Background: an optimization exercise with open tools, aiming at small area. Do not read the settings as production practice.
Where RTL was checked, it was by simulation tests only, not by an equivalence proof against the original.
The series may have gaps, and a smaller design here may also do less where the tests do not look.
Function not checked in runs 3 and 4: the RTL went through the layout flow alone.

run_1/layer_met1.png
(1 px per um)
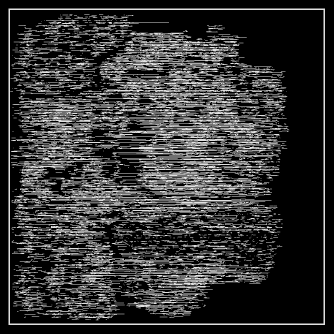
run_1/layer_met2.png
(1.5 px per um) Cells faint in the background.
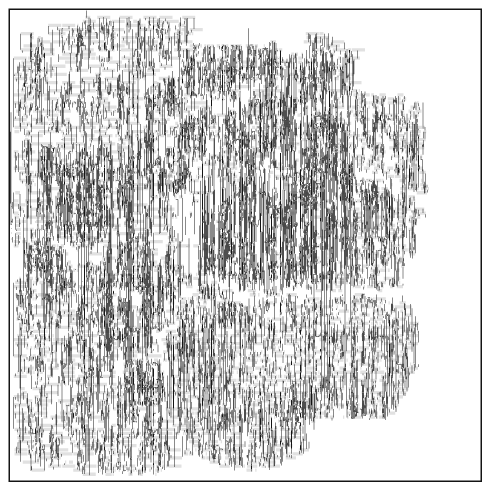
run_1/layer_met3.png
(2 px per um) Cells faint in the background.
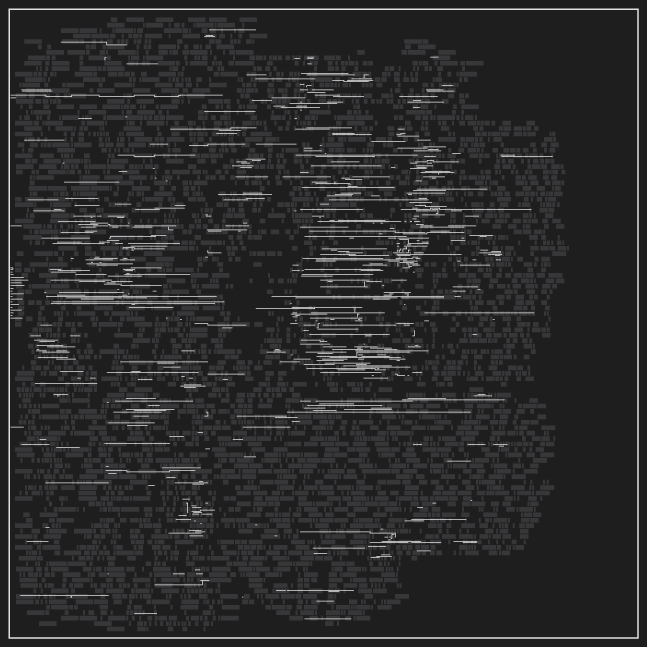
run_1/layer_met4.png
(1.5 px per um)
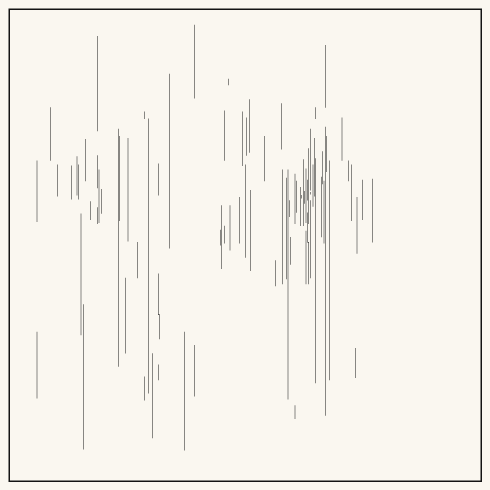
==> design/flow/design.v <==
`timescale 1ns / 1ns
module breakout_debounce #(
    parameter DEBOUNCE_TIME = 10000
)(
    input wire clk,
    input wire reset,
    input wire left_in,
    input wire right_in,
    input wire start_in,
    output reg left_out,
    output reg right_out,
    output reg start_out
);
    reg [19:0] left_counter;
    reg [19:0] right_counter;
    reg [19:0] start_counter;
    reg left_prev;
    reg right_prev;
    reg start_prev;
    always @(posedge clk or negedge reset) begin
        if (!reset) begin 
            left_out <= 0;
            left_prev <= 0;
            left_counter <= 0;
        end else begin
            left_prev <= left_in;
            if (left_in != left_prev) begin
                left_counter <= 0;
            end else if (left_counter < DEBOUNCE_TIME) begin
                left_counter <= left_counter + 1;
            end else begin
                left_out <= left_in;
            end
        end
    end
    always @(posedge clk or negedge reset) begin
        if (!reset) begin 
            right_out <= 0;
            right_prev <= 0;
            right_counter <= 0;
        end else begin
            right_prev <= right_in;
            if (right_in != right_prev) begin
                right_counter <= 0;
            end else if (right_counter < DEBOUNCE_TIME) begin
                right_counter <= right_counter + 1;
            end else begin
                right_out <= right_in;
            end
        end
    end
    always @(posedge clk or negedge reset) begin
        if (!reset) begin 
            start_out <= 0;
            start_prev <= 0;
            start_counter <= 0;
        end else begin
            start_prev <= start_in;
            if (start_in != start_prev) begin
                start_counter <= 0;
            end else if (start_counter < DEBOUNCE_TIME) begin
                start_counter <= start_counter + 1;
            end else begin 
                start_out <= start_in;
            end
        end
    end
endmodule
`timescale 1ns/1ps
module breakout_fsm(
    input wire sys_clk,
    input wire sys_rst_n,
    input wire start_key,
    input wire lose_sig,
    input wire win_sig,
    output reg [1:0]  game_state,
    output reg        game_reset
);
    localparam S_IDLE = 2'b00;
    localparam S_PLAY = 2'b01;
    localparam S_WIN  = 2'b10;
    localparam S_END  = 2'b11;
    reg [1:0] next_state;
    localparam IDLE_DELAY_MAX = 20'd5000; 
    reg [19:0] idle_delay_counter;
    wire idle_delay_done = (idle_delay_counter == IDLE_DELAY_MAX);
    always @(posedge sys_clk or negedge sys_rst_n) begin
        if(!sys_rst_n) begin
            idle_delay_counter <= 20'h0;
        end else begin
            if (game_state == S_IDLE && !idle_delay_done) begin
                idle_delay_counter <= idle_delay_counter + 1'b1;
            end else if (game_state != S_IDLE) begin
                idle_delay_counter <= 20'h0;
            end
        end
    end
    always @(posedge sys_clk or negedge sys_rst_n) begin
        if (!sys_rst_n) begin
            game_state <= S_IDLE;
        end else begin
            game_state <= next_state;
        end
    end
    always @(*) begin
        next_state = game_state;
        game_reset = 1'b0;
        case(game_state)
            S_IDLE: begin
                if (idle_delay_done && start_key) begin
                    next_state = S_PLAY;
                    game_reset = 1'b1;
                end
            end
            S_PLAY: begin
                if (lose_sig) begin
                    next_state = S_END;
                    game_reset = 1'b1;
                end else if (win_sig) begin
                    next_state = S_WIN;
                    game_reset = 1'b1;
                end
            end
            S_WIN: begin
                if (start_key) begin
                    next_state = S_IDLE;
                    game_reset = 1'b1;
                end
            end
            S_END: begin
                if (start_key) begin
                    next_state = S_IDLE;
                    game_reset = 1'b1;
                end
            end
            default: next_state = S_IDLE;
        endcase
    end
endmodule
`timescale 1ns/1ps
module MoveBall_logic (
    input wire vga_clk,
    input wire sys_rst_n,
    input wire [9:0] pix_x,
    input wire [9:0] pix_y,
    input wire left,
    input wire right,
    input wire [49:0] brick_collision,
    input wire [1:0]  game_state, 
    input wire        game_reset, 
    output reg [15:0] pix_data,
    output reg [9:0] ball_x, 
    output reg [9:0] ball_y,
    output reg [9:0] racket_x,
    output reg [9:0] racket_y,
    output reg       lose_sig 
);
    parameter H_VALID = 10'd640, V_VALID = 10'd480;
    parameter BLUE = 16'h001F, BLACK = 16'h0000, GREEN = 16'h07E0;
    parameter BALL_RADIUS = 5; 
    parameter RACKET_WIDTH = 80, RACKET_HEIGHT = 10;
    parameter FRAC_BITS = 7; 
    parameter RACKET_X_WIDTH = 10 + FRAC_BITS; 
    parameter BALL_POS_WIDTH = 10 + FRAC_BITS; 
    parameter FRAC_ONE = 1 << FRAC_BITS; 
    parameter BALL_SPEED_FP_STEP = FRAC_ONE / 4; 
    parameter RACKET_SPEED_FP_STEP = FRAC_ONE / 2; 
    parameter RACKET_MOVE_DIV = 120; 
    parameter BALL_MOVE_DIV   = 500; 
    parameter DRAW_MOVE_DIV = 4; 
    parameter DRAW_FP_STEP = 1; 
    reg ball_dx; 
    reg ball_dy; 
    reg left_pressed, right_pressed;
    reg [11:0] racket_move_cnt;
    reg [14:0] ball_move_cnt;  
    reg [1:0] draw_move_cnt; 
    reg [BALL_POS_WIDTH-1:0] ball_x_fp, ball_y_fp;      
    reg [BALL_POS_WIDTH-1:0] ball_x_draw_fp, ball_y_draw_fp; 
    reg [RACKET_X_WIDTH-1:0] racket_x_fp;
    reg hit_occurred; 
    reg [9:0] next_racket_x_int;    
    reg [RACKET_X_WIDTH-1:0] temp_racket_x_fp;
    reg [9:0] next_ball_x_int;      
    reg [9:0] next_ball_y_int;      
    reg [9:0] racket_x_int_temp;    
    reg [BALL_POS_WIDTH-1:0] next_ball_x_fp, next_ball_y_fp;
    reg next_ball_dx, next_ball_dy;
	 reg [19:0] dist_sq;
    reg is_ball, is_racket;
    always @(*) begin
        ball_x = ball_x_draw_fp[BALL_POS_WIDTH-1 : FRAC_BITS]; 
        ball_y = ball_y_draw_fp[BALL_POS_WIDTH-1 : FRAC_BITS]; 
        racket_x = racket_x_fp[RACKET_X_WIDTH-1 : FRAC_BITS];
        racket_y = 10'd440;
    end
    always @(posedge vga_clk or negedge sys_rst_n) begin
        if (!sys_rst_n) begin
            left_pressed <= 0;
            right_pressed <= 0;
        end else begin
            left_pressed <= ~left; 
            right_pressed <= ~right;
        end
    end
    always @(posedge vga_clk or negedge sys_rst_n) begin
        if (!sys_rst_n) begin
            racket_x_fp <= 280 << FRAC_BITS;
            racket_move_cnt <= 0;
        end else if (game_reset) begin
             racket_x_fp <= 280 << FRAC_BITS; 
        end else if (game_state == 2'b01) begin 
            racket_move_cnt <= racket_move_cnt + 1;
            if (racket_move_cnt >= RACKET_MOVE_DIV) begin
                racket_move_cnt <= 0;
                temp_racket_x_fp = racket_x_fp;
                if (left_pressed) begin 
                    temp_racket_x_fp = racket_x_fp - RACKET_SPEED_FP_STEP;
                end else if (right_pressed) begin
                    temp_racket_x_fp = racket_x_fp + RACKET_SPEED_FP_STEP;
                end
                next_racket_x_int = temp_racket_x_fp[RACKET_X_WIDTH-1 : FRAC_BITS];
                if (next_racket_x_int < RACKET_WIDTH/2) begin
                    racket_x_fp <= (RACKET_WIDTH/2) << FRAC_BITS;
                end else if (next_racket_x_int > H_VALID - RACKET_WIDTH/2) begin
                    racket_x_fp <= (H_VALID - RACKET_WIDTH/2) << FRAC_BITS;
                end else begin
                    racket_x_fp <= temp_racket_x_fp;
                end
            end
        end
    end
    always @(posedge vga_clk or negedge sys_rst_n) begin
        if (!sys_rst_n) begin
            hit_occurred <= 0;
        end else begin
            if (brick_collision != 50'd0) begin
                hit_occurred <= 1'b1; 
            end else if (ball_move_cnt == 0) begin
                hit_occurred <= 1'b0; 
            end
        end
    end
    always @(posedge vga_clk or negedge sys_rst_n) begin
        if (!sys_rst_n) begin
            ball_x_fp <= 320 << FRAC_BITS;
            ball_y_fp <= 240 << FRAC_BITS;
            ball_x_draw_fp <= 320 << FRAC_BITS; 
            ball_y_draw_fp <= 240 << FRAC_BITS; 
            ball_dx <= 0; ball_dy <= 0;
            ball_move_cnt <= 0;
            draw_move_cnt <= 0; 
            lose_sig <= 0;
        end else if (game_reset) begin
            ball_x_fp <= 320 << FRAC_BITS;
            ball_y_fp <= 240 << FRAC_BITS;
            ball_x_draw_fp <= 320 << FRAC_BITS; 
            ball_y_draw_fp <= 240 << FRAC_BITS; 
            ball_dx <= 0; ball_dy <= 0; 
            lose_sig <= 0;
        end else if (game_state == 2'b01) begin 
            ball_move_cnt <= ball_move_cnt + 1;
            if (ball_move_cnt >= BALL_MOVE_DIV - 1) begin 
                ball_move_cnt <= 0;
                next_ball_x_fp = ball_x_fp + (ball_dx ? -BALL_SPEED_FP_STEP : BALL_SPEED_FP_STEP);
                next_ball_y_fp = ball_y_fp + (ball_dy ? -BALL_SPEED_FP_STEP : BALL_SPEED_FP_STEP);
                next_ball_dx = ball_dx;
                next_ball_dy = ball_dy;
                next_ball_x_int = next_ball_x_fp[BALL_POS_WIDTH-1 : FRAC_BITS];
                next_ball_y_int = next_ball_y_fp[BALL_POS_WIDTH-1 : FRAC_BITS];
                racket_x_int_temp = racket_x_fp[RACKET_X_WIDTH-1 : FRAC_BITS];
                if (next_ball_x_int <= BALL_RADIUS) next_ball_dx = 0; 
                else if (next_ball_x_int >= H_VALID - BALL_RADIUS) next_ball_dx = 1; 
                if (next_ball_y_int <= BALL_RADIUS) next_ball_dy = 0; 
                if (next_ball_y_int >= racket_y - BALL_RADIUS && 
                    next_ball_y_int <= racket_y + RACKET_HEIGHT &&
                    next_ball_x_int >= racket_x_int_temp - RACKET_WIDTH/2 && 
                    next_ball_x_int <= racket_x_int_temp + RACKET_WIDTH/2) begin
                    next_ball_dy = 1; 
                end
                if (hit_occurred) begin
                    next_ball_dy = ~ball_dy; 
                end
                if (next_ball_y_int >= V_VALID - BALL_RADIUS) begin
                    lose_sig <= 1; 
                end else begin
                    ball_x_fp <= next_ball_x_fp;
                    ball_y_fp <= next_ball_y_fp;
                    ball_dx <= next_ball_dx;
                    ball_dy <= next_ball_dy;
                end
            end
            draw_move_cnt <= draw_move_cnt + 1;
            if (draw_move_cnt >= DRAW_MOVE_DIV - 1) begin
                draw_move_cnt <= 0;
                if (ball_x_draw_fp != ball_x_fp) begin
                    if (ball_x_fp > ball_x_draw_fp) ball_x_draw_fp <= ball_x_draw_fp + DRAW_FP_STEP;
                    else ball_x_draw_fp <= ball_x_draw_fp - DRAW_FP_STEP;
                end
                if (ball_y_draw_fp != ball_y_fp) begin
                    if (ball_y_fp > ball_y_draw_fp) ball_y_draw_fp <= ball_y_draw_fp + DRAW_FP_STEP;
                    else ball_y_draw_fp <= ball_y_draw_fp - DRAW_FP_STEP;
                end
            end
        end
    end
    always @(*) begin
        is_ball = 1'b0;
        is_racket = 1'b0;
        dist_sq = 20'd0;
        if (game_state == 2'b01) begin 
            dist_sq = (pix_x - ball_x) * (pix_x - ball_x) + (pix_y - ball_y) * (pix_y - ball_y);
            if (dist_sq <= (BALL_RADIUS * BALL_RADIUS)) is_ball = 1'b1;
            if (pix_x >= racket_x - RACKET_WIDTH/2 && pix_x <= racket_x + RACKET_WIDTH/2 &&
                pix_y >= racket_y && pix_y <= racket_y + RACKET_HEIGHT) begin
                is_racket = 1'b1;
            end
            if (is_ball) pix_data = BLUE; 
            else if (is_racket) pix_data = GREEN; 
            else pix_data = BLACK; 
        end else begin
            pix_data = BLACK; 
        end
    end
endmodule
`timescale 1ns/1ps
module VGA_Pic(
    input  wire        vga_clk,
    input  wire        sys_rst_n,
    input  wire [9:0]  pix_x,
    input  wire [9:0]  pix_y,
    input  wire [9:0]  ball_x,     
    input  wire [9:0]  ball_y,
    input  wire [1:0]  game_state, 
    input  wire        game_reset, 
    input  wire        clear_key,  
    output reg  [15:0] brick_data,
    output reg  [49:0] brick_collision,
    output reg         win_sig     
);
    parameter BRICK_ROWS    = 5;
    parameter BRICK_COLS    = 10;
    parameter BRICK_WIDTH   = 60;
    parameter BRICK_HEIGHT  = 20;
    parameter BRICK_GAP     = 2;
    parameter BRICK_START_X = 10;
    parameter BRICK_START_Y = 30;
    parameter BG_COLOR      = 16'h0000;
    parameter TEXT_RADIUS   = 3; 
    wire [15:0] ROW_COLORS [0:4];
    assign ROW_COLORS[0] = 16'hF800; 
    assign ROW_COLORS[1] = 16'hFD20; 
    assign ROW_COLORS[2] = 16'hFFE0; 
    assign ROW_COLORS[3] = 16'h07E0; 
    assign ROW_COLORS[4] = 16'h001F; 
    reg [49:0] brick_status; 
    wire [9:0] brick_total_w = BRICK_WIDTH + BRICK_GAP;
    wire [9:0] brick_total_h = BRICK_HEIGHT + BRICK_GAP;
    wire [9:0] col_idx = (pix_x - BRICK_START_X) / brick_total_w;
    wire [9:0] row_idx = (pix_y - BRICK_START_Y) / brick_total_h;
    wire valid_region = (pix_x >= BRICK_START_X) && (pix_x < BRICK_START_X + BRICK_COLS * brick_total_w) &&
                        (pix_y >= BRICK_START_Y) && (pix_y < BRICK_START_Y + BRICK_ROWS * brick_total_h);
    wire on_brick_face = ((pix_x - BRICK_START_X) % brick_total_w < BRICK_WIDTH) &&
                         ((pix_y - BRICK_START_Y) % brick_total_h < BRICK_HEIGHT);
    wire [5:0] current_brick_id = row_idx * BRICK_COLS + col_idx;
    wire is_brick_pixel = valid_region && on_brick_face && brick_status[current_brick_id];
    integer i;
    always @(posedge vga_clk or negedge sys_rst_n) begin
        if (!sys_rst_n) begin
            brick_status <= {50{1'b1}}; 
            win_sig <= 1'b0;
        end else if (game_reset) begin
            brick_status <= {50{1'b1}}; 
            win_sig <= 1'b0;
        end else begin
            for (i = 0; i < 50; i = i + 1) begin
                if (brick_collision[i]) brick_status[i] <= 1'b0;
            end
            if (clear_key && game_state == 2'b01) brick_status <= 50'd0;
            if (brick_status == 50'd0) win_sig <= 1'b1;
            else win_sig <= 1'b0;
        end
    end
    integer r, c;
    always @(*) begin
        brick_collision = 50'b0; 
        if (game_state == 2'b01) begin
            for (r = 0; r < BRICK_ROWS; r = r + 1) begin
                for (c = 0; c < BRICK_COLS; c = c + 1) begin
                    if (brick_status[r * BRICK_COLS + c]) begin
                        if (ball_x + 8 >= BRICK_START_X + c * brick_total_w && 
                            ball_x - 8 <  BRICK_START_X + c * brick_total_w + BRICK_WIDTH && 
                            ball_y + 8 >= BRICK_START_Y + r * brick_total_h && 
                            ball_y - 8 <  BRICK_START_Y + r * brick_total_h + BRICK_HEIGHT) begin
                            brick_collision[r * BRICK_COLS + c] = 1'b1;
                        end
                    end
                end
            end
        end
    end
    function automatic is_round_rect;
        input [9:0] x_in, y_in;
        input [9:0] x1, y1, x2, y2; 
        input [9:0] R;
        reg is_rect;
        begin
            is_rect = 1'b1;
            if (x_in < x1 || x_in >= x2 || y_in < y1 || y_in >= y2) begin
                is_rect = 1'b0;
            end else if (R > 0) begin
                if (x_in < x1 + R && y_in < y1 + R) is_rect = 1'b0;
                else if (x_in >= x2 - R && y_in < y1 + R) is_rect = 1'b0;
                else if (x_in < x1 + R && y_in >= y2 - R) is_rect = 1'b0;
                else if (x_in >= x2 - R && y_in >= y2 - R) is_rect = 1'b0;
            end
            is_round_rect = is_rect;
        end
    endfunction
    reg is_text_pixel;
    wire [9:0] tx = pix_x; 
    wire [9:0] ty = pix_y;
    wire [11:0] diag_calc_lhs = (tx >= 320) ? ((tx - 320) * 3) : 12'd0; 
    wire [11:0] diag_calc_rhs = (ty >= 200) ? ((ty - 200) * 2) : 12'd0;
    wire [11:0] diag_calc_end_n_x = (tx >= 300) ? (tx - 300) : 12'd0;
    wire [11:0] diag_calc_end_n_y = (ty >= 200) ? (ty - 200) : 12'd0;
    wire [11:0] r_x_diff = (tx >= 340) ? (tx - 340) : 12'd0;
    wire [11:0] r_y_diff = (ty >= 235) ? (ty - 235) : 12'd0;
    wire [12:0] r_lhs = r_y_diff * 6;
    wire [12:0] r_rhs = r_x_diff * 5; 
    always @(*) begin
        is_text_pixel = 0;
        if (game_state == 2'b00) begin  
            if(is_round_rect(tx, ty, 180, 200, 220, 210, TEXT_RADIUS)) is_text_pixel = 1;  
            if(is_round_rect(tx, ty, 180, 225, 220, 235, TEXT_RADIUS)) is_text_pixel = 1;  
            if(is_round_rect(tx, ty, 180, 250, 220, 260, TEXT_RADIUS)) is_text_pixel = 1;  
            if(is_round_rect(tx, ty, 180, 200, 190, 235, TEXT_RADIUS)) is_text_pixel = 1;  
            if(is_round_rect(tx, ty, 210, 225, 220, 260, TEXT_RADIUS)) is_text_pixel = 1;  
            if(is_round_rect(tx, ty, 230, 200, 270, 210, TEXT_RADIUS)) is_text_pixel = 1;  
            if(is_round_rect(tx, ty, 245, 200, 255, 260, TEXT_RADIUS)) is_text_pixel = 1;  
            if(is_round_rect(tx, ty, 280, 200, 320, 210, TEXT_RADIUS)) is_text_pixel = 1;  
            if(is_round_rect(tx, ty, 280, 225, 320, 235, TEXT_RADIUS)) is_text_pixel = 1;  
            if(is_round_rect(tx, ty, 280, 200, 290, 260, TEXT_RADIUS)) is_text_pixel = 1;  
            if(is_round_rect(tx, ty, 310, 200, 320, 260, TEXT_RADIUS)) is_text_pixel = 1;  
            if(is_round_rect(tx, ty, 330, 200, 340, 260, TEXT_RADIUS)) is_text_pixel = 1; 
            if(is_round_rect(tx, ty, 340, 200, 370, 210, TEXT_RADIUS)) is_text_pixel = 1;  
            if(is_round_rect(tx, ty, 340, 225, 370, 235, TEXT_RADIUS)) is_text_pixel = 1;  
            if(is_round_rect(tx, ty, 360, 200, 370, 235, TEXT_RADIUS)) is_text_pixel = 1;  
            if(tx >= 340 && tx < 370 && ty >= 235 && ty < 260) begin
                if(r_lhs >= r_rhs - 30 && r_lhs <= r_rhs + 30) begin
                    is_text_pixel = 1;
                end
            end
            if(is_round_rect(tx, ty, 380, 200, 420, 210, TEXT_RADIUS)) is_text_pixel = 1;  
            if(is_round_rect(tx, ty, 395, 200, 405, 260, TEXT_RADIUS)) is_text_pixel = 1;  
        end
        else if (game_state == 2'b10) begin  
            if(is_round_rect(tx, ty, 240, 200, 250, 260, TEXT_RADIUS)) is_text_pixel = 1;  
            if(is_round_rect(tx, ty, 270, 200, 280, 260, TEXT_RADIUS)) is_text_pixel = 1;  
            if(is_round_rect(tx, ty, 250, 250, 270, 260, TEXT_RADIUS)) is_text_pixel = 1;  
            if(is_round_rect(tx, ty, 255, 230, 265, 250, TEXT_RADIUS)) is_text_pixel = 1;  
            if(is_round_rect(tx, ty, 295, 200, 305, 260, TEXT_RADIUS)) is_text_pixel = 1; 
            if(is_round_rect(tx, ty, 320, 200, 330, 260, TEXT_RADIUS)) is_text_pixel = 1;  
            if(is_round_rect(tx, ty, 350, 200, 360, 260, TEXT_RADIUS)) is_text_pixel = 1;  
            if(tx >= 330 && tx < 350 && ty >= 200 && ty < 260) begin
                if(diag_calc_lhs >= diag_calc_rhs - 5 && diag_calc_lhs <= diag_calc_rhs + 5) 
                    is_text_pixel = 1;
            end
        end
        else if (game_state == 2'b11) begin  
            if(is_round_rect(tx, ty, 240, 200, 250, 260, TEXT_RADIUS)) is_text_pixel = 1;  
            if(is_round_rect(tx, ty, 240, 200, 280, 210, TEXT_RADIUS)) is_text_pixel = 1;  
            if(is_round_rect(tx, ty, 240, 225, 270, 235, TEXT_RADIUS)) is_text_pixel = 1;  
            if(is_round_rect(tx, ty, 240, 250, 280, 260, TEXT_RADIUS)) is_text_pixel = 1;  
            if(is_round_rect(tx, ty, 290, 200, 300, 260, TEXT_RADIUS)) is_text_pixel = 1;  
            if(is_round_rect(tx, ty, 320, 200, 330, 260, TEXT_RADIUS)) is_text_pixel = 1;  
            if(tx >= 300 && tx < 320 && ty >= 200 && ty < 260) begin
                if( diag_calc_end_n_x * 3 >= diag_calc_end_n_y - 3 && diag_calc_end_n_x * 3 <= diag_calc_end_n_y + 3)
                    is_text_pixel = 1; 
            end
            if(is_round_rect(tx, ty, 340, 200, 350, 260, TEXT_RADIUS)) is_text_pixel = 1; 
            if(is_round_rect(tx, ty, 340, 200, 380, 260, 7)) begin 
                if(tx >= 350 && tx < 370 && ty >= 210 && ty < 250) begin
                    is_text_pixel = 0;
                end else begin
                    is_text_pixel = 1; 
                end
            end
        end
    end
    always @(posedge vga_clk or negedge sys_rst_n) begin
        if (!sys_rst_n) brick_data <= BG_COLOR;
        else begin
            if (game_state == 2'b01) begin 
                if (is_brick_pixel) begin
                    if(row_idx < 5) brick_data <= ROW_COLORS[row_idx];
                    else brick_data <= BG_COLOR;
                end else begin
                    brick_data <= BG_COLOR;
                end
            end
            else begin 
                case(game_state)
                    2'b00: brick_data <= is_text_pixel ? 16'h07E0 : BG_COLOR;
                    2'b10: brick_data <= is_text_pixel ? 16'h001F : BG_COLOR;
                    2'b11: brick_data <= is_text_pixel ? 16'hF800 : BG_COLOR;
                    default: brick_data <= BG_COLOR;
                endcase
            end
        end
    end
endmodule
`timescale 1ns/1ps
module VGA_Ctrl(
    input  wire        vga_clk,     
    input  wire        sys_rst_n,   
    input  wire [15:0] pix_data,    
    output wire [9:0]  pix_x,       
    output wire [9:0]  pix_y,       
    output wire        hsync,       
    output wire        vsync,       
    output wire [15:0] rgb          
);
localparam H_SYNC_PULSE  = 10'd96;
localparam H_BACK_PORCH  = 10'd40;
localparam H_LEFT_BORDER = 10'd8;
localparam H_ACTIVE      = 10'd640;
localparam H_RIGHT_BORDER= 10'd8;
localparam H_FRONT_PORCH = 10'd8;
localparam H_TOTAL_CYCLES= 10'd800;
localparam V_SYNC_PULSE  = 10'd2;
localparam V_BACK_PORCH  = 10'd25;
localparam V_TOP_BORDER  = 10'd8;
localparam V_ACTIVE      = 10'd480;
localparam V_BOTTOM_BORDER=10'd8;
localparam V_FRONT_PORCH = 10'd2;
localparam V_TOTAL_LINES = 10'd525;
localparam H_SYNC_END   = H_SYNC_PULSE;
localparam H_BP_END     = H_SYNC_END + H_BACK_PORCH;
localparam H_BORDER_END = H_BP_END + H_LEFT_BORDER;
localparam H_ACTIVE_END = H_BORDER_END + H_ACTIVE;
localparam H_FP_START   = H_ACTIVE_END + H_RIGHT_BORDER;
localparam V_SYNC_END   = V_SYNC_PULSE;
localparam V_BP_END     = V_SYNC_END + V_BACK_PORCH;
localparam V_BORDER_END = V_BP_END + V_TOP_BORDER;
localparam V_ACTIVE_END = V_BORDER_END + V_ACTIVE;
localparam V_FP_START   = V_ACTIVE_END + V_BOTTOM_BORDER;
reg [9:0] h_counter;
reg [9:0] v_counter;
wire in_h_active_region;
wire in_v_active_region;
wire in_active_display;
wire data_request_region;
always @(posedge vga_clk or negedge sys_rst_n) begin
    if (!sys_rst_n) begin
        h_counter <= 10'd0;
    end else begin
        if (h_counter == H_TOTAL_CYCLES - 1'd1) begin
            h_counter <= 10'd0;  
        end else begin
            h_counter <= h_counter + 1'd1;  
        end
    end
end
always @(posedge vga_clk or negedge sys_rst_n) begin
    if (!sys_rst_n) begin
        v_counter <= 10'd0;
    end else begin
        if (h_counter == H_TOTAL_CYCLES - 1'd1) begin
            if (v_counter == V_TOTAL_LINES - 1'd1) begin
                v_counter <= 10'd0;  
            end else begin
                v_counter <= v_counter + 1'd1;  
            end
        end
    end
end
assign hsync = (h_counter < H_SYNC_PULSE) ? 1'b1 : 1'b0;
assign vsync = (v_counter < V_SYNC_PULSE) ? 1'b1 : 1'b0;
assign in_h_active_region = (h_counter >= H_BORDER_END) && 
                           (h_counter < H_ACTIVE_END);
assign in_v_active_region = (v_counter >= V_BORDER_END) && 
                           (v_counter < V_ACTIVE_END);
assign in_active_display = in_h_active_region && in_v_active_region;
assign data_request_region = ((h_counter >= H_BORDER_END - 1'd1) && 
                             (h_counter < H_ACTIVE_END - 1'd1)) &&
                             in_v_active_region;
assign pix_x = data_request_region ? 
              (h_counter - (H_BORDER_END - 1'd1)) : 10'h3FF;
assign pix_y = data_request_region ? 
              (v_counter - V_BORDER_END) : 10'h3FF;
assign rgb = in_active_display ? pix_data : 16'h0000;
endmodule
`timescale 1ns/1ps
module breakout_top(
    input  wire sys_clk,
    input  wire sys_rst_n,
    input  wire left,
    input  wire right,
    input  wire up,
    input  wire clear_key,
    output wire hsync,
    output wire vsync,
    output wire [15:0] rgb
);
    wire vga_clk;
    wire [9:0] pix_x, pix_y;
    wire [15:0] ball_racket_data;
    wire [15:0] brick_data;
    wire [9:0] ball_x, ball_y;
    wire [9:0] racket_x, racket_y;
    wire [49:0] brick_collision;
    wire [1:0] game_state;
    wire win_sig;
    wire lose_sig;
    wire game_reset;
    wire [15:0] pix_data_mixed; 
    wire left_db;
    wire right_db;
    wire up_db;
    assign vga_clk = sys_clk;
    breakout_debounce #(.DEBOUNCE_TIME(200)) db_inst (
        .clk        (sys_clk),
        .reset      (sys_rst_n),
        .left_in    (left),
        .right_in   (right),
        .start_in   (up),
        .left_out   (left_db),
        .right_out  (right_db),
        .start_out  (up_db) 
    );
    breakout_fsm Game_Ctrl_inst(
        .sys_clk    (sys_clk),
        .sys_rst_n  (sys_rst_n),
        .start_key  (~up_db),
        .win_sig    (win_sig),
        .lose_sig   (lose_sig),
        .game_state (game_state),
        .game_reset (game_reset)
    );
    MoveBall_logic MoveBall_inst(
        .vga_clk    (vga_clk),
        .sys_rst_n  (sys_rst_n),
        .pix_x      (pix_x),
        .pix_y      (pix_y),
        .left       (left_db),
        .right      (right_db),
        .brick_collision(brick_collision),
        .game_state (game_state),
        .game_reset (game_reset),
        .pix_data   (ball_racket_data),
        .ball_x     (ball_x),
        .ball_y     (ball_y),
        .racket_x   (racket_x),
        .racket_y   (racket_y),
        .lose_sig   (lose_sig)
    );
    VGA_Pic vga_pic_inst(
        .vga_clk    (vga_clk),
        .sys_rst_n  (sys_rst_n),
        .pix_x      (pix_x),
        .pix_y      (pix_y),
        .ball_x     (ball_x),
        .ball_y     (ball_y),
        .game_state (game_state),
        .game_reset (game_reset),
        .clear_key  (clear_key),
        .brick_data (brick_data),
        .brick_collision(brick_collision),
        .win_sig    (win_sig)
    );
    assign pix_data_mixed = (brick_data != 16'h0000) ? brick_data : ball_racket_data;
    VGA_Ctrl vga_ctrl_inst(
        .vga_clk    (vga_clk),
        .sys_rst_n  (sys_rst_n),
        .pix_data   (pix_data_mixed),
        .pix_x      (pix_x),
        .pix_y      (pix_y),
        .hsync      (hsync),
        .vsync      (vsync),
        .rgb        (rgb)
    );
endmodule
==> design/flow/run.sh <==
#!/bin/bash
# synth_recipe.tcl (not shown) runs the flow's synth.tcl, then flattens the netlist and writes it again
# the make line also repeats each setting of config.mk as NAME=value (left out here)
make -C /OpenROAD-flow-scripts/flow DESIGN_CONFIG=/design/flow/config.mk WORK_HOME=/design/flow/orfs CLKGATE_MAP_FILE= SYNTH_SCRIPT=/design/flow/synth_recipe.tcl finish
==> design/flow/config.mk <==
export PLATFORM = sky130hd
export DESIGN_NAME = breakout_top
export DESIGN_NICKNAME = breakout_top
export VERILOG_FILES = /design/flow/design.v
export SDC_FILE = /design/flow/constraint.sdc
export NUM_CORES = 4
export LEC_CHECK = 0
export CAP_MARGIN = 20
export CORE_MARGIN = 2
export CORE_UTILIZATION = 40
export SLEW_MARGIN = 20
==> design/flow/constraint.sdc <==
create_clock -name core_clock -period 25.0 [get_ports {sys_clk}]
set_input_delay 5.0000 -clock core_clock [delete_from_list [all_inputs] [get_ports {sys_clk}]]
set_output_delay 5.0000 -clock core_clock [all_outputs]
set_load 0.01 [all_outputs]
==> metrics.md, run 1 <==
| Metric | Value |
|---|---|
| Outcome | complete, no violations |
| Cell kind with the greatest summed area | multi-input combinational cells |
| CP Class | flip-flop to output port |
| Utilization after layout | 0.4329 |
| Layout clock buffer count | 42 |
| Largest net degree at the start of global routing | 162 |
| Arr. time, crit path | 14.39 ns |
| Proportion of synthesized chip area in sequential cells | 0.1764 |
| Max stage delay on crit path | 0.82 ns |
| Starting density of the core | 0.4035 |
| Number of instances resized during post-cts repair | 0 |
| Largest family of logic cells by synthesized area | adder cells |
| Final hold violations | 0 |
| Final Cycle Share | 0.7756 |
| Top Family by Delay on Critical Path | adder cells |
| CTS H-tree depth | 2 |
| Number of global-route vias before repair | 33.40k |
| Number of port buffers | 23 |
| Final Slew Violations | 0 |
| Max Cap Violations | 0 |
| Buffering stage count on the worst path with inverters included | 7 |
| Slowest cell on crit path | a21boi_0 |
| Min-Delay Path Class | flip-flop to flip-flop |
| Overflow after GRT | 0 |
| Per-cell via count in the routed design | 5.750 |
| Share of cell area taken by muxes after synthesis | 0.01642 |
| Compound-cell area share of the yosys netlist | 0.1854 |
| Setup WS post-layout | 5.609 ns |
| Post-CTS setup repair buffer count | 0 |
| Layout Cell Area excl Fill | 41130 um^2 |
| Count of pins on the block boundary | 24 |
| Flip-flop cell with the highest count after synthesis | dfrtp_1 |
| Fraction of registers with async set or reset after synthesis | 1.000 |
| Cell variety after synth | 116 |
| CTS hold repair buffers | 0 |
| Crit path top cell by count | fa_1 |
| Starting DRT DRC Count | 3126 |
| Share of the final layout cell area in multi-input gates | 0.7022 |
| Warnings from Yosys | 5 |
| Post-CTS clock slew at the launch and capture registers of the worst setup and hold paths | 0.06 ns |
| Layout fillers | 9674 |
| Area Growth Syn to Fin | 7.275% |
| Cells after DPL | 5863 |
| Maximum root-to-sink buffer count | 3 |
| First-pass GRT wire length | 187300 um |
| Tightest slew margin relative to the limit | 0.2070 |
| Final cell count without fillers | 5925 |
| Ant. Diodes | 1 |
| CTS tree | built |
| Number of buffers created by CTS | 34 |
| Critical-path maximum fanout | 19 |
| Average routed wire per standard cell | 19.77 um |
| Placer congestion estimate | 0.9914 |
| Count of buffers not belonging to the clock network in the layout | 81 |
| Die Span Y | 313.6 um |
| Post-Synth Simple-Gate Area | 0.1918 |
| Synthesized-area fraction occupied by adder cells | 0.2827 |
| Row cnt | 113 |
| Fmax achieved | 51.57 MHz |
| GRT Overall Usage | 0.2369 |
| Transition time of the tightest slew-check pin | 1.180 ns |
| Total die area | 98340 um^2 |
| Most frequent cells in the layout | inv_1, nor2_1, ha_1 |
| Synthesized netlist net count | 5391 |
| Worst hold slack | 0.4373 ns |
| Final clock-cell share | 0.02826 |
| Number of flip-flops and latches in the synthesized netlist | 267 |
| Sequential cell count | 267 |
| Number of antenna violations at the first check in global routing | 2 |
| Clock Latency Late Sink | 0.59 ns |
| Post-place instance area | 39960 um^2 |
Notes on layer_met1.png above:
- longest straight run: 125 um
- main direction: horizontal
- share of all routed wire: 45%
met1 track demand over resource: 0.3302
total number of vias: 34.07k
Routed WL: 117200 um

Notes on layer_met2.png above:
- main direction: vertical
- nets with wire on the layer: 4432
- longest straight run: 155 um
- share of all routed wire: 46%
met2 demand-to-capacity share in global routing: 0.3867

Notes on layer_met3.png above:
- nets with wire on the layer: 398
- wire length on this layer: 6770 um
met3 GRT Util: 0.02547

Notes on layer_met4.png above:
- main direction: vertical
- share of all routed wire: 3.1%
- nets with wire on the layer: 71

==> run 1: routing by layer <==
layer  wire, um  global-route usage  vias to the layer above
li1           -                   -                    16166
met1      53040              0.3302                    16630
met2      53650              0.3867                     1081
met3       6774             0.02547                      194
met4       3684             0.07101                        0
met5          0                   0                        -
==> run 1: worst paths after layout <==
| check | from | to | slack (ns) | cells past startpoint |
|---|---|---|---|---|
| max | vga_ctrl_inst.v_counter[0] | rgb[1] | 5.61 | 44 |
| min | db_inst.right_out | MoveBall_inst.right_pressed | 0.44 | 1 |
| max reg2reg | vga_ctrl_inst.v_counter[0] | vga_pic_inst.brick_data[9] | 13.01 | 36 |
| min reg2reg | db_inst.right_out | MoveBall_inst.right_pressed | 0.44 | 1 |
| max in group asynchronous | sys_rst_n | MoveBall_inst.ball_y_draw_fp[9] | 18.96 | 2 |
| min in group asynchronous | sys_rst_n | db_inst.left_counter[5] | 4.44 | 1 |
==> run 1: synth_stat cells, types with 52 or more instances <==
cell type | count | area share
a21o_1 | 83 | 0.016
a21oi_1 | 304 | 0.040
and2_1 | 55 | 0.0090
clkbuf_1 | 112 | 0.011
dfrtp_1 | 202 | 0.13
dfstp_2 | 65 | 0.045
fa_1 | 259 | 0.14
ha_1 | 451 | 0.15
inv_1 | 531 | 0.052
nand2_1 | 378 | 0.037
nand2b_1 | 52 | 0.0085
nand3_1 | 137 | 0.018
nand4_1 | 68 | 0.011
nor2_1 | 462 | 0.045
nor3_1 | 111 | 0.014
nor4_1 | 54 | 0.0088
o211ai_1 | 63 | 0.012
o21ai_0 | 225 | 0.029
xnor2_1 | 241 | 0.055
xor2_1 | 89 | 0.020
==> run 1: registers in the layout (all words and copies together), names as in the netlist, 2 cells and up <==
register	cells
Game_Ctrl_inst.game_state	2
Game_Ctrl_inst.idle_delay_counter	20
MoveBall_inst.ball_move_cnt	15
MoveBall_inst.ball_x_draw_fp	17
MoveBall_inst.ball_x_fp	12
MoveBall_inst.ball_y_draw_fp	17
MoveBall_inst.ball_y_fp	12
MoveBall_inst.draw_move_cnt	2
MoveBall_inst.racket_move_cnt	12
MoveBall_inst.racket_x_fp	11
db_inst.left_counter	20
db_inst.right_counter	20
db_inst.start_counter	20
vga_ctrl_inst.h_counter	10
vga_ctrl_inst.v_counter	10
vga_pic_inst.brick_data	4
vga_pic_inst.brick_status	50
run_1/layout.png
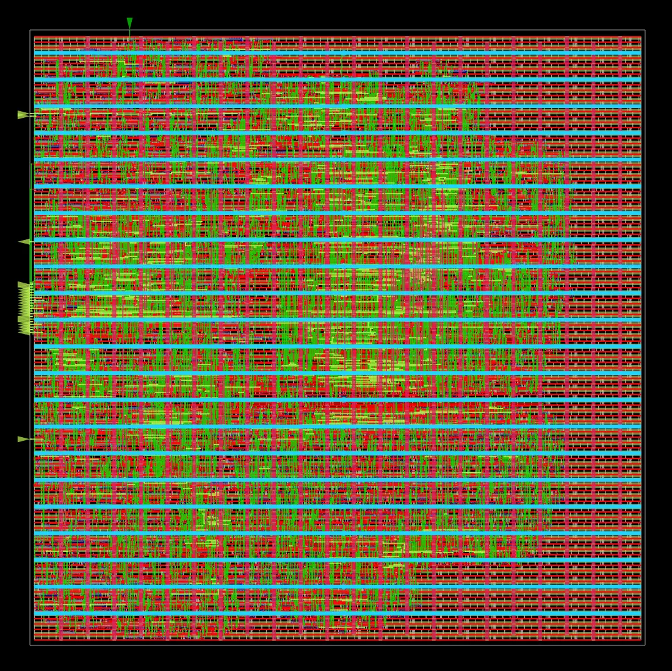

--- run 2 (changed files replaced; the others as in run 1) ---
==> design/flow/design.v <==
`timescale 1ns / 1ns
module breakout_debounce #(
    parameter DEBOUNCE_TIME = 200
)(
    input  wire clk,
    input  wire reset,
    input  wire in,
    output reg  out
);
    reg [7:0] cnt;
    reg prev;
    always @(posedge clk or negedge reset) begin
        if (!reset) begin
            out <= 1'b0;
            prev <= 1'b0;
            cnt <= 8'd0;
        end else begin
            prev <= in;
            if (in != prev)
                cnt <= 8'd0;
            else if (cnt < DEBOUNCE_TIME)
                cnt <= cnt + 8'd1;
            else
                out <= in;
        end
    end
endmodule
`timescale 1ns/1ps
module breakout_fsm(
    input  wire       sys_clk,
    input  wire       sys_rst_n,
    input  wire       start_key,
    input  wire       lose_sig,
    input  wire       win_sig,
    output reg  [1:0] game_state,
    output reg        game_reset
);
    localparam S_IDLE = 2'b00;
    localparam S_PLAY = 2'b01;
    localparam S_WIN  = 2'b10;
    localparam S_END  = 2'b11;
    reg [12:0] idle_cnt;
    wire idle_done = (idle_cnt == 13'd5000);
    reg [1:0] next_state;
    always @(posedge sys_clk or negedge sys_rst_n) begin
        if (!sys_rst_n)
            idle_cnt <= 13'd0;
        else if (game_state != S_IDLE)
            idle_cnt <= 13'd0;
        else if (!idle_done)
            idle_cnt <= idle_cnt + 13'd1;
    end
    always @(posedge sys_clk or negedge sys_rst_n) begin
        if (!sys_rst_n)
            game_state <= S_IDLE;
        else
            game_state <= next_state;
    end
    always @(*) begin
        next_state = game_state;
        game_reset = 1'b0;
        case (game_state)
            S_IDLE: if (idle_done && start_key) begin next_state = S_PLAY; game_reset = 1'b1; end
            S_PLAY: if (lose_sig) begin next_state = S_END; game_reset = 1'b1; end
                    else if (win_sig) begin next_state = S_WIN; game_reset = 1'b1; end
            default: if (start_key) begin next_state = S_IDLE; game_reset = 1'b1; end
        endcase
    end
endmodule
`timescale 1ns/1ps
module MoveBall_logic (
    input  wire       vga_clk,
    input  wire       sys_rst_n,
    input  wire [9:0] hx,
    input  wire [9:0] vy,
    input  wire       last_col,
    input  wire       left,
    input  wire       right,
    input  wire       any_hit,
    input  wire [1:0] game_state,
    input  wire       game_reset,
    output wire [9:0] ball_x,
    output wire [9:0] ball_y,
    output wire       is_ball,
    output wire       is_racket,
    output reg        lose_sig
);
    wire play = (game_state == 2'b01);
    wire run  = play & ~game_reset;
    reg left_pressed, right_pressed;
    always @(posedge vga_clk) begin
        left_pressed  <= ~left;
        right_pressed <= ~right;
    end
    reg [6:0]  racket_cnt;
    reg [10:0] K;                        
    wire racket_step = (racket_cnt[6:3] == 4'b1111);    
    always @(posedge vga_clk or negedge sys_rst_n) begin
        if (!sys_rst_n)
            racket_cnt <= 7'd0;
        else if (run)
            racket_cnt <= racket_step ? 7'd0 : racket_cnt + 7'd1;
    end
    always @(posedge vga_clk) begin
        if (game_reset)
            K <= 11'd560;
        else if (run && racket_step) begin
            if (left_pressed) begin
                if (K != 11'd80) K <= K - 11'd1;
            end else if (right_pressed) begin
                if (K == 11'd1201) K <= 11'd1200;
                else K <= K + 11'd1;
            end
        end
    end
    wire [9:0] R = K[10:1];
    reg [8:0]  ball_cnt;
    reg [1:0]  draw_cnt;
    reg [11:0] X, Y;                     
    reg dx, dy;                          
    reg sx, sy;                          
    reg [5:0] k;                         
    reg hit_occurred;
    wire ball_step = (ball_cnt >= 9'd499);
    always @(posedge vga_clk or negedge sys_rst_n) begin
        if (!sys_rst_n) begin
            ball_cnt <= 9'd0;
            draw_cnt <= 2'd0;
        end else if (run) begin
            ball_cnt <= ball_step ? 9'd0 : ball_cnt + 9'd1;
            draw_cnt <= draw_cnt + 2'd1;
        end
    end
    always @(posedge vga_clk) begin
        if (any_hit) hit_occurred <= 1'b1;
        else if (ball_cnt == 9'd0) hit_occurred <= 1'b0;
    end
    wire [11:0] nX = dx ? X - 12'd1 : X + 12'd1;
    wire [11:0] nY = dy ? Y - 12'd1 : Y + 12'd1;
    wire [9:0] nxi = nX[11:2];
    wire [9:0] nyi = nY[11:2];
    wire [9:0] rdx = nxi - R;
    wire on_racket = (nyi >= 10'd435) && (nyi <= 10'd450) && ((rdx <= 10'd40) || (rdx >= 10'd984));
    reg ndx, ndy;
    always @(*) begin
        ndx = dx;
        if (nxi <= 10'd5) ndx = 1'b0;
        else if (nxi >= 10'd635) ndx = 1'b1;
        ndy = dy;
        if (nyi <= 10'd5) ndy = 1'b0;
        if (on_racket) ndy = 1'b1;
        if (hit_occurred) ndy = ~dy;
    end
    always @(posedge vga_clk) begin
        if (game_reset) begin
            X <= 12'd1280;
            Y <= 12'd960;
            dx <= 1'b0; dy <= 1'b0;
            k <= 6'd0;
            lose_sig <= 1'b0;
        end else if (run) begin
            if (ball_step) begin
                if (nyi >= 10'd475)
                    lose_sig <= 1'b1;
                else begin
                    X <= nX; Y <= nY;
                    dx <= ndx; dy <= ndy;
                    sx <= dx; sy <= dy;
                    k <= 6'd32;
                end
            end else if (draw_cnt == 2'd3 && k != 6'd0)
                k <= k - 6'd1;
        end
    end
    wire k_nz = (k != 6'd0);
    wire k_32 = k[5];
    wire ax = ~sx & (X[1:0] == 2'd0) & k_nz;
    wire bx = sx & (X[1:0] == 2'd3) & k_32;
    wire ay = ~sy & (Y[1:0] == 2'd0) & k_nz;
    wire by = sy & (Y[1:0] == 2'd3) & k_32;
    assign ball_x = X[11:2] + {{9{ax}}, ax | bx};
    assign ball_y = Y[11:2] + {{9{ay}}, ay | by};
    wire [9:0] cx = hx - ball_x;
    wire [9:0] cy = vy - ball_y;
    wire wx = (cx <= 10'd5) || (cx >= 10'd1019);
    wire wy = (cy <= 10'd5) || (cy >= 10'd1019);
    wire [2:0] ax3 = cx[3] ? 3'd0 - cx[2:0] : cx[2:0];
    wire [2:0] ay3 = cy[3] ? 3'd0 - cy[2:0] : cy[2:0];
    reg circ;
    always @(*) begin
        case (ax3)
            3'd0:    circ = 1'b1;
            3'd5:    circ = (ay3 == 3'd0);
            3'd4:    circ = (ay3 <= 3'd3);
            default: circ = (ay3 <= 3'd4);
        endcase
        circ = circ & wx & wy;
    end
    reg wrap_ball;
    always @(*) begin
        case ({ball_x, ball_y})
            {10'd167, 10'd461}, {10'd175, 10'd449}, {10'd202, 10'd411},
            {10'd205, 10'd407}, {10'd288, 10'd310}, {10'd310, 10'd288},
            {10'd407, 10'd205}, {10'd411, 10'd202}, {10'd449, 10'd175},
            {10'd461, 10'd167}, {10'd542, 10'd119}, {10'd631, 10'd77}:
                wrap_ball = 1'b1;
            default: wrap_ball = 1'b0;
        endcase
    end
    wire [9:0] rx = hx - R;
    assign is_ball   = play & (last_col ? wrap_ball : circ);
    assign is_racket = play & ~last_col & ((rx <= 10'd40) || (rx >= 10'd984)) & (vy >= 10'd440) & (vy <= 10'd450);
endmodule
`timescale 1ns/1ps
module VGA_Pic(
    input  wire       vga_clk,
    input  wire [9:0] hx,
    input  wire [9:0] vy,
    input  wire [9:0] ball_x,
    input  wire [9:0] ball_y,
    input  wire [1:0] game_state,
    input  wire       game_reset,
    input  wire       clear_key,
    output reg  [3:0] col,
    output wire       any_hit,
    output reg        win_sig
);
    wire play = (game_state == 2'b01);
    reg [49:0] brick_status;
    wire [9:0] bcol, brow;
    wire [4:0] hrow;
    genvar g;
    generate
        for (g = 0; g < 10; g = g + 1) begin : gc
            localparam integer LO = (62*g + 2 < 8) ? 8 : 62*g + 2;
            assign bcol[g] = (ball_x >= LO) && (ball_x <= 62*g + 77);
        end
        for (g = 0; g < 5; g = g + 1) begin : gr
            assign hrow[g] = (ball_y >= 22*g + 22) && (ball_y <= 22*g + 57);
        end
    endgenerate
    wire [49:0] brick_collision;
    generate
        for (g = 0; g < 50; g = g + 1) begin : gb
            assign brick_collision[g] = brick_status[g] & bcol[g % 10] & hrow[g / 10];
        end
    endgenerate
    assign any_hit = play & (|brick_collision);
    always @(posedge vga_clk) begin
        if (game_reset) begin
            brick_status <= {50{1'b1}};
            win_sig <= 1'b0;
        end else begin
            if (clear_key && play) brick_status <= 50'd0;
            else if (play) brick_status <= brick_status & ~brick_collision;
            win_sig <= (brick_status == 50'd0);
        end
    end
    wire [9:0] xf;
    wire [4:0] yf;
    generate
        for (g = 0; g < 10; g = g + 1) begin : gx
            assign xf[g] = (hx >= 62*g + 10) && (hx < 62*g + 70);
        end
        for (g = 0; g < 5; g = g + 1) begin : gy
            assign yf[g] = (vy >= 22*g + 30) && (vy < 22*g + 50);
        end
    endgenerate
    wire [4:0] row_on;
    generate
        for (g = 0; g < 5; g = g + 1) begin : gro
            assign row_on[g] = yf[g] & |(xf & brick_status[10*g+9:10*g]);
        end
    endgenerate
    function automatic is_round_rect;
        input [9:0] x_in, y_in;
        input [9:0] x1, y1, x2, y2;
        input [9:0] R;
        reg is_rect;
        begin
            is_rect = 1'b1;
            if (x_in < x1 || x_in >= x2 || y_in < y1 || y_in >= y2) begin
                is_rect = 1'b0;
            end else if (R > 0) begin
                if (x_in < x1 + R && y_in < y1 + R) is_rect = 1'b0;
                else if (x_in >= x2 - R && y_in < y1 + R) is_rect = 1'b0;
                else if (x_in < x1 + R && y_in >= y2 - R) is_rect = 1'b0;
                else if (x_in >= x2 - R && y_in >= y2 - R) is_rect = 1'b0;
            end
            is_round_rect = is_rect;
        end
    endfunction
    localparam TEXT_RADIUS = 3;
    reg is_text_pixel;
    wire [9:0] tx = hx;
    wire [9:0] ty = vy;
    wire [11:0] diag_calc_lhs = (tx >= 320) ? ((tx - 320) * 3) : 12'd0;
    wire [11:0] diag_calc_rhs = (ty >= 200) ? ((ty - 200) * 2) : 12'd0;
    wire [11:0] diag_calc_end_n_x = (tx >= 300) ? (tx - 300) : 12'd0;
    wire [11:0] diag_calc_end_n_y = (ty >= 200) ? (ty - 200) : 12'd0;
    wire [11:0] r_x_diff = (tx >= 340) ? (tx - 340) : 12'd0;
    wire [11:0] r_y_diff = (ty >= 235) ? (ty - 235) : 12'd0;
    wire [12:0] r_lhs = r_y_diff * 6;
    wire [12:0] r_rhs = r_x_diff * 5;
    always @(*) begin
        is_text_pixel = 0;
        if (game_state == 2'b00) begin
            if(is_round_rect(tx, ty, 180, 200, 220, 210, TEXT_RADIUS)) is_text_pixel = 1;
            if(is_round_rect(tx, ty, 180, 225, 220, 235, TEXT_RADIUS)) is_text_pixel = 1;
            if(is_round_rect(tx, ty, 180, 250, 220, 260, TEXT_RADIUS)) is_text_pixel = 1;
            if(is_round_rect(tx, ty, 180, 200, 190, 235, TEXT_RADIUS)) is_text_pixel = 1;
            if(is_round_rect(tx, ty, 210, 225, 220, 260, TEXT_RADIUS)) is_text_pixel = 1;
            if(is_round_rect(tx, ty, 230, 200, 270, 210, TEXT_RADIUS)) is_text_pixel = 1;
            if(is_round_rect(tx, ty, 245, 200, 255, 260, TEXT_RADIUS)) is_text_pixel = 1;
            if(is_round_rect(tx, ty, 280, 200, 320, 210, TEXT_RADIUS)) is_text_pixel = 1;
            if(is_round_rect(tx, ty, 280, 225, 320, 235, TEXT_RADIUS)) is_text_pixel = 1;
            if(is_round_rect(tx, ty, 280, 200, 290, 260, TEXT_RADIUS)) is_text_pixel = 1;
            if(is_round_rect(tx, ty, 310, 200, 320, 260, TEXT_RADIUS)) is_text_pixel = 1;
            if(is_round_rect(tx, ty, 330, 200, 340, 260, TEXT_RADIUS)) is_text_pixel = 1;
            if(is_round_rect(tx, ty, 340, 200, 370, 210, TEXT_RADIUS)) is_text_pixel = 1;
            if(is_round_rect(tx, ty, 340, 225, 370, 235, TEXT_RADIUS)) is_text_pixel = 1;
            if(is_round_rect(tx, ty, 360, 200, 370, 235, TEXT_RADIUS)) is_text_pixel = 1;
            if(tx >= 340 && tx < 370 && ty >= 235 && ty < 260) begin
                if(r_lhs >= r_rhs - 30 && r_lhs <= r_rhs + 30) is_text_pixel = 1;
            end
            if(is_round_rect(tx, ty, 380, 200, 420, 210, TEXT_RADIUS)) is_text_pixel = 1;
            if(is_round_rect(tx, ty, 395, 200, 405, 260, TEXT_RADIUS)) is_text_pixel = 1;
        end
        else if (game_state == 2'b10) begin
            if(is_round_rect(tx, ty, 240, 200, 250, 260, TEXT_RADIUS)) is_text_pixel = 1;
            if(is_round_rect(tx, ty, 270, 200, 280, 260, TEXT_RADIUS)) is_text_pixel = 1;
            if(is_round_rect(tx, ty, 250, 250, 270, 260, TEXT_RADIUS)) is_text_pixel = 1;
            if(is_round_rect(tx, ty, 255, 230, 265, 250, TEXT_RADIUS)) is_text_pixel = 1;
            if(is_round_rect(tx, ty, 295, 200, 305, 260, TEXT_RADIUS)) is_text_pixel = 1;
            if(is_round_rect(tx, ty, 320, 200, 330, 260, TEXT_RADIUS)) is_text_pixel = 1;
            if(is_round_rect(tx, ty, 350, 200, 360, 260, TEXT_RADIUS)) is_text_pixel = 1;
            if(tx >= 330 && tx < 350 && ty >= 200 && ty < 260) begin
                if(diag_calc_lhs >= diag_calc_rhs - 5 && diag_calc_lhs <= diag_calc_rhs + 5)
                    is_text_pixel = 1;
            end
        end
        else if (game_state == 2'b11) begin
            if(is_round_rect(tx, ty, 240, 200, 250, 260, TEXT_RADIUS)) is_text_pixel = 1;
            if(is_round_rect(tx, ty, 240, 200, 280, 210, TEXT_RADIUS)) is_text_pixel = 1;
            if(is_round_rect(tx, ty, 240, 225, 270, 235, TEXT_RADIUS)) is_text_pixel = 1;
            if(is_round_rect(tx, ty, 240, 250, 280, 260, TEXT_RADIUS)) is_text_pixel = 1;
            if(is_round_rect(tx, ty, 290, 200, 300, 260, TEXT_RADIUS)) is_text_pixel = 1;
            if(is_round_rect(tx, ty, 320, 200, 330, 260, TEXT_RADIUS)) is_text_pixel = 1;
            if(tx >= 300 && tx < 320 && ty >= 200 && ty < 260) begin
                if( diag_calc_end_n_x * 3 >= diag_calc_end_n_y - 3 && diag_calc_end_n_x * 3 <= diag_calc_end_n_y + 3)
                    is_text_pixel = 1;
            end
            if(is_round_rect(tx, ty, 340, 200, 350, 260, TEXT_RADIUS)) is_text_pixel = 1;
            if(is_round_rect(tx, ty, 340, 200, 380, 260, 7)) begin
                if(tx >= 350 && tx < 370 && ty >= 210 && ty < 250) is_text_pixel = 0;
                else is_text_pixel = 1;
            end
        end
    end
    always @(posedge vga_clk) begin
        case (game_state)
            2'b01: col <= {row_on[0] | row_on[1] | row_on[2],
                           row_on[1] | row_on[2] | row_on[3],
                           row_on[2] | row_on[3],
                           row_on[4]};
            2'b00: col <= is_text_pixel ? 4'b0110 : 4'b0000;
            2'b10: col <= is_text_pixel ? 4'b0001 : 4'b0000;
            default: col <= is_text_pixel ? 4'b1000 : 4'b0000;
        endcase
    end
endmodule
`timescale 1ns/1ps
module VGA_Ctrl(
    input  wire       vga_clk,
    input  wire       sys_rst_n,
    output reg  [9:0] hx,
    output reg  [9:0] vy,
    output wire       hsync,
    output wire       vsync,
    output wire       active,
    output wire       last_col
);
    always @(posedge vga_clk or negedge sys_rst_n) begin
        if (!sys_rst_n) begin
            hx <= 10'd657;
            vy <= 10'd490;
        end else begin
            hx <= (hx == 10'd799) ? 10'd0 : hx + 10'd1;
            if (hx == 10'd656)
                vy <= (vy == 10'd524) ? 10'd0 : vy + 10'd1;
        end
    end
    assign hsync    = (hx >= 10'd657) && (hx < 10'd753);
    assign vsync    = (vy == 10'd490) || (vy == 10'd491);
    assign active   = (hx != 10'd0) && (hx <= 10'd640) && (vy < 10'd480);
    assign last_col = (hx == 10'd640);
endmodule
`timescale 1ns/1ps
module breakout_top(
    input  wire sys_clk,
    input  wire sys_rst_n,
    input  wire left,
    input  wire right,
    input  wire up,
    input  wire clear_key,
    output wire hsync,
    output wire vsync,
    output wire [15:0] rgb
);
    wire [9:0] hx, vy;
    wire active, last_col;
    wire left_db, right_db, up_db;
    wire [1:0] game_state;
    wire game_reset, win_sig, lose_sig, any_hit;
    wire [9:0] ball_x, ball_y;
    wire is_ball, is_racket;
    wire [3:0] col;
    VGA_Ctrl vga_ctrl_inst(
        .vga_clk(sys_clk), .sys_rst_n(sys_rst_n), .hx(hx), .vy(vy),
        .hsync(hsync), .vsync(vsync), .active(active), .last_col(last_col)
    );
    breakout_debounce #(.DEBOUNCE_TIME(200)) db_left (
        .clk(sys_clk), .reset(sys_rst_n), .in(left), .out(left_db));
    breakout_debounce #(.DEBOUNCE_TIME(200)) db_right (
        .clk(sys_clk), .reset(sys_rst_n), .in(right), .out(right_db));
    breakout_debounce #(.DEBOUNCE_TIME(200)) db_up (
        .clk(sys_clk), .reset(sys_rst_n), .in(up), .out(up_db));
    breakout_fsm Game_Ctrl_inst(
        .sys_clk(sys_clk), .sys_rst_n(sys_rst_n), .start_key(~up_db),
        .win_sig(win_sig), .lose_sig(lose_sig),
        .game_state(game_state), .game_reset(game_reset)
    );
    MoveBall_logic MoveBall_inst(
        .vga_clk(sys_clk), .sys_rst_n(sys_rst_n), .hx(hx), .vy(vy),
        .last_col(last_col), .left(left_db), .right(right_db), .any_hit(any_hit),
        .game_state(game_state), .game_reset(game_reset),
        .ball_x(ball_x), .ball_y(ball_y), .is_ball(is_ball), .is_racket(is_racket),
        .lose_sig(lose_sig)
    );
    VGA_Pic vga_pic_inst(
        .vga_clk(sys_clk), .hx(hx), .vy(vy), .ball_x(ball_x), .ball_y(ball_y),
        .game_state(game_state), .game_reset(game_reset), .clear_key(clear_key),
        .col(col), .any_hit(any_hit), .win_sig(win_sig)
    );
    wire brick = |col;
    wire g_r  = col[3];
    wire g_ga = col[2] | (~brick & ~is_ball & is_racket);
    wire g_gb = col[1] | (~brick & ~is_ball & is_racket);
    wire g_b  = col[0] | (~brick & is_ball);
    wire [3:0] grp = active ? {g_r, g_ga, g_gb, g_b} : 4'b0000;
    assign rgb = {{5{grp[3]}}, grp[2], grp[1], grp[2], grp[1], grp[1], grp[2], {5{grp[0]}}};
endmodule
==> design/flow/config.mk <==
export PLATFORM = sky130hd
export DESIGN_NAME = breakout_top
export DESIGN_NICKNAME = breakout_top
export VERILOG_FILES = /design/flow/design.v
export SDC_FILE = /design/flow/constraint.sdc
export NUM_CORES = 4
export LEC_CHECK = 0
export CAP_MARGIN = 20
export CORE_MARGIN = 2
export CORE_UTILIZATION = 70
export SLEW_MARGIN = 20
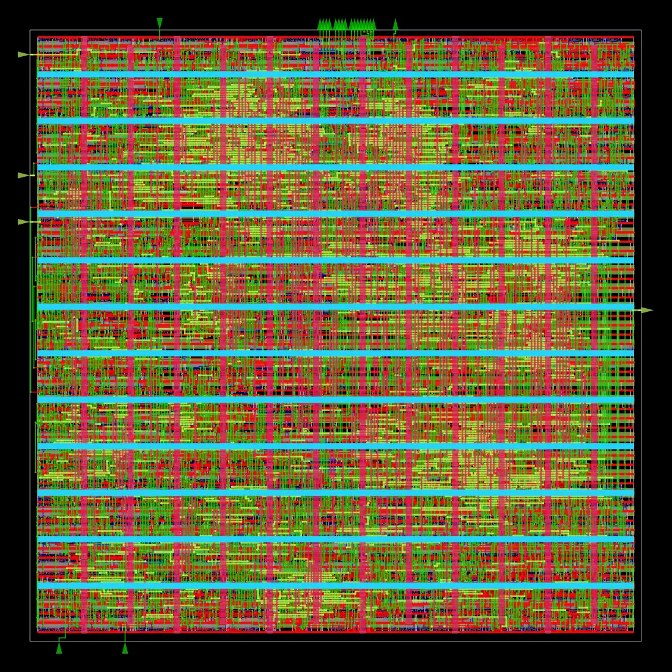
run_2/layout.png
utilization after layout: 0.7437
count of pins on the block boundary: 24
Die Span Y: 178.9 um
final cell count without fillers: 3198

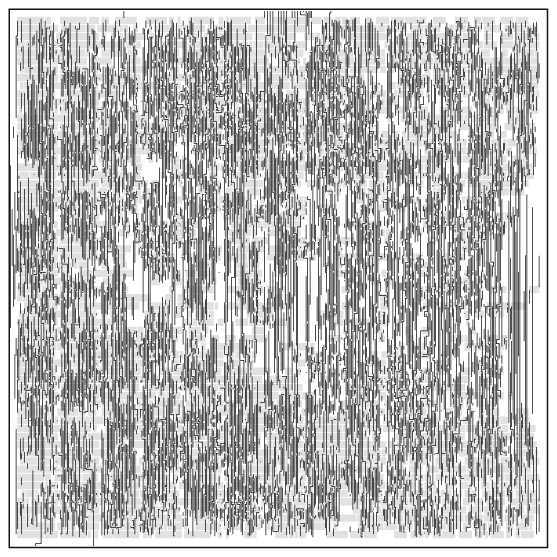
run_2/layer_met2.png
(3 px per um) Cells faint in the background.
total number of vias: 23.50k
met2 demand-to-capacity share in global routing: 0.7340

==> metrics.md, run 2 <==
| Metric | Value |
|---|---|
| Outcome | complete, no violations |
| Clock Latency Late Sink | 0.46 ns (-0.13 ns) |
| Number of global-route vias before repair | 21.69k (-35%) |
| Critical Path Start Type | flip-flop |
| Max Cap Violations | 0 (unchanged) |
| Detailed-routed wire length on met2 | 33650 um (-37%) |
| Max reg flops | 50 (unchanged) |
| Maximum root-to-sink buffer count | 2 (-1) |
| Synth cell count leaders | nor2_1, nand2_1, ha_1 |
| Cells after DPL | 3166 (-46%) |
| Number of flip-flops and latches in the synthesized netlist | 187 (-30%) |
| Number of enable-type register cells in the synthesized netlist | 2 |
| Fraction of registers with async set or reset after synthesis | 0.4439 (-0.5561) |
| Standard cell core area | 30350 um^2 |
| Area Growth Syn to Fin | 5.405% |
| Layout cell share with drive strength beyond 1 | 0.05139 |
| Ant. Diodes | 0 (-1) |
| Area of the multi-input gates | 16250 um^2 |
| Post-CTS clock slew at the launch and capture registers of the worst setup and hold paths | 0.07 ns (about the same) |
| Post-place instance area | 21890 um^2 (-45%) |
| WP data required | 20.00 ns |
| Biggest regs | vga_pic_inst.brick_status x50, Game_Ctrl_inst.idle_cnt x13 |
| Min-Delay Path Class | flip-flop to flip-flop |
| Die Span X | 178.9 um |
| Synthesized netlist net count | 3101 (-42%) |
| Largest net degree at the start of global routing | 61 (-62%) |
| Largest cells by area after synthesis | ha_1, dfxtp_1, dfrtp_1, a21oi_1, o21ai_0 |
| Sum of negative setup slack | 0 ns |
| Final critical delay including setup and external delays | 12.15 ns |
| Top-area cell type share of the netlist area | 0.1438 (-0.003443) |
| Final Slew Violations | 0 (unchanged) |
| CP Class | flip-flop to output port |
| Post-CTS setup repair buffer count | 0 (unchanged) |
| Met1 track demand over resource | 0.5491 (+0.2189) |
| Starting density of the core | 0.7055 (+0.3020) |
| Final setup violation count | 0 |
| Row cnt | 64 (-43%) |
| Cell type contributing the most total cell area after synthesis | ha_1 |
| Warnings from Yosys | 5 (unchanged) |
| Cell variety after synth | 101 (-13%) |
| Total standard cell area after synthesis | 21410 um^2 |
| WL met1 | 27850 um (-48%) |
| Clock Tree Root | clkbuf_16 |
| Overflow after GRT | 0 (unchanged) |
| Busiest grt layer | met2 |
| Nature of the critical path endpoint | output port |
| Sequential standard cell area | 4192 um^2 |
| CTS hold repair buffers | 0 (unchanged) |
| Cell count after synthesis | 2837 |
| Layout fillers | 2170 (-78%) |
| Number of buffers created by CTS | 17 (-50%) |
| Number of antenna violations at the first check in global routing | 0 (-2) |
| Transition time of the tightest slew-check pin | 1.186 ns (+0.005290 ns) |
| Layout Cell Area excl Fill | 22570 um^2 (-45%) |
| Most common library cell in the layout ignoring fill and taps | nor2_1 |
| GRT Overall Usage | 0.4625 (+0.2256) |
| Proportion of synthesized chip area in sequential cells | 0.1958 (+0.01935) |
| RSZ-0062 raised after global routing | no |
| First-pass GRT wire length | 116100 um (-38%) |
| DRC Markers | 0 |
| Nets | 3053 |
| Total die area | 32000 um^2 (-67%) |
| Average instance area after synthesis | 7.547 um^2 |
| CTS H-tree depth | 4 (+2) |
| Estimated wirelength of the detail-placed design | 55170 um |
| Final Cycle Share | 0.4858 (-0.2898) |
| Per-cell via count in the routed design | 7.350 (+28%) |
| Setup skew after layout | 0.008378 ns |
| Tightest slew margin relative to the limit | 0.2095 (+0.002528) |
| Flip-flop cell with the highest count after synthesis | dfxtp_1 |
| Average routed wire per standard cell | 23.89 um (+21%) |
| Number of iterations in the first detailed-routing pass | 14 |
| Arr. time, crit path | 7.15 ns (-7.24 ns) |
| Final hold violations | 0 (unchanged) |
| Sink count of the clock tree | 187 |
| Top register by number of flip-flops | vga_pic_inst.brick_status |
| Number of port buffers | 23 (unchanged) |
| Starting DRT DRC Count | 3706 (+19%) |
| Cell with the most instances after synthesis | nor2_1 |
| CTS tree | built |
| Fmax achieved | 82.33 MHz (+60%) |
| Highest routing layer actually used | met4 |
| Placer congestion estimate | 1.120 (+13%) |
| Most frequent cells in the layout | nor2_1, nand2_1, ha_1 |
| Critical-path maximum fanout | 12 (-7) |
| Total met3 wirelength after detailed routing | 8376 um (+24%) |
| Number of instances resized during post-cts repair | 0 (unchanged) |
| ANT nets after route | 0 |
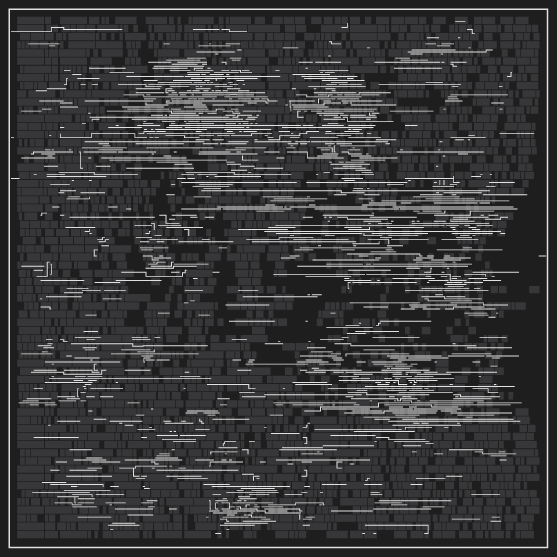
run_2/layer_met3.png
(3 px per um) Cells faint in the background.
- main direction: horizontal
- longest straight run: 78.7 um
- wire length on this layer: 8380 um
met3 GRT Util: 0.1033
Routed WL: 76390 um

==> run 2: cell count changes after synthesis, sizes merged, moves of 55 or more <==
cell and change:
dfrtp -129, nor2 -191, dfxtp +102, nand2 -116, inv -404, dfstp -55
fa -247, ha -205, xnor2 -122, a21oi -73
==> run 2: area by class of cell <==
type                    instances  share of cell area
well taps                     396             0.02195
multi-input cells            2387              0.7200
clock buffers                  18             0.01946
flip-flops and latches        187              0.1857
clock inverters                14            0.008316
inverters                     139             0.02312
repair buffers                 57             0.02140
==> run 2: final timing paths <==
kind,start,endpoint,slack [ns],cells after the start
worst max-delay path,MoveBall_inst.k[5],rgb[0],12.85,19
worst min-delay path,db_left.out,MoveBall_inst.left_pressed,0.43,1
worst max register to register,vga_ctrl_inst.hx[0],vga_pic_inst.col[1],16.13,26
worst min register to register,db_left.out,MoveBall_inst.left_pressed,0.43,1
max in group asynchronous,sys_rst_n,vga_ctrl_inst.vy[0],19.40,2
min in group asynchronous,sys_rst_n,db_left.cnt[2],4.52,1
==> run 2: critical path, stage by stage, from the launching register on <==
cell and delay [ns]:
dfxtp_1 0.37, nor4_2 0.37, a21oi_2 0.24, a41o_1 0.26, ha_1 0.23, fa_1 0.45
a211oi_1 0.52, nor2_1 0.10, nor2_1 0.55, clkinv_1 0.42, ha_1 0.45, and2_1 0.20
a311o_1 0.31, o311ai_0 0.16, xor2_1 0.15, or4b_2 0.63, mux2i_1 0.23, a31o_2 0.25
a22o_1 0.22, clkdlybuf4s50_1 0.57
==> run 2: cells by family after synthesis <==
group / count (synthesis) / synth area share
AOI/OAI and AO/OA: 839 / 0.2562
adders and majority gates: 258 / 0.1550
and+or+nand+nor: 1056 / 0.2442
xor gates and xnor gates: 196 / 0.08204
DFF: 187 / 0.1958
muxes: 38 / 0.01806
buffers and inverters: 263 / 0.04873
==> run 2: through the flow <==
step | worst slack, ns | hold slack (ns)
after global routing | 12.44 | 0.4528
after global placement | 13.57 | 0.4139
after floorplan | 14.48 | 0.4038
after CTS | 12.94 | 0.4404
after detailed placement | 13.44 | 0.4300
final | 12.85 | 0.4348
run_2/layer_met1.png
(2 px per um)
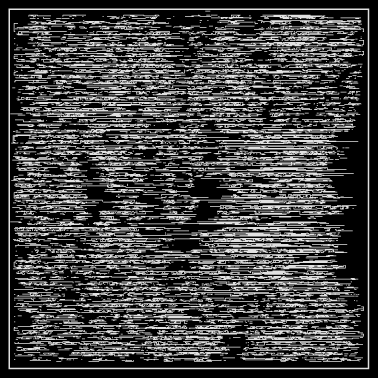

## Run 3: files that changed since run 2, shown whole
removed: design/flow/run.sh
==> design/flow/design.v <==
`timescale 1ns / 1ns
module breakout_debounce #(
    parameter DEBOUNCE_TIME = 200
)(
    input  wire clk,
    input  wire reset,
    input  wire in,
    output reg  out
);
    localparam [7:0] CNT_END = 8'd11;
    reg [7:0] cnt;
    reg prev;
    always @(posedge clk or negedge reset) begin
        if (!reset) begin
            out <= 1'b0;
            prev <= 1'b0;
            cnt <= 8'd0;
        end else begin
            prev <= in;
            if (in != prev)
                cnt <= 8'd0;
            else if (cnt != CNT_END)
                cnt <= {cnt[6:0], ~(cnt[7] ^ cnt[5] ^ cnt[4] ^ cnt[3])};
            else
                out <= in;
        end
    end
endmodule
`timescale 1ns/1ps
module breakout_fsm(
    input  wire       sys_clk,
    input  wire       sys_rst_n,
    input  wire       start_key,
    input  wire       lose_sig,
    input  wire       win_sig,
    output reg  [1:0] game_state,
    output reg        game_reset
);
    localparam S_IDLE = 2'b00;
    localparam S_PLAY = 2'b01;
    localparam S_WIN  = 2'b10;
    localparam S_END  = 2'b11;
    reg [12:0] idle_cnt;
    wire idle_done = (idle_cnt == 13'd3458);
    reg [1:0] next_state;
    always @(posedge sys_clk or negedge sys_rst_n) begin
        if (!sys_rst_n)
            idle_cnt <= 13'd0;
        else if (game_state != S_IDLE)
            idle_cnt <= 13'd0;
        else if (!idle_done)
            idle_cnt <= {idle_cnt[11:0], ~(idle_cnt[12] ^ idle_cnt[3] ^ idle_cnt[2] ^ idle_cnt[0])};
    end
    always @(posedge sys_clk or negedge sys_rst_n) begin
        if (!sys_rst_n)
            game_state <= S_IDLE;
        else
            game_state <= next_state;
    end
    always @(*) begin
        next_state = game_state;
        game_reset = 1'b0;
        case (game_state)
            S_IDLE: if (idle_done && start_key) begin next_state = S_PLAY; game_reset = 1'b1; end
            S_PLAY: if (lose_sig) begin next_state = S_END; game_reset = 1'b1; end
                    else if (win_sig) begin next_state = S_WIN; game_reset = 1'b1; end
            default: if (start_key) begin next_state = S_IDLE; game_reset = 1'b1; end
        endcase
    end
endmodule
`timescale 1ns/1ps
module MoveBall_logic (
    input  wire       vga_clk,
    input  wire       sys_rst_n,
    input  wire [9:0] hx,
    input  wire [9:0] vy,
    input  wire       last_col,
    input  wire       left,
    input  wire       right,
    input  wire       any_hit,
    input  wire [1:0] game_state,
    input  wire       game_reset,
    output reg  [9:0] ball_x,       
    output reg  [9:0] ball_y,       
    output wire       is_ball,
    output wire       is_racket,
    output reg        lose_sig
);
    wire play = (game_state == 2'b01);
    wire run  = play & ~game_reset;
    reg left_pressed, right_pressed;
    always @(posedge vga_clk) begin
        left_pressed  <= ~left;
        right_pressed <= ~right;
    end
    reg [6:0]  racket_cnt;
    reg [10:0] Kr;
    wire racket_step = (racket_cnt == 7'd85);
    always @(posedge vga_clk or negedge sys_rst_n) begin
        if (!sys_rst_n)
            racket_cnt <= 7'd0;
        else if (run)
            racket_cnt <= racket_step ? 7'd0 : {racket_cnt[5:0], ~(racket_cnt[6] ^ racket_cnt[5])};
    end
    always @(posedge vga_clk) begin
        if (game_reset)
            Kr <= 11'd480;
        else if (run && racket_step) begin
            if (left_pressed) begin
                if (Kr != 11'd0) Kr <= Kr - 11'd1;
            end else if (right_pressed) begin
                if (Kr == 11'd1121) Kr <= 11'd1120;
                else Kr <= Kr + 11'd1;
            end
        end
    end
    wire [9:0] R = Kr[10:1];
    reg [8:0] ball_cnt;
    reg [1:0] qx, qy;
    reg px, py;
    reg dx, dy;                          
    reg hit_occurred;
    wire ball_step = (ball_cnt == 9'd33);
    always @(posedge vga_clk or negedge sys_rst_n) begin
        if (!sys_rst_n)
            ball_cnt <= 9'd0;
        else if (run)
            ball_cnt <= ball_step ? 9'd0 : {ball_cnt[7:0], ~(ball_cnt[8] ^ ball_cnt[4])};
    end
    always @(posedge vga_clk) begin
        if (any_hit) hit_occurred <= 1'b1;
        else if (ball_cnt == 9'd0) hit_occurred <= 1'b0;
    end
    wire cross_x = dx ? (qx == 2'd0) : (qx == 2'd3);
    wire cross_y = dy ? (qy == 2'd0) : (qy == 2'd3);
    wire copy_x = run & px & ((qx == 2'd0) ? (ball_cnt == 9'd447) : (ball_cnt == 9'd7));
    wire copy_y = run & py & ((qy == 2'd0) ? (ball_cnt == 9'd447) : (ball_cnt == 9'd7));
    wire stx = ball_step ? cross_x : 1'b1;
    wire sty = ball_step ? cross_y : 1'b1;
    wire decx = ball_step ? dx : (qx == 2'd3);
    wire decy = ball_step ? dy : (qy == 2'd3);
    wire [9:0] nxi = ball_x + {{9{stx & decx}}, stx};
    wire [9:0] nyi = ball_y + {{9{sty & decy}}, sty};
    wire [9:0] rdx = nxi - R;
    wire on_racket = (nyi >= 10'd430) && (nyi <= 10'd445) && ((rdx <= 10'd75) || (rdx >= 10'd1019));
    reg ndx, ndy;
    always @(*) begin
        ndx = dx;
        if (nxi == 10'd0) ndx = 1'b0;
        else if (nxi >= 10'd630) ndx = 1'b1;
        ndy = dy;
        if (nyi == 10'd0) ndy = 1'b0;
        if (on_racket) ndy = 1'b1;
        if (hit_occurred) ndy = ~dy;
    end
    always @(posedge vga_clk) begin
        if (game_reset) begin
            ball_x <= 10'd315;
            ball_y <= 10'd235;
            qx <= 2'd0; qy <= 2'd0;
            px <= 1'b0; py <= 1'b0;
            dx <= 1'b0; dy <= 1'b0;
            lose_sig <= 1'b0;
        end else begin
            if (copy_x) begin ball_x <= nxi; px <= 1'b0; end
            if (copy_y) begin ball_y <= nyi; py <= 1'b0; end
            if (run && ball_step) begin
                if (nyi >= 10'd470)
                    lose_sig <= 1'b1;
                else begin
                    qx <= dx ? qx - 2'd1 : qx + 2'd1;
                    qy <= dy ? qy - 2'd1 : qy + 2'd1;
                    px <= cross_x; py <= cross_y;
                    dx <= ndx; dy <= ndy;
                end
            end
        end
    end
    wire [9:0] cx = hx - ball_x;         
    wire [9:0] cy = vy - ball_y;
    reg circ;
    always @(*) begin
        case (cx[3:0])
            4'd5:        circ = 1'b1;
            4'd0, 4'd10: circ = (cy[3:0] == 4'd5);
            4'd1, 4'd9:  circ = (cy[3:0] >= 4'd2) && (cy[3:0] <= 4'd8);
            default:     circ = (cy[3:0] >= 4'd1) && (cy[3:0] <= 4'd9);
        endcase
        circ = circ & (cx <= 10'd10) & (cy <= 10'd10);
    end
    reg wrap_ball;
    always @(*) begin
        case ({ball_x, ball_y})
            {10'd162, 10'd456}, {10'd170, 10'd444}, {10'd197, 10'd406},
            {10'd200, 10'd402}, {10'd283, 10'd305}, {10'd305, 10'd283},
            {10'd402, 10'd200}, {10'd406, 10'd197}, {10'd444, 10'd170},
            {10'd456, 10'd162}, {10'd537, 10'd114}, {10'd626, 10'd72}:
                wrap_ball = 1'b1;
            default: wrap_ball = 1'b0;
        endcase
    end
    wire [9:0] rx = hx - R;
    assign is_ball   = play & (last_col ? wrap_ball : circ);
    assign is_racket = play & ~last_col & (rx <= 10'd80) & (vy >= 10'd440) & (vy <= 10'd450);
endmodule
`timescale 1ns/1ps
module VGA_Pic(
    input  wire       vga_clk,
    input  wire [9:0] hx,
    input  wire [9:0] vy,
    input  wire [9:0] ball_x,
    input  wire [9:0] ball_y,
    input  wire [1:0] game_state,
    input  wire       game_reset,
    input  wire       clear_key,
    output reg  [3:0] col,
    output wire       any_hit,
    output reg        win_sig
);
    wire play = (game_state == 2'b01);
    reg [49:0] brick_status;
    wire [9:0] bcol;
    wire [4:0] hrow;
    genvar g;
    generate
        for (g = 0; g < 10; g = g + 1) begin : gc
            localparam integer LO = (62*g - 3 < 3) ? 3 : 62*g - 3;
            assign bcol[g] = (ball_x >= LO) && (ball_x <= 62*g + 72);
        end
        for (g = 0; g < 5; g = g + 1) begin : gr
            assign hrow[g] = (ball_y >= 22*g + 17) && (ball_y <= 22*g + 52);
        end
    endgenerate
    wire [4:0] krow = hrow & {5{play}};
    wire kill_all = play & clear_key;
    wire [49:0] hit_mask;        
    generate
        for (g = 0; g < 50; g = g + 1) begin : gb
            assign hit_mask[g] = krow[g / 10] & bcol[g % 10];
        end
    endgenerate
    assign any_hit = |(brick_status & hit_mask);
    always @(posedge vga_clk) begin
        if (game_reset) begin
            brick_status <= {50{1'b1}};
            win_sig <= 1'b0;
        end else begin
            brick_status <= brick_status & ~hit_mask & {50{~kill_all}};
            win_sig <= (brick_status == 50'd0);
        end
    end
    wire [9:0] xf;
    wire [4:0] yf;
    generate
        for (g = 0; g < 10; g = g + 1) begin : gx
            assign xf[g] = (hx >= 62*g + 10) && (hx < 62*g + 70);
        end
        for (g = 0; g < 5; g = g + 1) begin : gy
            assign yf[g] = (vy >= 22*g + 30) && (vy < 22*g + 50);
        end
    endgenerate
    wire [4:0] row_on;
    generate
        for (g = 0; g < 5; g = g + 1) begin : gro
            assign row_on[g] = yf[g] & |(xf & brick_status[10*g+9:10*g]);
        end
    endgenerate
    wire is_text_pixel;
    text_fn text_inst(.tx(hx), .ty(vy), .st(game_state), .is_text(is_text_pixel));
    always @(posedge vga_clk) begin
        case (game_state)
            2'b01: col <= {row_on[0] | row_on[1] | row_on[2],
                           row_on[1] | row_on[2] | row_on[3],
                           row_on[2] | row_on[3],
                           row_on[4]};
            2'b00: col <= is_text_pixel ? 4'b0110 : 4'b0000;
            2'b10: col <= is_text_pixel ? 4'b0001 : 4'b0000;
            default: col <= is_text_pixel ? 4'b1000 : 4'b0000;
        endcase
    end
endmodule
module text_fn(
    input  wire [9:0] tx,
    input  wire [9:0] ty,
    input  wire [1:0] st,
    output wire       is_text
);
wire t_start_r = ((tx >= 10'd180 && tx < 10'd190) && ((ty >= 10'd210 && ty < 10'd225))) ||
   ((tx >= 10'd180 && tx < 10'd217) && ((ty >= 10'd207 && ty < 10'd210) || (ty >= 10'd225 && ty < 10'd228))) ||
   ((tx >= 10'd180 && tx < 10'd220) && ((ty >= 10'd203 && ty < 10'd207) || (ty >= 10'd228 && ty < 10'd232) || (ty >= 10'd253 && ty < 10'd257))) ||
   ((tx >= 10'd183 && tx < 10'd217) && ((ty >= 10'd200 && ty < 10'd203) || (ty >= 10'd257 && ty < 10'd260))) ||
   ((tx >= 10'd183 && tx < 10'd220) && ((ty >= 10'd232 && ty < 10'd235) || (ty >= 10'd250 && ty < 10'd253))) ||
   ((tx >= 10'd210 && tx < 10'd220) && ((ty >= 10'd235 && ty < 10'd250))) ||
   ((tx >= 10'd230 && tx < 10'd270) && ((ty >= 10'd203 && ty < 10'd207))) ||
   ((tx >= 10'd233 && tx < 10'd267) && ((ty >= 10'd200 && ty < 10'd203) || (ty >= 10'd207 && ty < 10'd210))) ||
   ((tx >= 10'd245 && tx < 10'd255) && ((ty >= 10'd210 && ty < 10'd257))) ||
   ((tx >= 10'd248 && tx < 10'd252) && ((ty >= 10'd257 && ty < 10'd260))) ||
   ((tx >= 10'd280 && tx < 10'd290) && ((ty >= 10'd210 && ty < 10'd225) || (ty >= 10'd235 && ty < 10'd257))) ||
   ((tx >= 10'd280 && tx < 10'd320) && ((ty >= 10'd203 && ty < 10'd210) || (ty >= 10'd225 && ty < 10'd235))) ||
   ((tx >= 10'd283 && tx < 10'd287) && ((ty >= 10'd257 && ty < 10'd260))) ||
   ((tx >= 10'd283 && tx < 10'd317) && ((ty >= 10'd200 && ty < 10'd203))) ||
   ((tx >= 10'd310 && tx < 10'd320) && ((ty >= 10'd210 && ty < 10'd225) || (ty >= 10'd235 && ty < 10'd257))) ||
   ((tx >= 10'd313 && tx < 10'd317) && ((ty >= 10'd257 && ty < 10'd260))) ||
   ((tx >= 10'd330 && tx < 10'd340) && ((ty >= 10'd207 && ty < 10'd228) || (ty >= 10'd232 && ty < 10'd257))) ||
   ((tx >= 10'd330 && tx < 10'd370) && ((ty >= 10'd203 && ty < 10'd207) || (ty >= 10'd228 && ty < 10'd232))) ||
   ((tx >= 10'd333 && tx < 10'd337) && ((ty >= 10'd200 && ty < 10'd203) || (ty >= 10'd257 && ty < 10'd260))) ||
   ((tx >= 10'd343 && tx < 10'd367) && ((ty >= 10'd200 && ty < 10'd203) || (ty >= 10'd232 && ty < 10'd235))) ||
   ((tx >= 10'd343 && tx < 10'd370) && ((ty >= 10'd207 && ty < 10'd210) || (ty >= 10'd225 && ty < 10'd228))) ||
   ((tx >= 10'd360 && tx < 10'd370) && ((ty >= 10'd210 && ty < 10'd225))) ||
   ((tx >= 10'd380 && tx < 10'd420) && ((ty >= 10'd203 && ty < 10'd207))) ||
   ((tx >= 10'd383 && tx < 10'd417) && ((ty >= 10'd200 && ty < 10'd203) || (ty >= 10'd207 && ty < 10'd210))) ||
   ((tx >= 10'd395 && tx < 10'd405) && ((ty >= 10'd210 && ty < 10'd257))) ||
   ((tx >= 10'd398 && tx < 10'd402) && ((ty >= 10'd257 && ty < 10'd260)));
wire t_win_r = ((tx >= 10'd240 && tx < 10'd250) && ((ty >= 10'd203 && ty < 10'd253))) ||
   ((tx >= 10'd240 && tx < 10'd280) && ((ty >= 10'd253 && ty < 10'd257))) ||
   ((tx >= 10'd243 && tx < 10'd247) && ((ty >= 10'd200 && ty < 10'd203) || (ty >= 10'd257 && ty < 10'd260))) ||
   ((tx >= 10'd253 && tx < 10'd267) && ((ty >= 10'd250 && ty < 10'd253) || (ty >= 10'd257 && ty < 10'd260))) ||
   ((tx >= 10'd255 && tx < 10'd265) && ((ty >= 10'd233 && ty < 10'd247))) ||
   ((tx >= 10'd258 && tx < 10'd262) && ((ty >= 10'd230 && ty < 10'd233) || (ty >= 10'd247 && ty < 10'd250))) ||
   ((tx >= 10'd270 && tx < 10'd280) && ((ty >= 10'd203 && ty < 10'd253))) ||
   ((tx >= 10'd273 && tx < 10'd277) && ((ty >= 10'd200 && ty < 10'd203) || (ty >= 10'd257 && ty < 10'd260))) ||
   ((tx >= 10'd295 && tx < 10'd305) && ((ty >= 10'd203 && ty < 10'd257))) ||
   ((tx >= 10'd298 && tx < 10'd302) && ((ty >= 10'd200 && ty < 10'd203) || (ty >= 10'd257 && ty < 10'd260))) ||
   ((tx >= 10'd320 && tx < 10'd330) && ((ty >= 10'd203 && ty < 10'd257))) ||
   ((tx >= 10'd323 && tx < 10'd327) && ((ty >= 10'd200 && ty < 10'd203) || (ty >= 10'd257 && ty < 10'd260))) ||
   ((tx >= 10'd350 && tx < 10'd360) && ((ty >= 10'd203 && ty < 10'd257))) ||
   ((tx >= 10'd353 && tx < 10'd357) && ((ty >= 10'd200 && ty < 10'd203) || (ty >= 10'd257 && ty < 10'd260)));
wire t_end_r = ((tx >= 10'd240 && tx < 10'd250) && ((ty >= 10'd210 && ty < 10'd225) || (ty >= 10'd235 && ty < 10'd250))) ||
   ((tx >= 10'd240 && tx < 10'd267) && ((ty >= 10'd225 && ty < 10'd228) || (ty >= 10'd232 && ty < 10'd235))) ||
   ((tx >= 10'd240 && tx < 10'd270) && ((ty >= 10'd228 && ty < 10'd232))) ||
   ((tx >= 10'd240 && tx < 10'd277) && ((ty >= 10'd207 && ty < 10'd210) || (ty >= 10'd250 && ty < 10'd253))) ||
   ((tx >= 10'd240 && tx < 10'd280) && ((ty >= 10'd203 && ty < 10'd207) || (ty >= 10'd253 && ty < 10'd257))) ||
   ((tx >= 10'd243 && tx < 10'd277) && ((ty >= 10'd200 && ty < 10'd203) || (ty >= 10'd257 && ty < 10'd260))) ||
   ((tx >= 10'd290 && tx < 10'd300) && ((ty >= 10'd203 && ty < 10'd257))) ||
   ((tx >= 10'd293 && tx < 10'd297) && ((ty >= 10'd200 && ty < 10'd203) || (ty >= 10'd257 && ty < 10'd260))) ||
   ((tx >= 10'd320 && tx < 10'd330) && ((ty >= 10'd203 && ty < 10'd257))) ||
   ((tx >= 10'd323 && tx < 10'd327) && ((ty >= 10'd200 && ty < 10'd203) || (ty >= 10'd257 && ty < 10'd260))) ||
   ((tx >= 10'd340 && tx < 10'd350) && ((ty >= 10'd210 && ty < 10'd250))) ||
   ((tx >= 10'd340 && tx < 10'd373) && ((ty >= 10'd203 && ty < 10'd207) || (ty >= 10'd253 && ty < 10'd257))) ||
   ((tx >= 10'd340 && tx < 10'd380) && ((ty >= 10'd207 && ty < 10'd210) || (ty >= 10'd250 && ty < 10'd253))) ||
   ((tx >= 10'd343 && tx < 10'd373) && ((ty >= 10'd200 && ty < 10'd203) || (ty >= 10'd257 && ty < 10'd260))) ||
   ((tx >= 10'd370 && tx < 10'd380) && ((ty >= 10'd210 && ty < 10'd250)));
wire [8:0] t3 = {tx[7:0],1'b0} + tx[8:0];
wire [6:0] ze = t3[6:0] - ty[6:0];
wire [7:0] zw = t3[7:0] - {ty[6:0],1'b0};
wire [8:0] q  = tx[8:0] - {ty[7:0],1'b0};
wire [8:0] zs = {zw[7:0]} + {q[7:0],1'b0};
wire d_end = (tx >= 300 && tx < 320 && ty >= 203 && ty < 260) && (ze >= 7'd57) && (ze <= 7'd63);
wire d_win = (tx >= 330 && tx < 350 && ty >= 203 && ty < 260) && (zw >= 8'd43) && (zw <= 8'd53);
wire d_start = (tx >= 346 && tx < 370 && ty >= 235 && ty < 260) && (zs >= 9'd260) && (zs <= 9'd320);
assign is_text = (st==2'b00) ? (t_start_r | d_start) : (st==2'b10) ? (t_win_r | d_win) : (st==2'b11) ? (t_end_r | d_end) : 1'b0;
endmodule
`timescale 1ns/1ps
module VGA_Ctrl(
    input  wire       vga_clk,
    input  wire       sys_rst_n,
    output reg  [9:0] hx,
    output reg  [9:0] vy,
    output wire       hsync,
    output wire       vsync,
    output wire       active,
    output wire       last_col
);
    always @(posedge vga_clk or negedge sys_rst_n) begin
        if (!sys_rst_n) begin
            hx <= 10'd657;
            vy <= 10'd490;
        end else begin
            hx <= (hx == 10'd799) ? 10'd0 : hx + 10'd1;
            if (hx == 10'd656)
                vy <= (vy == 10'd524) ? 10'd0 : vy + 10'd1;
        end
    end
    assign hsync    = (hx >= 10'd657) && (hx < 10'd753);
    assign vsync    = (vy == 10'd490) || (vy == 10'd491);
    assign active   = (hx != 10'd0) && (hx <= 10'd640) && (vy < 10'd480);
    assign last_col = (hx == 10'd640);
endmodule
`timescale 1ns/1ps
module breakout_top(
    input  wire sys_clk,
    input  wire sys_rst_n,
    input  wire left,
    input  wire right,
    input  wire up,
    input  wire clear_key,
    output wire hsync,
    output wire vsync,
    output wire [15:0] rgb
);
    wire [9:0] hx, vy;
    wire active, last_col;
    wire left_db, right_db, up_db;
    wire [1:0] game_state;
    wire game_reset, win_sig, lose_sig, any_hit;
    wire [9:0] ball_x, ball_y;
    wire is_ball, is_racket;
    wire [3:0] col;
    VGA_Ctrl vga_ctrl_inst(
        .vga_clk(sys_clk), .sys_rst_n(sys_rst_n), .hx(hx), .vy(vy),
        .hsync(hsync), .vsync(vsync), .active(active), .last_col(last_col)
    );
    breakout_debounce #(.DEBOUNCE_TIME(200)) db_left (
        .clk(sys_clk), .reset(sys_rst_n), .in(left), .out(left_db));
    breakout_debounce #(.DEBOUNCE_TIME(200)) db_right (
        .clk(sys_clk), .reset(sys_rst_n), .in(right), .out(right_db));
    breakout_debounce #(.DEBOUNCE_TIME(200)) db_up (
        .clk(sys_clk), .reset(sys_rst_n), .in(up), .out(up_db));
    breakout_fsm Game_Ctrl_inst(
        .sys_clk(sys_clk), .sys_rst_n(sys_rst_n), .start_key(~up_db),
        .win_sig(win_sig), .lose_sig(lose_sig),
        .game_state(game_state), .game_reset(game_reset)
    );
    MoveBall_logic MoveBall_inst(
        .vga_clk(sys_clk), .sys_rst_n(sys_rst_n), .hx(hx), .vy(vy),
        .last_col(last_col), .left(left_db), .right(right_db), .any_hit(any_hit),
        .game_state(game_state), .game_reset(game_reset),
        .ball_x(ball_x), .ball_y(ball_y), .is_ball(is_ball), .is_racket(is_racket),
        .lose_sig(lose_sig)
    );
    VGA_Pic vga_pic_inst(
        .vga_clk(sys_clk), .hx(hx), .vy(vy), .ball_x(ball_x), .ball_y(ball_y),
        .game_state(game_state), .game_reset(game_reset), .clear_key(clear_key),
        .col(col), .any_hit(any_hit), .win_sig(win_sig)
    );
    wire brick = |col;
    wire g_r  = col[3];
    wire g_ga = col[2] | (~brick & ~is_ball & is_racket);
    wire g_gb = col[1] | (~brick & ~is_ball & is_racket);
    wire g_b  = col[0] | (~brick & is_ball);
    wire [3:0] grp = active ? {g_r, g_ga, g_gb, g_b} : 4'b0000;
    assign rgb = {{5{grp[3]}}, grp[2], grp[1], grp[2], grp[1], grp[1], grp[2], {5{grp[0]}}};
endmodule
==> design/flow/flow/run.sh <==
#!/bin/bash
# Standard synthesis, then an area-oriented re-mapping of its combinational
# logic (flip-flops untouched), then the standard layout from floorplan on,
# with clock tree synthesis told not to add dummy loads and the ports
# buffered with the smallest buffer.
set -euo pipefail
W=$(pwd)
F=$W/flow
R=$W/orfs/results/$FLOW_PLATFORM/breakout_top/base
YOSYS=$(command -v yosys || echo "$FLOW_HOME/../tools/install/yosys/bin/yosys")

bash standard.sh synth > $W/log_synth.txt 2>&1

cp $R/1_2_yosys.v $W/std_1_2_yosys.v
RS_LIB=$FLOW_HOME/platforms/$FLOW_PLATFORM/lib/sky130_fd_sc_hd__tt_025C_1v80.lib \
RS_DONTUSE=$F/dont_use.txt RS_SCRIPT=$F/area.abc RS_TOP=$FLOW_TOP \
RS_IN=$W/std_1_2_yosys.v RS_OUT=$W/resynth.v \
  "$YOSYS" -c $F/resynth.tcl > $W/log_resynth.txt 2>&1

# hand the re-mapped netlist to the rest of the standard flow
cp $W/resynth.v $R/1_2_yosys.v
rm -f $R/1_synth.odb $R/1_synth.sdc
bash standard.sh "CTS_ARGS=$(cat $F/cts_args.txt)" "BUFFER_PORTS_ARGS=-buffer_cell sky130_fd_sc_hd__buf_1" finish > $W/log_layout.txt 2>&1
==> design/flow/flow/area.abc <==
strash
ifraig
scorr
dc2
&get -n
&deepsyn -T 120
&put
dc2
strash
&get -n
&dch -f
&nf -R 1000
&put
==> design/flow/flow/cts_args.txt <==
-sink_clustering_enable -repair_clock_nets -dont_use_dummy_load -root_buf sky130_fd_sc_hd__clkbuf_16 -buf_list {sky130_fd_sc_hd__clkbuf_8}
==> design/flow/flow/dont_use.txt <==
sky130_fd_sc_hd__probe_p_8 sky130_fd_sc_hd__probec_p_8 sky130_fd_sc_hd__lpflow_bleeder_1 sky130_fd_sc_hd__lpflow_clkbufkapwr_1 sky130_fd_sc_hd__lpflow_clkbufkapwr_16 sky130_fd_sc_hd__lpflow_clkbufkapwr_2 sky130_fd_sc_hd__lpflow_clkbufkapwr_4 sky130_fd_sc_hd__lpflow_clkbufkapwr_8 sky130_fd_sc_hd__lpflow_clkinvkapwr_1 sky130_fd_sc_hd__lpflow_clkinvkapwr_16 sky130_fd_sc_hd__lpflow_clkinvkapwr_2 sky130_fd_sc_hd__lpflow_clkinvkapwr_4 sky130_fd_sc_hd__lpflow_clkinvkapwr_8 sky130_fd_sc_hd__lpflow_decapkapwr_12 sky130_fd_sc_hd__lpflow_decapkapwr_3 sky130_fd_sc_hd__lpflow_decapkapwr_4 sky130_fd_sc_hd__lpflow_decapkapwr_6 sky130_fd_sc_hd__lpflow_decapkapwr_8 sky130_fd_sc_hd__lpflow_inputiso0n_1 sky130_fd_sc_hd__lpflow_inputiso0p_1 sky130_fd_sc_hd__lpflow_inputiso1n_1 sky130_fd_sc_hd__lpflow_inputiso1p_1 sky130_fd_sc_hd__lpflow_inputisolatch_1 sky130_fd_sc_hd__lpflow_isobufsrc_1 sky130_fd_sc_hd__lpflow_isobufsrc_16 sky130_fd_sc_hd__lpflow_isobufsrc_2 sky130_fd_sc_hd__lpflow_isobufsrc_4 sky130_fd_sc_hd__lpflow_isobufsrc_8 sky130_fd_sc_hd__lpflow_isobufsrckapwr_16 sky130_fd_sc_hd__lpflow_lsbuf_lh_hl_isowell_tap_1 sky130_fd_sc_hd__lpflow_lsbuf_lh_hl_isowell_tap_2 sky130_fd_sc_hd__lpflow_lsbuf_lh_hl_isowell_tap_4 sky130_fd_sc_hd__lpflow_lsbuf_lh_isowell_4 sky130_fd_sc_hd__lpflow_lsbuf_lh_isowell_tap_1 sky130_fd_sc_hd__lpflow_lsbuf_lh_isowell_tap_2 sky130_fd_sc_hd__lpflow_lsbuf_lh_isowell_tap_4
==> design/flow/flow/resynth.tcl <==
# Re-map the combinational logic of the standard synthesis netlist for area.
# The flip-flops are kept as they are (same instances, names and cell types).
yosys -import
set lib $::env(RS_LIB)
set du {}
foreach c [split [string trim [read [open $::env(RS_DONTUSE)]]]] {
  if {$c ne ""} { lappend du -dont_use $c }
}
read_liberty -ignore_miss_func -ignore_miss_dir -ignore_miss_data_latch $lib
foreach m {dfrtp dfxtp dfstp dfrbp dfsbp dfbbp dfbbn dfrtn dfxbp edfxtp edfxbp sdfxtp dlxtp dlrtp} {
  catch { blackbox sky130_fd_sc_hd__${m}_* }
}
read_verilog $::env(RS_IN)
hierarchy -top $::env(RS_TOP)
flatten
opt_clean -purge
opt -fast
abc -liberty $lib {*}$du -script $::env(RS_SCRIPT)
opt_clean -purge
hilomap -singleton -hicell sky130_fd_sc_hd__conb_1 HI -locell sky130_fd_sc_hd__conb_1 LO
insbuf -buf sky130_fd_sc_hd__buf_1 A X
splitnets
opt_clean -purge
tee -o $::env(RS_OUT).stat stat -liberty $lib
write_verilog -noattr -nohex -nodec $::env(RS_OUT)
==> design/flow/standard.sh <==
#!/bin/bash
# synth_recipe.tcl (not shown) runs the flow's synth.tcl, then flattens the netlist and writes it again
# the make line also repeats each setting of config.mk as NAME=value (left out here)
make -C /OpenROAD-flow-scripts/flow DESIGN_CONFIG=/design/flow/config.mk WORK_HOME=/design/flow/orfs CLKGATE_MAP_FILE= SYNTH_SCRIPT=/design/flow/synth_recipe.tcl "${@:-finish}"
==> design/flow/config.mk <==
export PLATFORM = sky130hd
export DESIGN_NAME = breakout_top
export DESIGN_NICKNAME = breakout_top
export VERILOG_FILES = /design/flow/design.v
export SDC_FILE = /design/flow/constraint.sdc
export NUM_CORES = 4
export LEC_CHECK = 0
export CAP_MARGIN = 5
export CORE_MARGIN = 2
export CORE_UTILIZATION = 60
export SLEW_MARGIN = 5
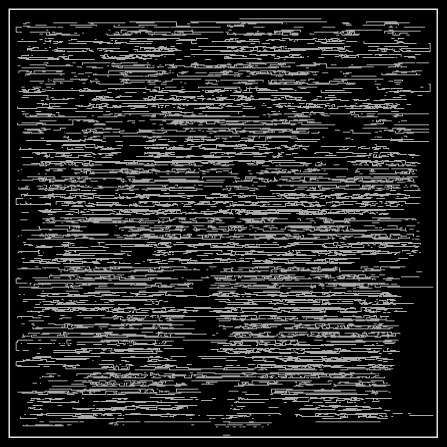
run_3/layer_met1.png
(3 px per um)
- longest straight run: 45.5 um
- main direction: horizontal
- nets with wire on the layer: 1458
- share of all routed wire: 40%
- wire length on this layer: 15400 um
total number of vias: 12.39k
met1 track demand over resource: 0.5185
Routed WL: 38660 um

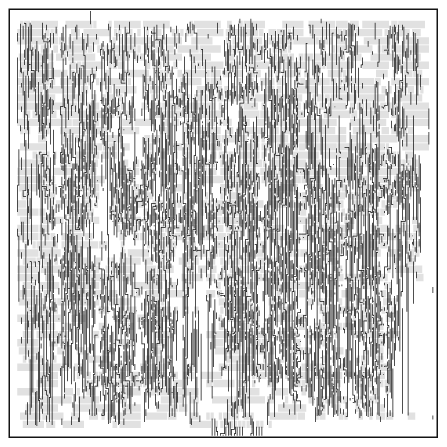
run_3/layer_met2.png
(3 px per um) Cells faint in the background.
- main direction: vertical
- share of all routed wire: 45%
- nets with wire on the layer: 1296
- longest straight run: 62.9 um
met2 demand-to-capacity share in global routing: 0.5973

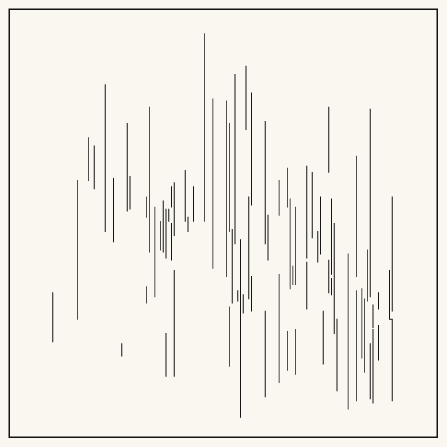
run_3/layer_met4.png
(3 px per um)
- longest straight run: 62.6 um
- share of all routed wire: 4.7%
- nets with wire on the layer: 64

==> metrics.md, run 3 <==
| Metric | Value |
|---|---|
| Post-CTS setup repair buffer count | 0 (unchanged) |
| Outcome | complete, no violations |
| Post-CTS clock slew at the launch and capture registers of the worst setup and hold paths | 0.10 ns (+0.03 ns) |
| Destination of the worst register-to-register timing path | vga_pic_inst.col[2] |
| CTS H-tree depth | 4 (unchanged) |
| Final Cycle Share | 0.3572 (-0.1286) |
| Worst r2r src | vga_ctrl_inst.hx[1] |
| Nature of the critical path endpoint | output port |
| Total standard cell area after synthesis | 11460 um^2 (-46%) |
| Clock Latency Late Sink | 0.42 ns (-0.04 ns) |
| Count of pins on the block boundary | 24 (unchanged) |
| ANT nets after route | 0 (unchanged) |
| Critical-path maximum fanout | 26 (+14) |
| Row cnt | 50 (-22%) |
| First-pass GRT wire length | 61100 um (-47%) |
| Number of global-route vias before repair | 11.30k (-48%) |
| Clock Tree Root | clkbuf_16 |
| Reg2reg path depth | 20 (-23%) |
| DRC Markers | 0 (unchanged) |
| Worst setup startpoint | vga_ctrl_inst.hx[4] |
| Number of buffers created by CTS | 17 (unchanged) |
| Number of port buffers | 23 (unchanged) |
| Area Growth Syn to Fin | 6.126% |
| Top register by number of flip-flops | vga_pic_inst.brick_status |
| CTS hold repair buffers | 0 (unchanged) |
| Most frequent cells in the layout | nand2_1, nor2_1, a21oi_1 |
| Max reg flops | 50 (unchanged) |
| Per-cell via count in the routed design | 7.082 (-3.6%) |
| Cells after DPL | 1732 (-45%) |
| CP Class | flip-flop to output port |
| Number of instances resized during post-cts repair | 0 (unchanged) |
| Cell count after synthesis | 1472 (-48%) |
| Final critical delay including setup and external delays | 8.931 ns (-3.215 ns) |
| Layout cell share with drive strength beyond 1 | 0.02970 (-0.02169) |
| Placer congestion estimate | 1.060 (-5.3%) |
| Nets | 1523 (-50%) |
| Flop-to-flop setup slack | 19.97 ns (+3.84 ns) |
| Die Span Y | 142.2 um (-21%) |
| Setup crit end | rgb[9] |
| Warnings from Yosys | 5 (unchanged) |
| Average routed wire per standard cell | 22.10 um (-7.5%) |
| Final setup violation count | 0 (unchanged) |
| Transition time of the tightest slew-check pin | 1.288 ns (+0.1025 ns) |
| CTS tree | built |
| Biggest regs | vga_pic_inst.brick_status x50, Game_Ctrl_inst.idle_cnt x13, MoveBall_inst.Kr x11 |
| Average instance area after synthesis | 7.784 um^2 (+3.1%) |
| Fmax achieved | 112.0 MHz (+36%) |
| Setup skew after layout | 0.05177 ns (+0.04340 ns) |
| Starting DRT DRC Count | 2087 (-44%) |
| Layout fillers | 1644 (-24%) |
| Standard cell core area | 18710 um^2 (-38%) |
| WP data required | 20.00 ns (about the same) |
| Min-Delay Path Class | flip-flop to flip-flop |
| Sum of negative setup slack | 0 ns (unchanged) |
| Total die area | 20220 um^2 (-37%) |
| Critical Path Start Type | flip-flop |
| Final Slew Violations | 0 (unchanged) |
| Overflow after GRT | 0 (unchanged) |
| Tightest slew margin relative to the limit | 0.1385 (-0.07101) |
| Maximum root-to-sink buffer count | 2 (unchanged) |
| Synthesized netlist net count | 1478 (-52%) |
| Starting density of the core | 0.6126 (-0.09294) |
| Number of iterations in the first detailed-routing pass | 8 (-6) |
| Largest net degree at the start of global routing | 68 (+11%) |
| Final cell count without fillers | 1749 (-45%) |
| Die Span X | 142.2 um (-21%) |
| Estimated wirelength of the detail-placed design | 28100 um (-49%) |
| Max Cap Violations | 0 (unchanged) |
| RSZ-0062 raised after global routing | no |
| Number of antenna violations at the first check in global routing | 0 (unchanged) |
| Sink count of the clock tree | 179 (-4.3%) |
| Ant. Diodes | 0 (unchanged) |
| Final hold violations | 0 (unchanged) |
| Most common library cell in the layout ignoring fill and taps | nand2_1 |
| GRT Overall Usage | 0.3821 (-0.08033) |
| Arr. time, crit path | 3.93 ns (-3.22 ns) |
-- run 3: worst min path at each step --
stage / slack (ns) / startpoint / cells past startpoint / end
2_1_floorplan: 0.42 / db_left.out / 1 / MoveBall_inst.left_pressed
3_3_place_gp: 0.45 / db_right.out / 1 / MoveBall_inst.right_pressed
3_5_place_dp: 0.46 / db_right.out / 1 / MoveBall_inst.right_pressed
4_1_cts: 0.48 / db_left.cnt[6] / 1 / db_left.cnt[7]
5_1_grt: 0.50 / db_right.cnt[0] / 1 / db_right.cnt[1]
6_report: 0.47 / db_left.cnt[6] / 1 / db_left.cnt[7]
-- run 3: critical path, stage by stage (launching register included) --
cell      delay, ns
dfstp_2        0.87
clkinv_1       0.59
nand2_1        0.25
nor3b_1        0.07
a221oi_1       0.23
o22ai_1        0.13
nand4_1        0.11
nor4_1         0.05
and3_1         0.20
nor4_1         0.66
o21a_1         0.22
buf_1          0.16
-- run 3: routing by layer --
metal | track usage | vias up | share of wire
li1 | - | 5611 | -
met1 | 0.5185 | 5769 | 0.40
met2 | 0.5973 | 840 | 0.45
met3 | 0.06965 | 167 | 0.11
met4 | 0.1711 | 0 | 0.047
met5 | 0 | - | 0
-- run 3: area by class of cell --
class / instances / area [um^2] / share of cell area
Tap cell: 234 / 292.8 / 0.02408
Clock buffer: 17 / 245.2 / 0.02017
Timing Repair Buffer: 38 / 202.7 / 0.01667
Inverter: 43 / 161.4 / 0.01327
Multi-Input combinational cell: 1238 / 7257 / 0.5968
Sequential cell: 179 / 4001 / 0.3290
-- run 3: per-stage QoR --
stage,hold WS (ns),utilization,cell area (um^2),worst slack [ns]
3_5_place_dp,0.4594,0.6370,11920,16.64
4_1_cts,0.4755,0.6501,12160,16.20
5_1_grt,0.4988,0.6501,12160,15.85
6_report,0.4673,0.6501,12160,16.07
2_1_floorplan,0.4164,-,11460,17.25
3_3_place_gp,0.4506,0.6370,11920,16.72
run_3/routing.png
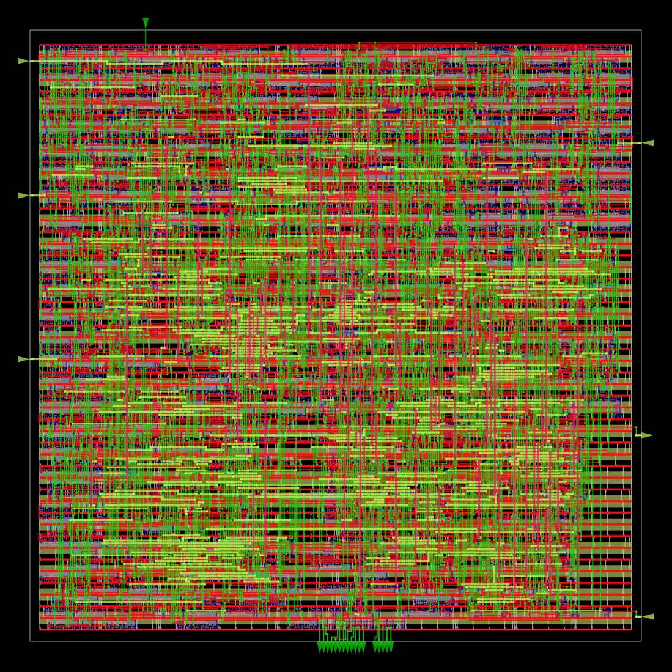

==> inputs of run 4 (changes only) <==
==> design/flow/flow/cts_args.txt (replaced) <==
-sink_clustering_enable -repair_clock_nets -dont_use_dummy_load -root_buf sky130_fd_sc_hd__clkbuf_16 -buf_list {sky130_fd_sc_hd__clkbuf_4 sky130_fd_sc_hd__clkbuf_8}
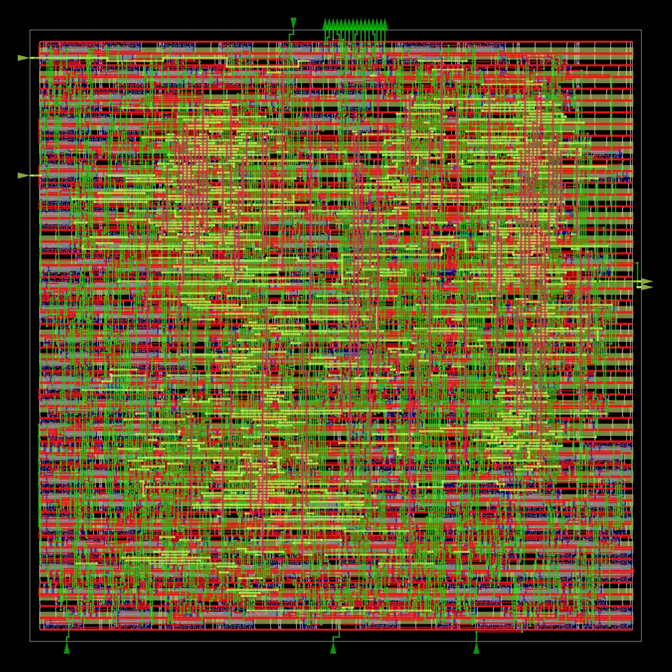
run_4/routing.png
WL met1: 14970 um
average routed wire per standard cell: 22.02 um
total met3 wirelength after detailed routing: 4090 um
total number of vias: 12.43k

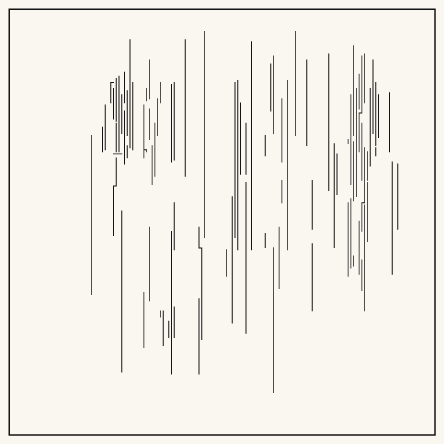
run_4/layer_met4.png
(3 px per um)
- share of all routed wire: 5.4%
- longest straight run: 69.4 um
Routed WL: 38520 um

==> metrics.md, run 4 <==
| Metric | Value |
|---|---|
| Outcome | complete, no violations |
| Layout cell share with drive strength beyond 1 | 0.02706 (-0.002640) |
| Sum of negative setup slack | 0 ns (unchanged) |
| Number of antenna violations at the first check in global routing | 0 (unchanged) |
| Final hold violations | 0 (unchanged) |
| Biggest regs | vga_pic_inst.brick_status x50, Game_Ctrl_inst.idle_cnt x13, MoveBall_inst.Kr x11 |
| Starting density of the core | 0.6080 (-0.004589) |
| Number of iterations in the first detailed-routing pass | 11 (+3) |
| Cell count after synthesis | 1476 (+0.27%) |
| Cells after DPL | 1732 (unchanged) |
| Min-Delay Path Class | flip-flop to flip-flop |
| Top register by number of flip-flops | vga_pic_inst.brick_status |
| Number of port buffers | 23 (unchanged) |
| Placer congestion estimate | 1.032 (-2.7%) |
| Count of pins on the block boundary | 24 (unchanged) |
| Sink count of the clock tree | 179 (unchanged) |
| Critical Path Start Type | flip-flop |
| DRC Markers | 0 (unchanged) |
| Post-CTS clock slew at the launch and capture registers of the worst setup and hold paths | 0.10 ns (about the same) |
| Starting DRT DRC Count | 2209 (+5.8%) |
| Utilization after layout | 0.6440 (-0.006073) |
| Post-CTS setup repair buffer count | 0 (unchanged) |
| Row cnt | 50 (unchanged) |
| Die Span Y | 141.4 um (-0.53%) |
| Nets | 1523 (unchanged) |
| Number of buffers created by CTS | 17 (unchanged) |
| Setup skew after layout | 0.05458 ns (+0.002804 ns) |
| Most common library cell in the layout ignoring fill and taps | nand2_1 |
| RSZ-0062 raised after global routing | no |
| CP Class | flip-flop to output port |
| Average instance area after synthesis | 7.679 um^2 (-1.3%) |
| Ant. Diodes | 0 (unchanged) |
| Largest net degree at the start of global routing | 68 (unchanged) |
| Arr. time, crit path | 3.54 ns (-0.39 ns) |
| ANT nets after route | 0 (unchanged) |
| Final setup violation count | 0 (unchanged) |
| Warnings from Yosys | 5 (unchanged) |
| Clock Latency Late Sink | 0.41 ns (about the same) |
| Fmax achieved | 117.0 MHz (+4.5%) |
| Tightest slew margin relative to the limit | 0.2973 (+0.1588) |
| Maximum root-to-sink buffer count | 2 (unchanged) |
| Estimated wirelength of the detail-placed design | 27990 um (-0.38%) |
| Max reg flops | 50 (unchanged) |
| CTS hold repair buffers | 0 (unchanged) |
| Number of global-route vias before repair | 11.43k (+1.2%) |
| Total die area | 20010 um^2 (-1.1%) |
| Synthesized netlist net count | 1482 (+0.27%) |
| Transition time of the tightest slew-check pin | 1.054 ns (-0.2342 ns) |
| GRT Overall Usage | 0.3856 (+0.003448) |
| Final cell count without fillers | 1749 (unchanged) |
| Die Span X | 141.4 um (-0.53%) |
| Most frequent cells in the layout | nand2_1, nor2_1, a21oi_1 |
| Post-place instance area | 11760 um^2 (-1.3%) |
| Critical-path maximum fanout | 19 (-27%) |
| WP data required | 20.00 ns (about the same) |
| Met2 demand-to-capacity share in global routing | 0.6208 (+0.02359) |
| Final critical delay including setup and external delays | 8.544 ns (-0.3872 ns) |
| CTS tree | built |
| Max Cap Violations | 0 (unchanged) |
| Standard cell core area | 18640 um^2 (-0.33%) |
| Layout Cell Area excl Fill | 12010 um^2 (-1.3%) |
| Total standard cell area after synthesis | 11330 um^2 (-1.1%) |
| Per-cell via count in the routed design | 7.106 (+0.33%) |
| Final Slew Violations | 0 (unchanged) |
| Final Cycle Share | 0.3417 (-0.01549) |
| Overflow after GRT | 0 (unchanged) |
| Busiest grt layer | met2 |
| Clock Tree Root | clkbuf_16 |
| CTS H-tree depth | 4 (unchanged) |
| Met1 track demand over resource | 0.5066 (-0.01197) |
| Number of instances resized during post-cts repair | 0 (unchanged) |
| First-pass GRT wire length | 61640 um (+0.88%) |
| Area Growth Syn to Fin | 5.928% |
| Nature of the critical path endpoint | output port |
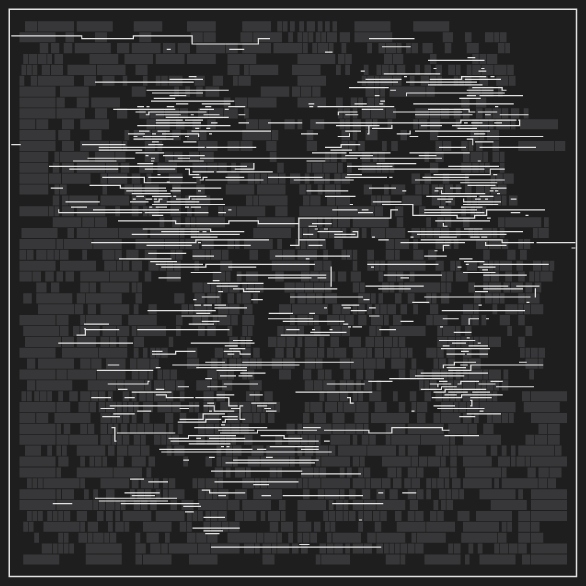
run_4/layer_met3.png
(4 px per um) Cells faint in the background.
met3 GRT Util: 0.06885

run 4: metrics by stage:
step / hold WS [ns] / worst slack [ns]
after floorplan: 0.4164 / 17.35
after global placement: 0.4247 / 17.09
after detailed placement: 0.4356 / 16.98
after CTS: 0.4618 / 16.58
after global routing: 0.4757 / 16.17
final: 0.4610 / 16.46
run 4: critical path, stage by stage (launching register included):
cell	delay, ns
dfxtp_1	0.71
and2_0	0.36
and3_1	0.26
nand4_1	0.10
a2111oi_0	0.45
nand2_1	0.09
o21ai_0	0.08
nand3_1	0.09
a21oi_1	0.17
o31ai_1	0.12
a21oi_1	0.31
o21a_1	0.23
buf_1	0.18
run 4: per-layer routing:
layer	up-vias	share of wire
li1	5617	-
met1	5699	0.39
met2	911	0.45
met3	201	0.11
met4	0	0.054
met5	-	0
run 4: worst paths after layout:
kind                       cells past startpoint  slack (ns)                     endpoint                    start
max                                           12       16.46                       rgb[0]  MoveBall_inst.ball_y[5]
min                                            1        0.46  MoveBall_inst.right_pressed             db_right.out
max reg2reg                                   20       19.24          vga_pic_inst.col[2]      vga_ctrl_inst.hx[1]
min reg2reg                                    1        0.46  MoveBall_inst.right_pressed             db_right.out
max in group asynchronous                      2       19.33          vga_ctrl_inst.vy[0]                sys_rst_n
min in group asynchronous                      1        4.46    MoveBall_inst.ball_cnt[7]                sys_rst_n
run 4: cell type report:
cell class	instances	area [um^2]
Sequential cell	179	4001
Timing Repair Buffer	34	172.7
Tap cell	234	292.8
Fill cell	1619	6636
Inverter	33	123.9
Multi-Input combinational cell	1252	7171
Clock buffer	17	245.2
run_4/layer_met1.png
(3 px per um)
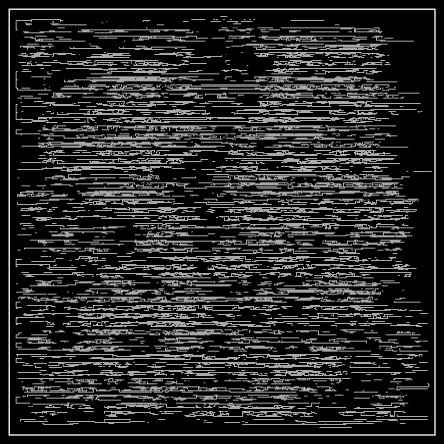

==> inputs of run 5 (changes only) <==
--- a/design/flow/design.v
+++ b/design/flow/design.v
@@ -76,2 +76,3 @@
     input  wire [9:0] vy,
+    input  wire       first_col,
     input  wire       last_col,
@@ -202,4 +203,4 @@
     wire [9:0] rx = hx - R;
-    assign is_ball   = play & (last_col ? wrap_ball : circ);
-    assign is_racket = play & ~last_col & (rx <= 10'd80) & (vy >= 10'd440) & (vy <= 10'd450);
+    assign is_ball   = play & ~first_col & (last_col ? wrap_ball : circ);
+    assign is_racket = play & ~first_col & ~last_col & (rx <= 10'd80) & (vy >= 10'd440) & (vy <= 10'd450);
 endmodule
@@ -208,2 +209,3 @@
     input  wire       vga_clk,
+    input  wire       sys_rst_n,
     input  wire [9:0] hx,
@@ -269,4 +271,6 @@
     text_fn text_inst(.tx(hx), .ty(vy), .st(game_state), .is_text(is_text_pixel));
-    always @(posedge vga_clk) begin
-        case (game_state)
+    always @(posedge vga_clk or negedge sys_rst_n) begin
+        if (!sys_rst_n)
+            col <= 4'b0000;
+        else case (game_state)
             2'b01: col <= {row_on[0] | row_on[1] | row_on[2],
@@ -360,3 +364,3 @@
     output wire       vsync,
-    output wire       active,
+    output wire       first_col,
     output wire       last_col
@@ -375,3 +379,3 @@
     assign vsync    = (vy == 10'd490) || (vy == 10'd491);
-    assign active   = (hx != 10'd0) && (hx <= 10'd640) && (vy < 10'd480);
+    assign first_col = (hx == 10'd0);       
     assign last_col = (hx == 10'd640);
@@ -391,3 +395,3 @@
     wire [9:0] hx, vy;
-    wire active, last_col;
+    wire first_col, last_col;
     wire left_db, right_db, up_db;
@@ -400,3 +404,3 @@
         .vga_clk(sys_clk), .sys_rst_n(sys_rst_n), .hx(hx), .vy(vy),
-        .hsync(hsync), .vsync(vsync), .active(active), .last_col(last_col)
+        .hsync(hsync), .vsync(vsync), .first_col(first_col), .last_col(last_col)
     );
@@ -415,3 +419,3 @@
         .vga_clk(sys_clk), .sys_rst_n(sys_rst_n), .hx(hx), .vy(vy),
-        .last_col(last_col), .left(left_db), .right(right_db), .any_hit(any_hit),
+        .first_col(first_col), .last_col(last_col), .left(left_db), .right(right_db), .any_hit(any_hit),
         .game_state(game_state), .game_reset(game_reset),
@@ -421,3 +425,3 @@
     VGA_Pic vga_pic_inst(
-        .vga_clk(sys_clk), .hx(hx), .vy(vy), .ball_x(ball_x), .ball_y(ball_y),
+        .vga_clk(sys_clk), .sys_rst_n(sys_rst_n), .hx(hx), .vy(vy), .ball_x(ball_x), .ball_y(ball_y),
         .game_state(game_state), .game_reset(game_reset), .clear_key(clear_key),
@@ -430,3 +434,3 @@
     wire g_b  = col[0] | (~brick & is_ball);
-    wire [3:0] grp = active ? {g_r, g_ga, g_gb, g_b} : 4'b0000;
+    wire [3:0] grp = {g_r, g_ga, g_gb, g_b};
     assign rgb = {{5{grp[3]}}, grp[2], grp[1], grp[2], grp[1], grp[1], grp[2], {5{grp[0]}}};
==> design/flow/flow/area.abc (replaced) <==
strash
ifraig
scorr
dc2
&get -n
&deepsyn -T 300
&put
dc2
strash
&get -n
&dch -f
&nf -R 1000
&put
==> design/flow/flow/cts_args.txt (replaced) <==
-sink_clustering_enable -repair_clock_nets -dont_use_dummy_load -root_buf sky130_fd_sc_hd__clkbuf_16 -buf_list {sky130_fd_sc_hd__clkbuf_8} -sink_clustering_size 12
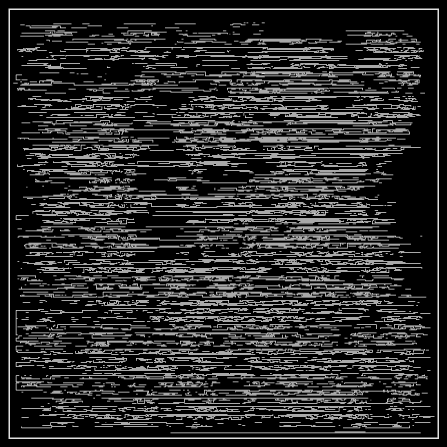
run_5/layer_met1.png
(3 px per um)
Routed WL: 41960 um
met1 track demand over resource: 0.5354
total number of vias: 12.81k

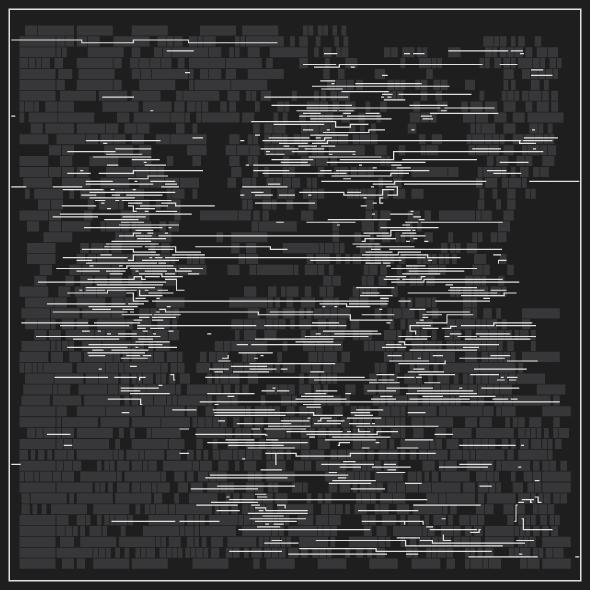
run_5/layer_met3.png
(4 px per um) Cells faint in the background.
- main direction: horizontal
- share of all routed wire: 12%
- nets with wire on the layer: 319
- wire length on this layer: 4910 um
met3 GRT Util: 0.08614

==> metrics.md, run 5 <==
| Metric | Value |
|---|---|
| Outcome | complete, no violations |
| Min-Delay Path Class | flip-flop to flip-flop |
| CTS tree | built |
| Starting density of the core | 0.6131 (+0.005147) |
| Layout fillers | 1612 (-0.43%) |
| Area of the multi-input gates | 7316 um^2 (+2.0%) |
| Number of antenna violations at the first check in global routing | 0 (unchanged) |
| Estimated wirelength of the detail-placed design | 30890 um (+10%) |
| Top register by number of flip-flops | vga_pic_inst.brick_status |
| Final hold violations | 0 (unchanged) |
| Nets | 1531 (+0.53%) |
| Arr. time, crit path | 3.34 ns (-0.20 ns) |
| Die Span X | 142.5 um (+0.74%) |
| Final Cycle Share | 0.3336 (-0.008104) |
| Number of instances resized during post-cts repair | 0 (unchanged) |
| CTS H-tree depth | 4 (unchanged) |
| Sum of negative setup slack | 0 ns (unchanged) |
| Worst hold slack | 0.4697 ns (+0.008701 ns) |
| Total die area | 20300 um^2 (+1.5%) |
| DRC Markers | 0 (unchanged) |
| WP data required | 20.00 ns (about the same) |
| Max Cap Violations | 0 (unchanged) |
| Critical-path maximum fanout | 24 (+5) |
| Largest net degree at the start of global routing | 53 (-22%) |
| Placer congestion estimate | 1.058 (+2.5%) |
| Standard cell core area | 18770 um^2 (+0.67%) |
| CP Class | flip-flop to output port |
| Final Slew Violations | 0 (unchanged) |
| Final cell count without fillers | 1757 (+0.46%) |
| Row cnt | 50 (unchanged) |
| Post-CTS clock slew at the launch and capture registers of the worst setup and hold paths | 0.12 ns (+0.02 ns) |
| RSZ-0062 raised after global routing | no |
| Total standard cell area after synthesis | 11510 um^2 (+1.5%) |
| Most common library cell in the layout ignoring fill and taps | nand2_1 |
| Number of global-route vias before repair | 11.85k (+3.7%) |
| Critical Path Start Type | flip-flop |
| Nature of the critical path endpoint | output port |
| Number of iterations in the first detailed-routing pass | 14 (+3) |
| Fmax achieved | 119.9 MHz (+2.4%) |
| Overflow after GRT | 0 (unchanged) |
| Clock Tree Root | clkbuf_16 |
| Average instance area after synthesis | 7.759 um^2 (+1.0%) |
| Average routed wire per standard cell | 23.88 um (+8.4%) |
| Transition time of the tightest slew-check pin | 1.216 ns (+0.1622 ns) |
| Most frequent cells in the layout | nand2_1, nor2_1, a21oi_1 |
| Synthesized netlist net count | 1489 (+0.47%) |
| Max reg flops | 50 (unchanged) |
| Setup skew after layout | 0.04528 ns (-0.009301 ns) |
| Number of buffers created by CTS | 17 (unchanged) |
| Maximum root-to-sink buffer count | 2 (unchanged) |
| Ant. Diodes | 0 (unchanged) |
| Biggest regs | vga_pic_inst.brick_status x50, Game_Ctrl_inst.idle_cnt x13, MoveBall_inst.Kr x11 |
| Final setup violation count | 0 (unchanged) |
| First-pass GRT wire length | 65470 um (+6.2%) |
| Die Span Y | 142.5 um (+0.74%) |
| Tightest slew margin relative to the limit | 0.1829 (-0.1144) |
| Cells after DPL | 1740 (+0.46%) |
| Cell count after synthesis | 1483 (+0.47%) |
| Count of pins on the block boundary | 24 (unchanged) |
| ANT nets after route | 0 (unchanged) |
| Per-cell via count in the routed design | 7.291 (+2.6%) |
| Area Growth Syn to Fin | 6.100% |
| Number of port buffers | 23 (unchanged) |
| GRT Overall Usage | 0.4124 (+0.02680) |
| Utilization after layout | 0.6505 (+0.006506) |
| Clock Latency Late Sink | 0.41 ns (about the same) |
| Starting DRT DRC Count | 1992 (-9.8%) |
| Layout cell share with drive strength beyond 1 | 0.02955 (+0.002484) |
| Post-CTS setup repair buffer count | 0 (unchanged) |
| CTS hold repair buffers | 0 (unchanged) |
| Sink count of the clock tree | 179 (unchanged) |
| Warnings from Yosys | 5 (unchanged) |
| Sequential standard cell area | 4021 um^2 (+0.50%) |
| Final critical delay including setup and external delays | 8.341 ns (-0.2026 ns) |
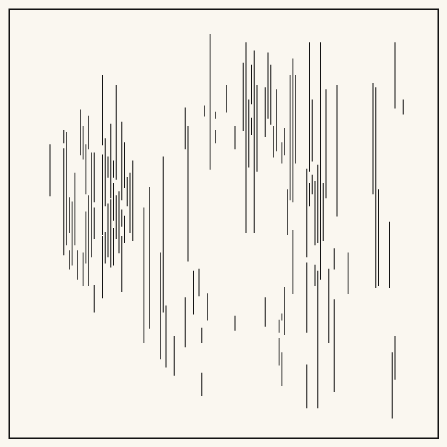
run_5/layer_met4.png
(3 px per um)

[run 5: changes by cell type in the layout (fill, tap and decap cells not counted), sizes merged, moves of 5 or more]
cell	delta
nand2	-25
a21oi	-24
xnor2	+23
nand3	+18
or3	-8
or4	+7
xor2	+7
clkinv	+6
nor2	+6
o22a	+5
[run 5: layer usage]
| layer | GRT usage | wire [um] |
|---|---|---|
| met1 | 0.5354 | 15840 |
| met5 | 0 | 0 |
| met4 | 0.1871 | 2392 |
| met3 | 0.08614 | 4910 |
| met2 | 0.6637 | 18820 |
[run 5: path summary, 6_finish.rpt]
path | from | to | slack (ns) | cells past startpoint
max in group asynchronous | sys_rst_n | vga_ctrl_inst.vy[0] | 19.31 | 2
worst min register to register | db_up.cnt[5] | db_up.cnt[0] | 0.47 | 1
worst max register to register | MoveBall_inst.ball_cnt[4] | MoveBall_inst.dy | 19.25 | 22
worst max-delay path | vga_ctrl_inst.vy[2] | rgb[3] | 16.66 | 10
worst min-delay path | db_up.cnt[5] | db_up.cnt[0] | 0.47 | 1
min in group asynchronous | sys_rst_n | db_right.out | 4.61 | 1
[run 5: cell type report]
| class | instances | area share |
|---|---|---|
| flip-flops and latches | 179 | 0.3294 |
| clock buffers | 17 | 0.02009 |
| multi-input cells | 1252 | 0.5992 |
| inverters | 39 | 0.01199 |
| well taps | 234 | 0.02398 |
| repair buffers | 36 | 0.01537 |
[run 5: worst max-delay path: stages, from the launching register on]
cell and delay, ns:
dfrtp_1 0.92, clkinv_1 0.50, nand2_1 0.23, o21ai_0 0.11, o21ai_0 0.12, mux2i_1 0.11
nor4_1 0.27, nand4_1 0.14, o21ai_0 0.10, a21o_1 0.26, buf_1 0.19
[run 5: per-stage QoR]
stage	cell area [um^2]	worst slack, ns
global placement	11960	17.33
floorplan	11510	17.72
global route	12210	16.45
finish	12210	16.66
detailed placement	11960	17.20
CTS	12210	16.77

## what the ideal ports hide
How much do the figures lean on ideal ports? The routed layouts below were timed once more, with nothing changed but the port constraints.
Step 1, drivers: a clkbuf_16 drives sys_clk and a buf_2 each remaining input, both assumed.
Step 2 moves the port delays by t, midway between the first and last clock arrival at a register: inputs arrive t later, outputs are due t later. That takes back most of the time a late clock gives input paths.
Slacks: ideal ports / drivers / drivers and shift; pairs: ideal ports / drivers.
run	t (ns)	slack for setup (ns)	worst setup path after step 2	latest minus earliest clock arrival (ns)
run 1	0.633	5.609 / 5.549 / 6.181	register to output	0.042 / 0.041
run 2	0.506	12.854 / 12.803 / 13.308	register to output	0.010 / 0.009
run 3	0.440	16.069 / 16.021 / 16.460	register to output	0.059 / 0.059
run 4	0.434	16.456 / 16.408 / 16.843	register to output	0.056 / 0.055
run 5	0.430	16.659 / 16.615 / 17.045	register to output	0.045 / 0.045
After both steps every run listed still meets setup and hold.
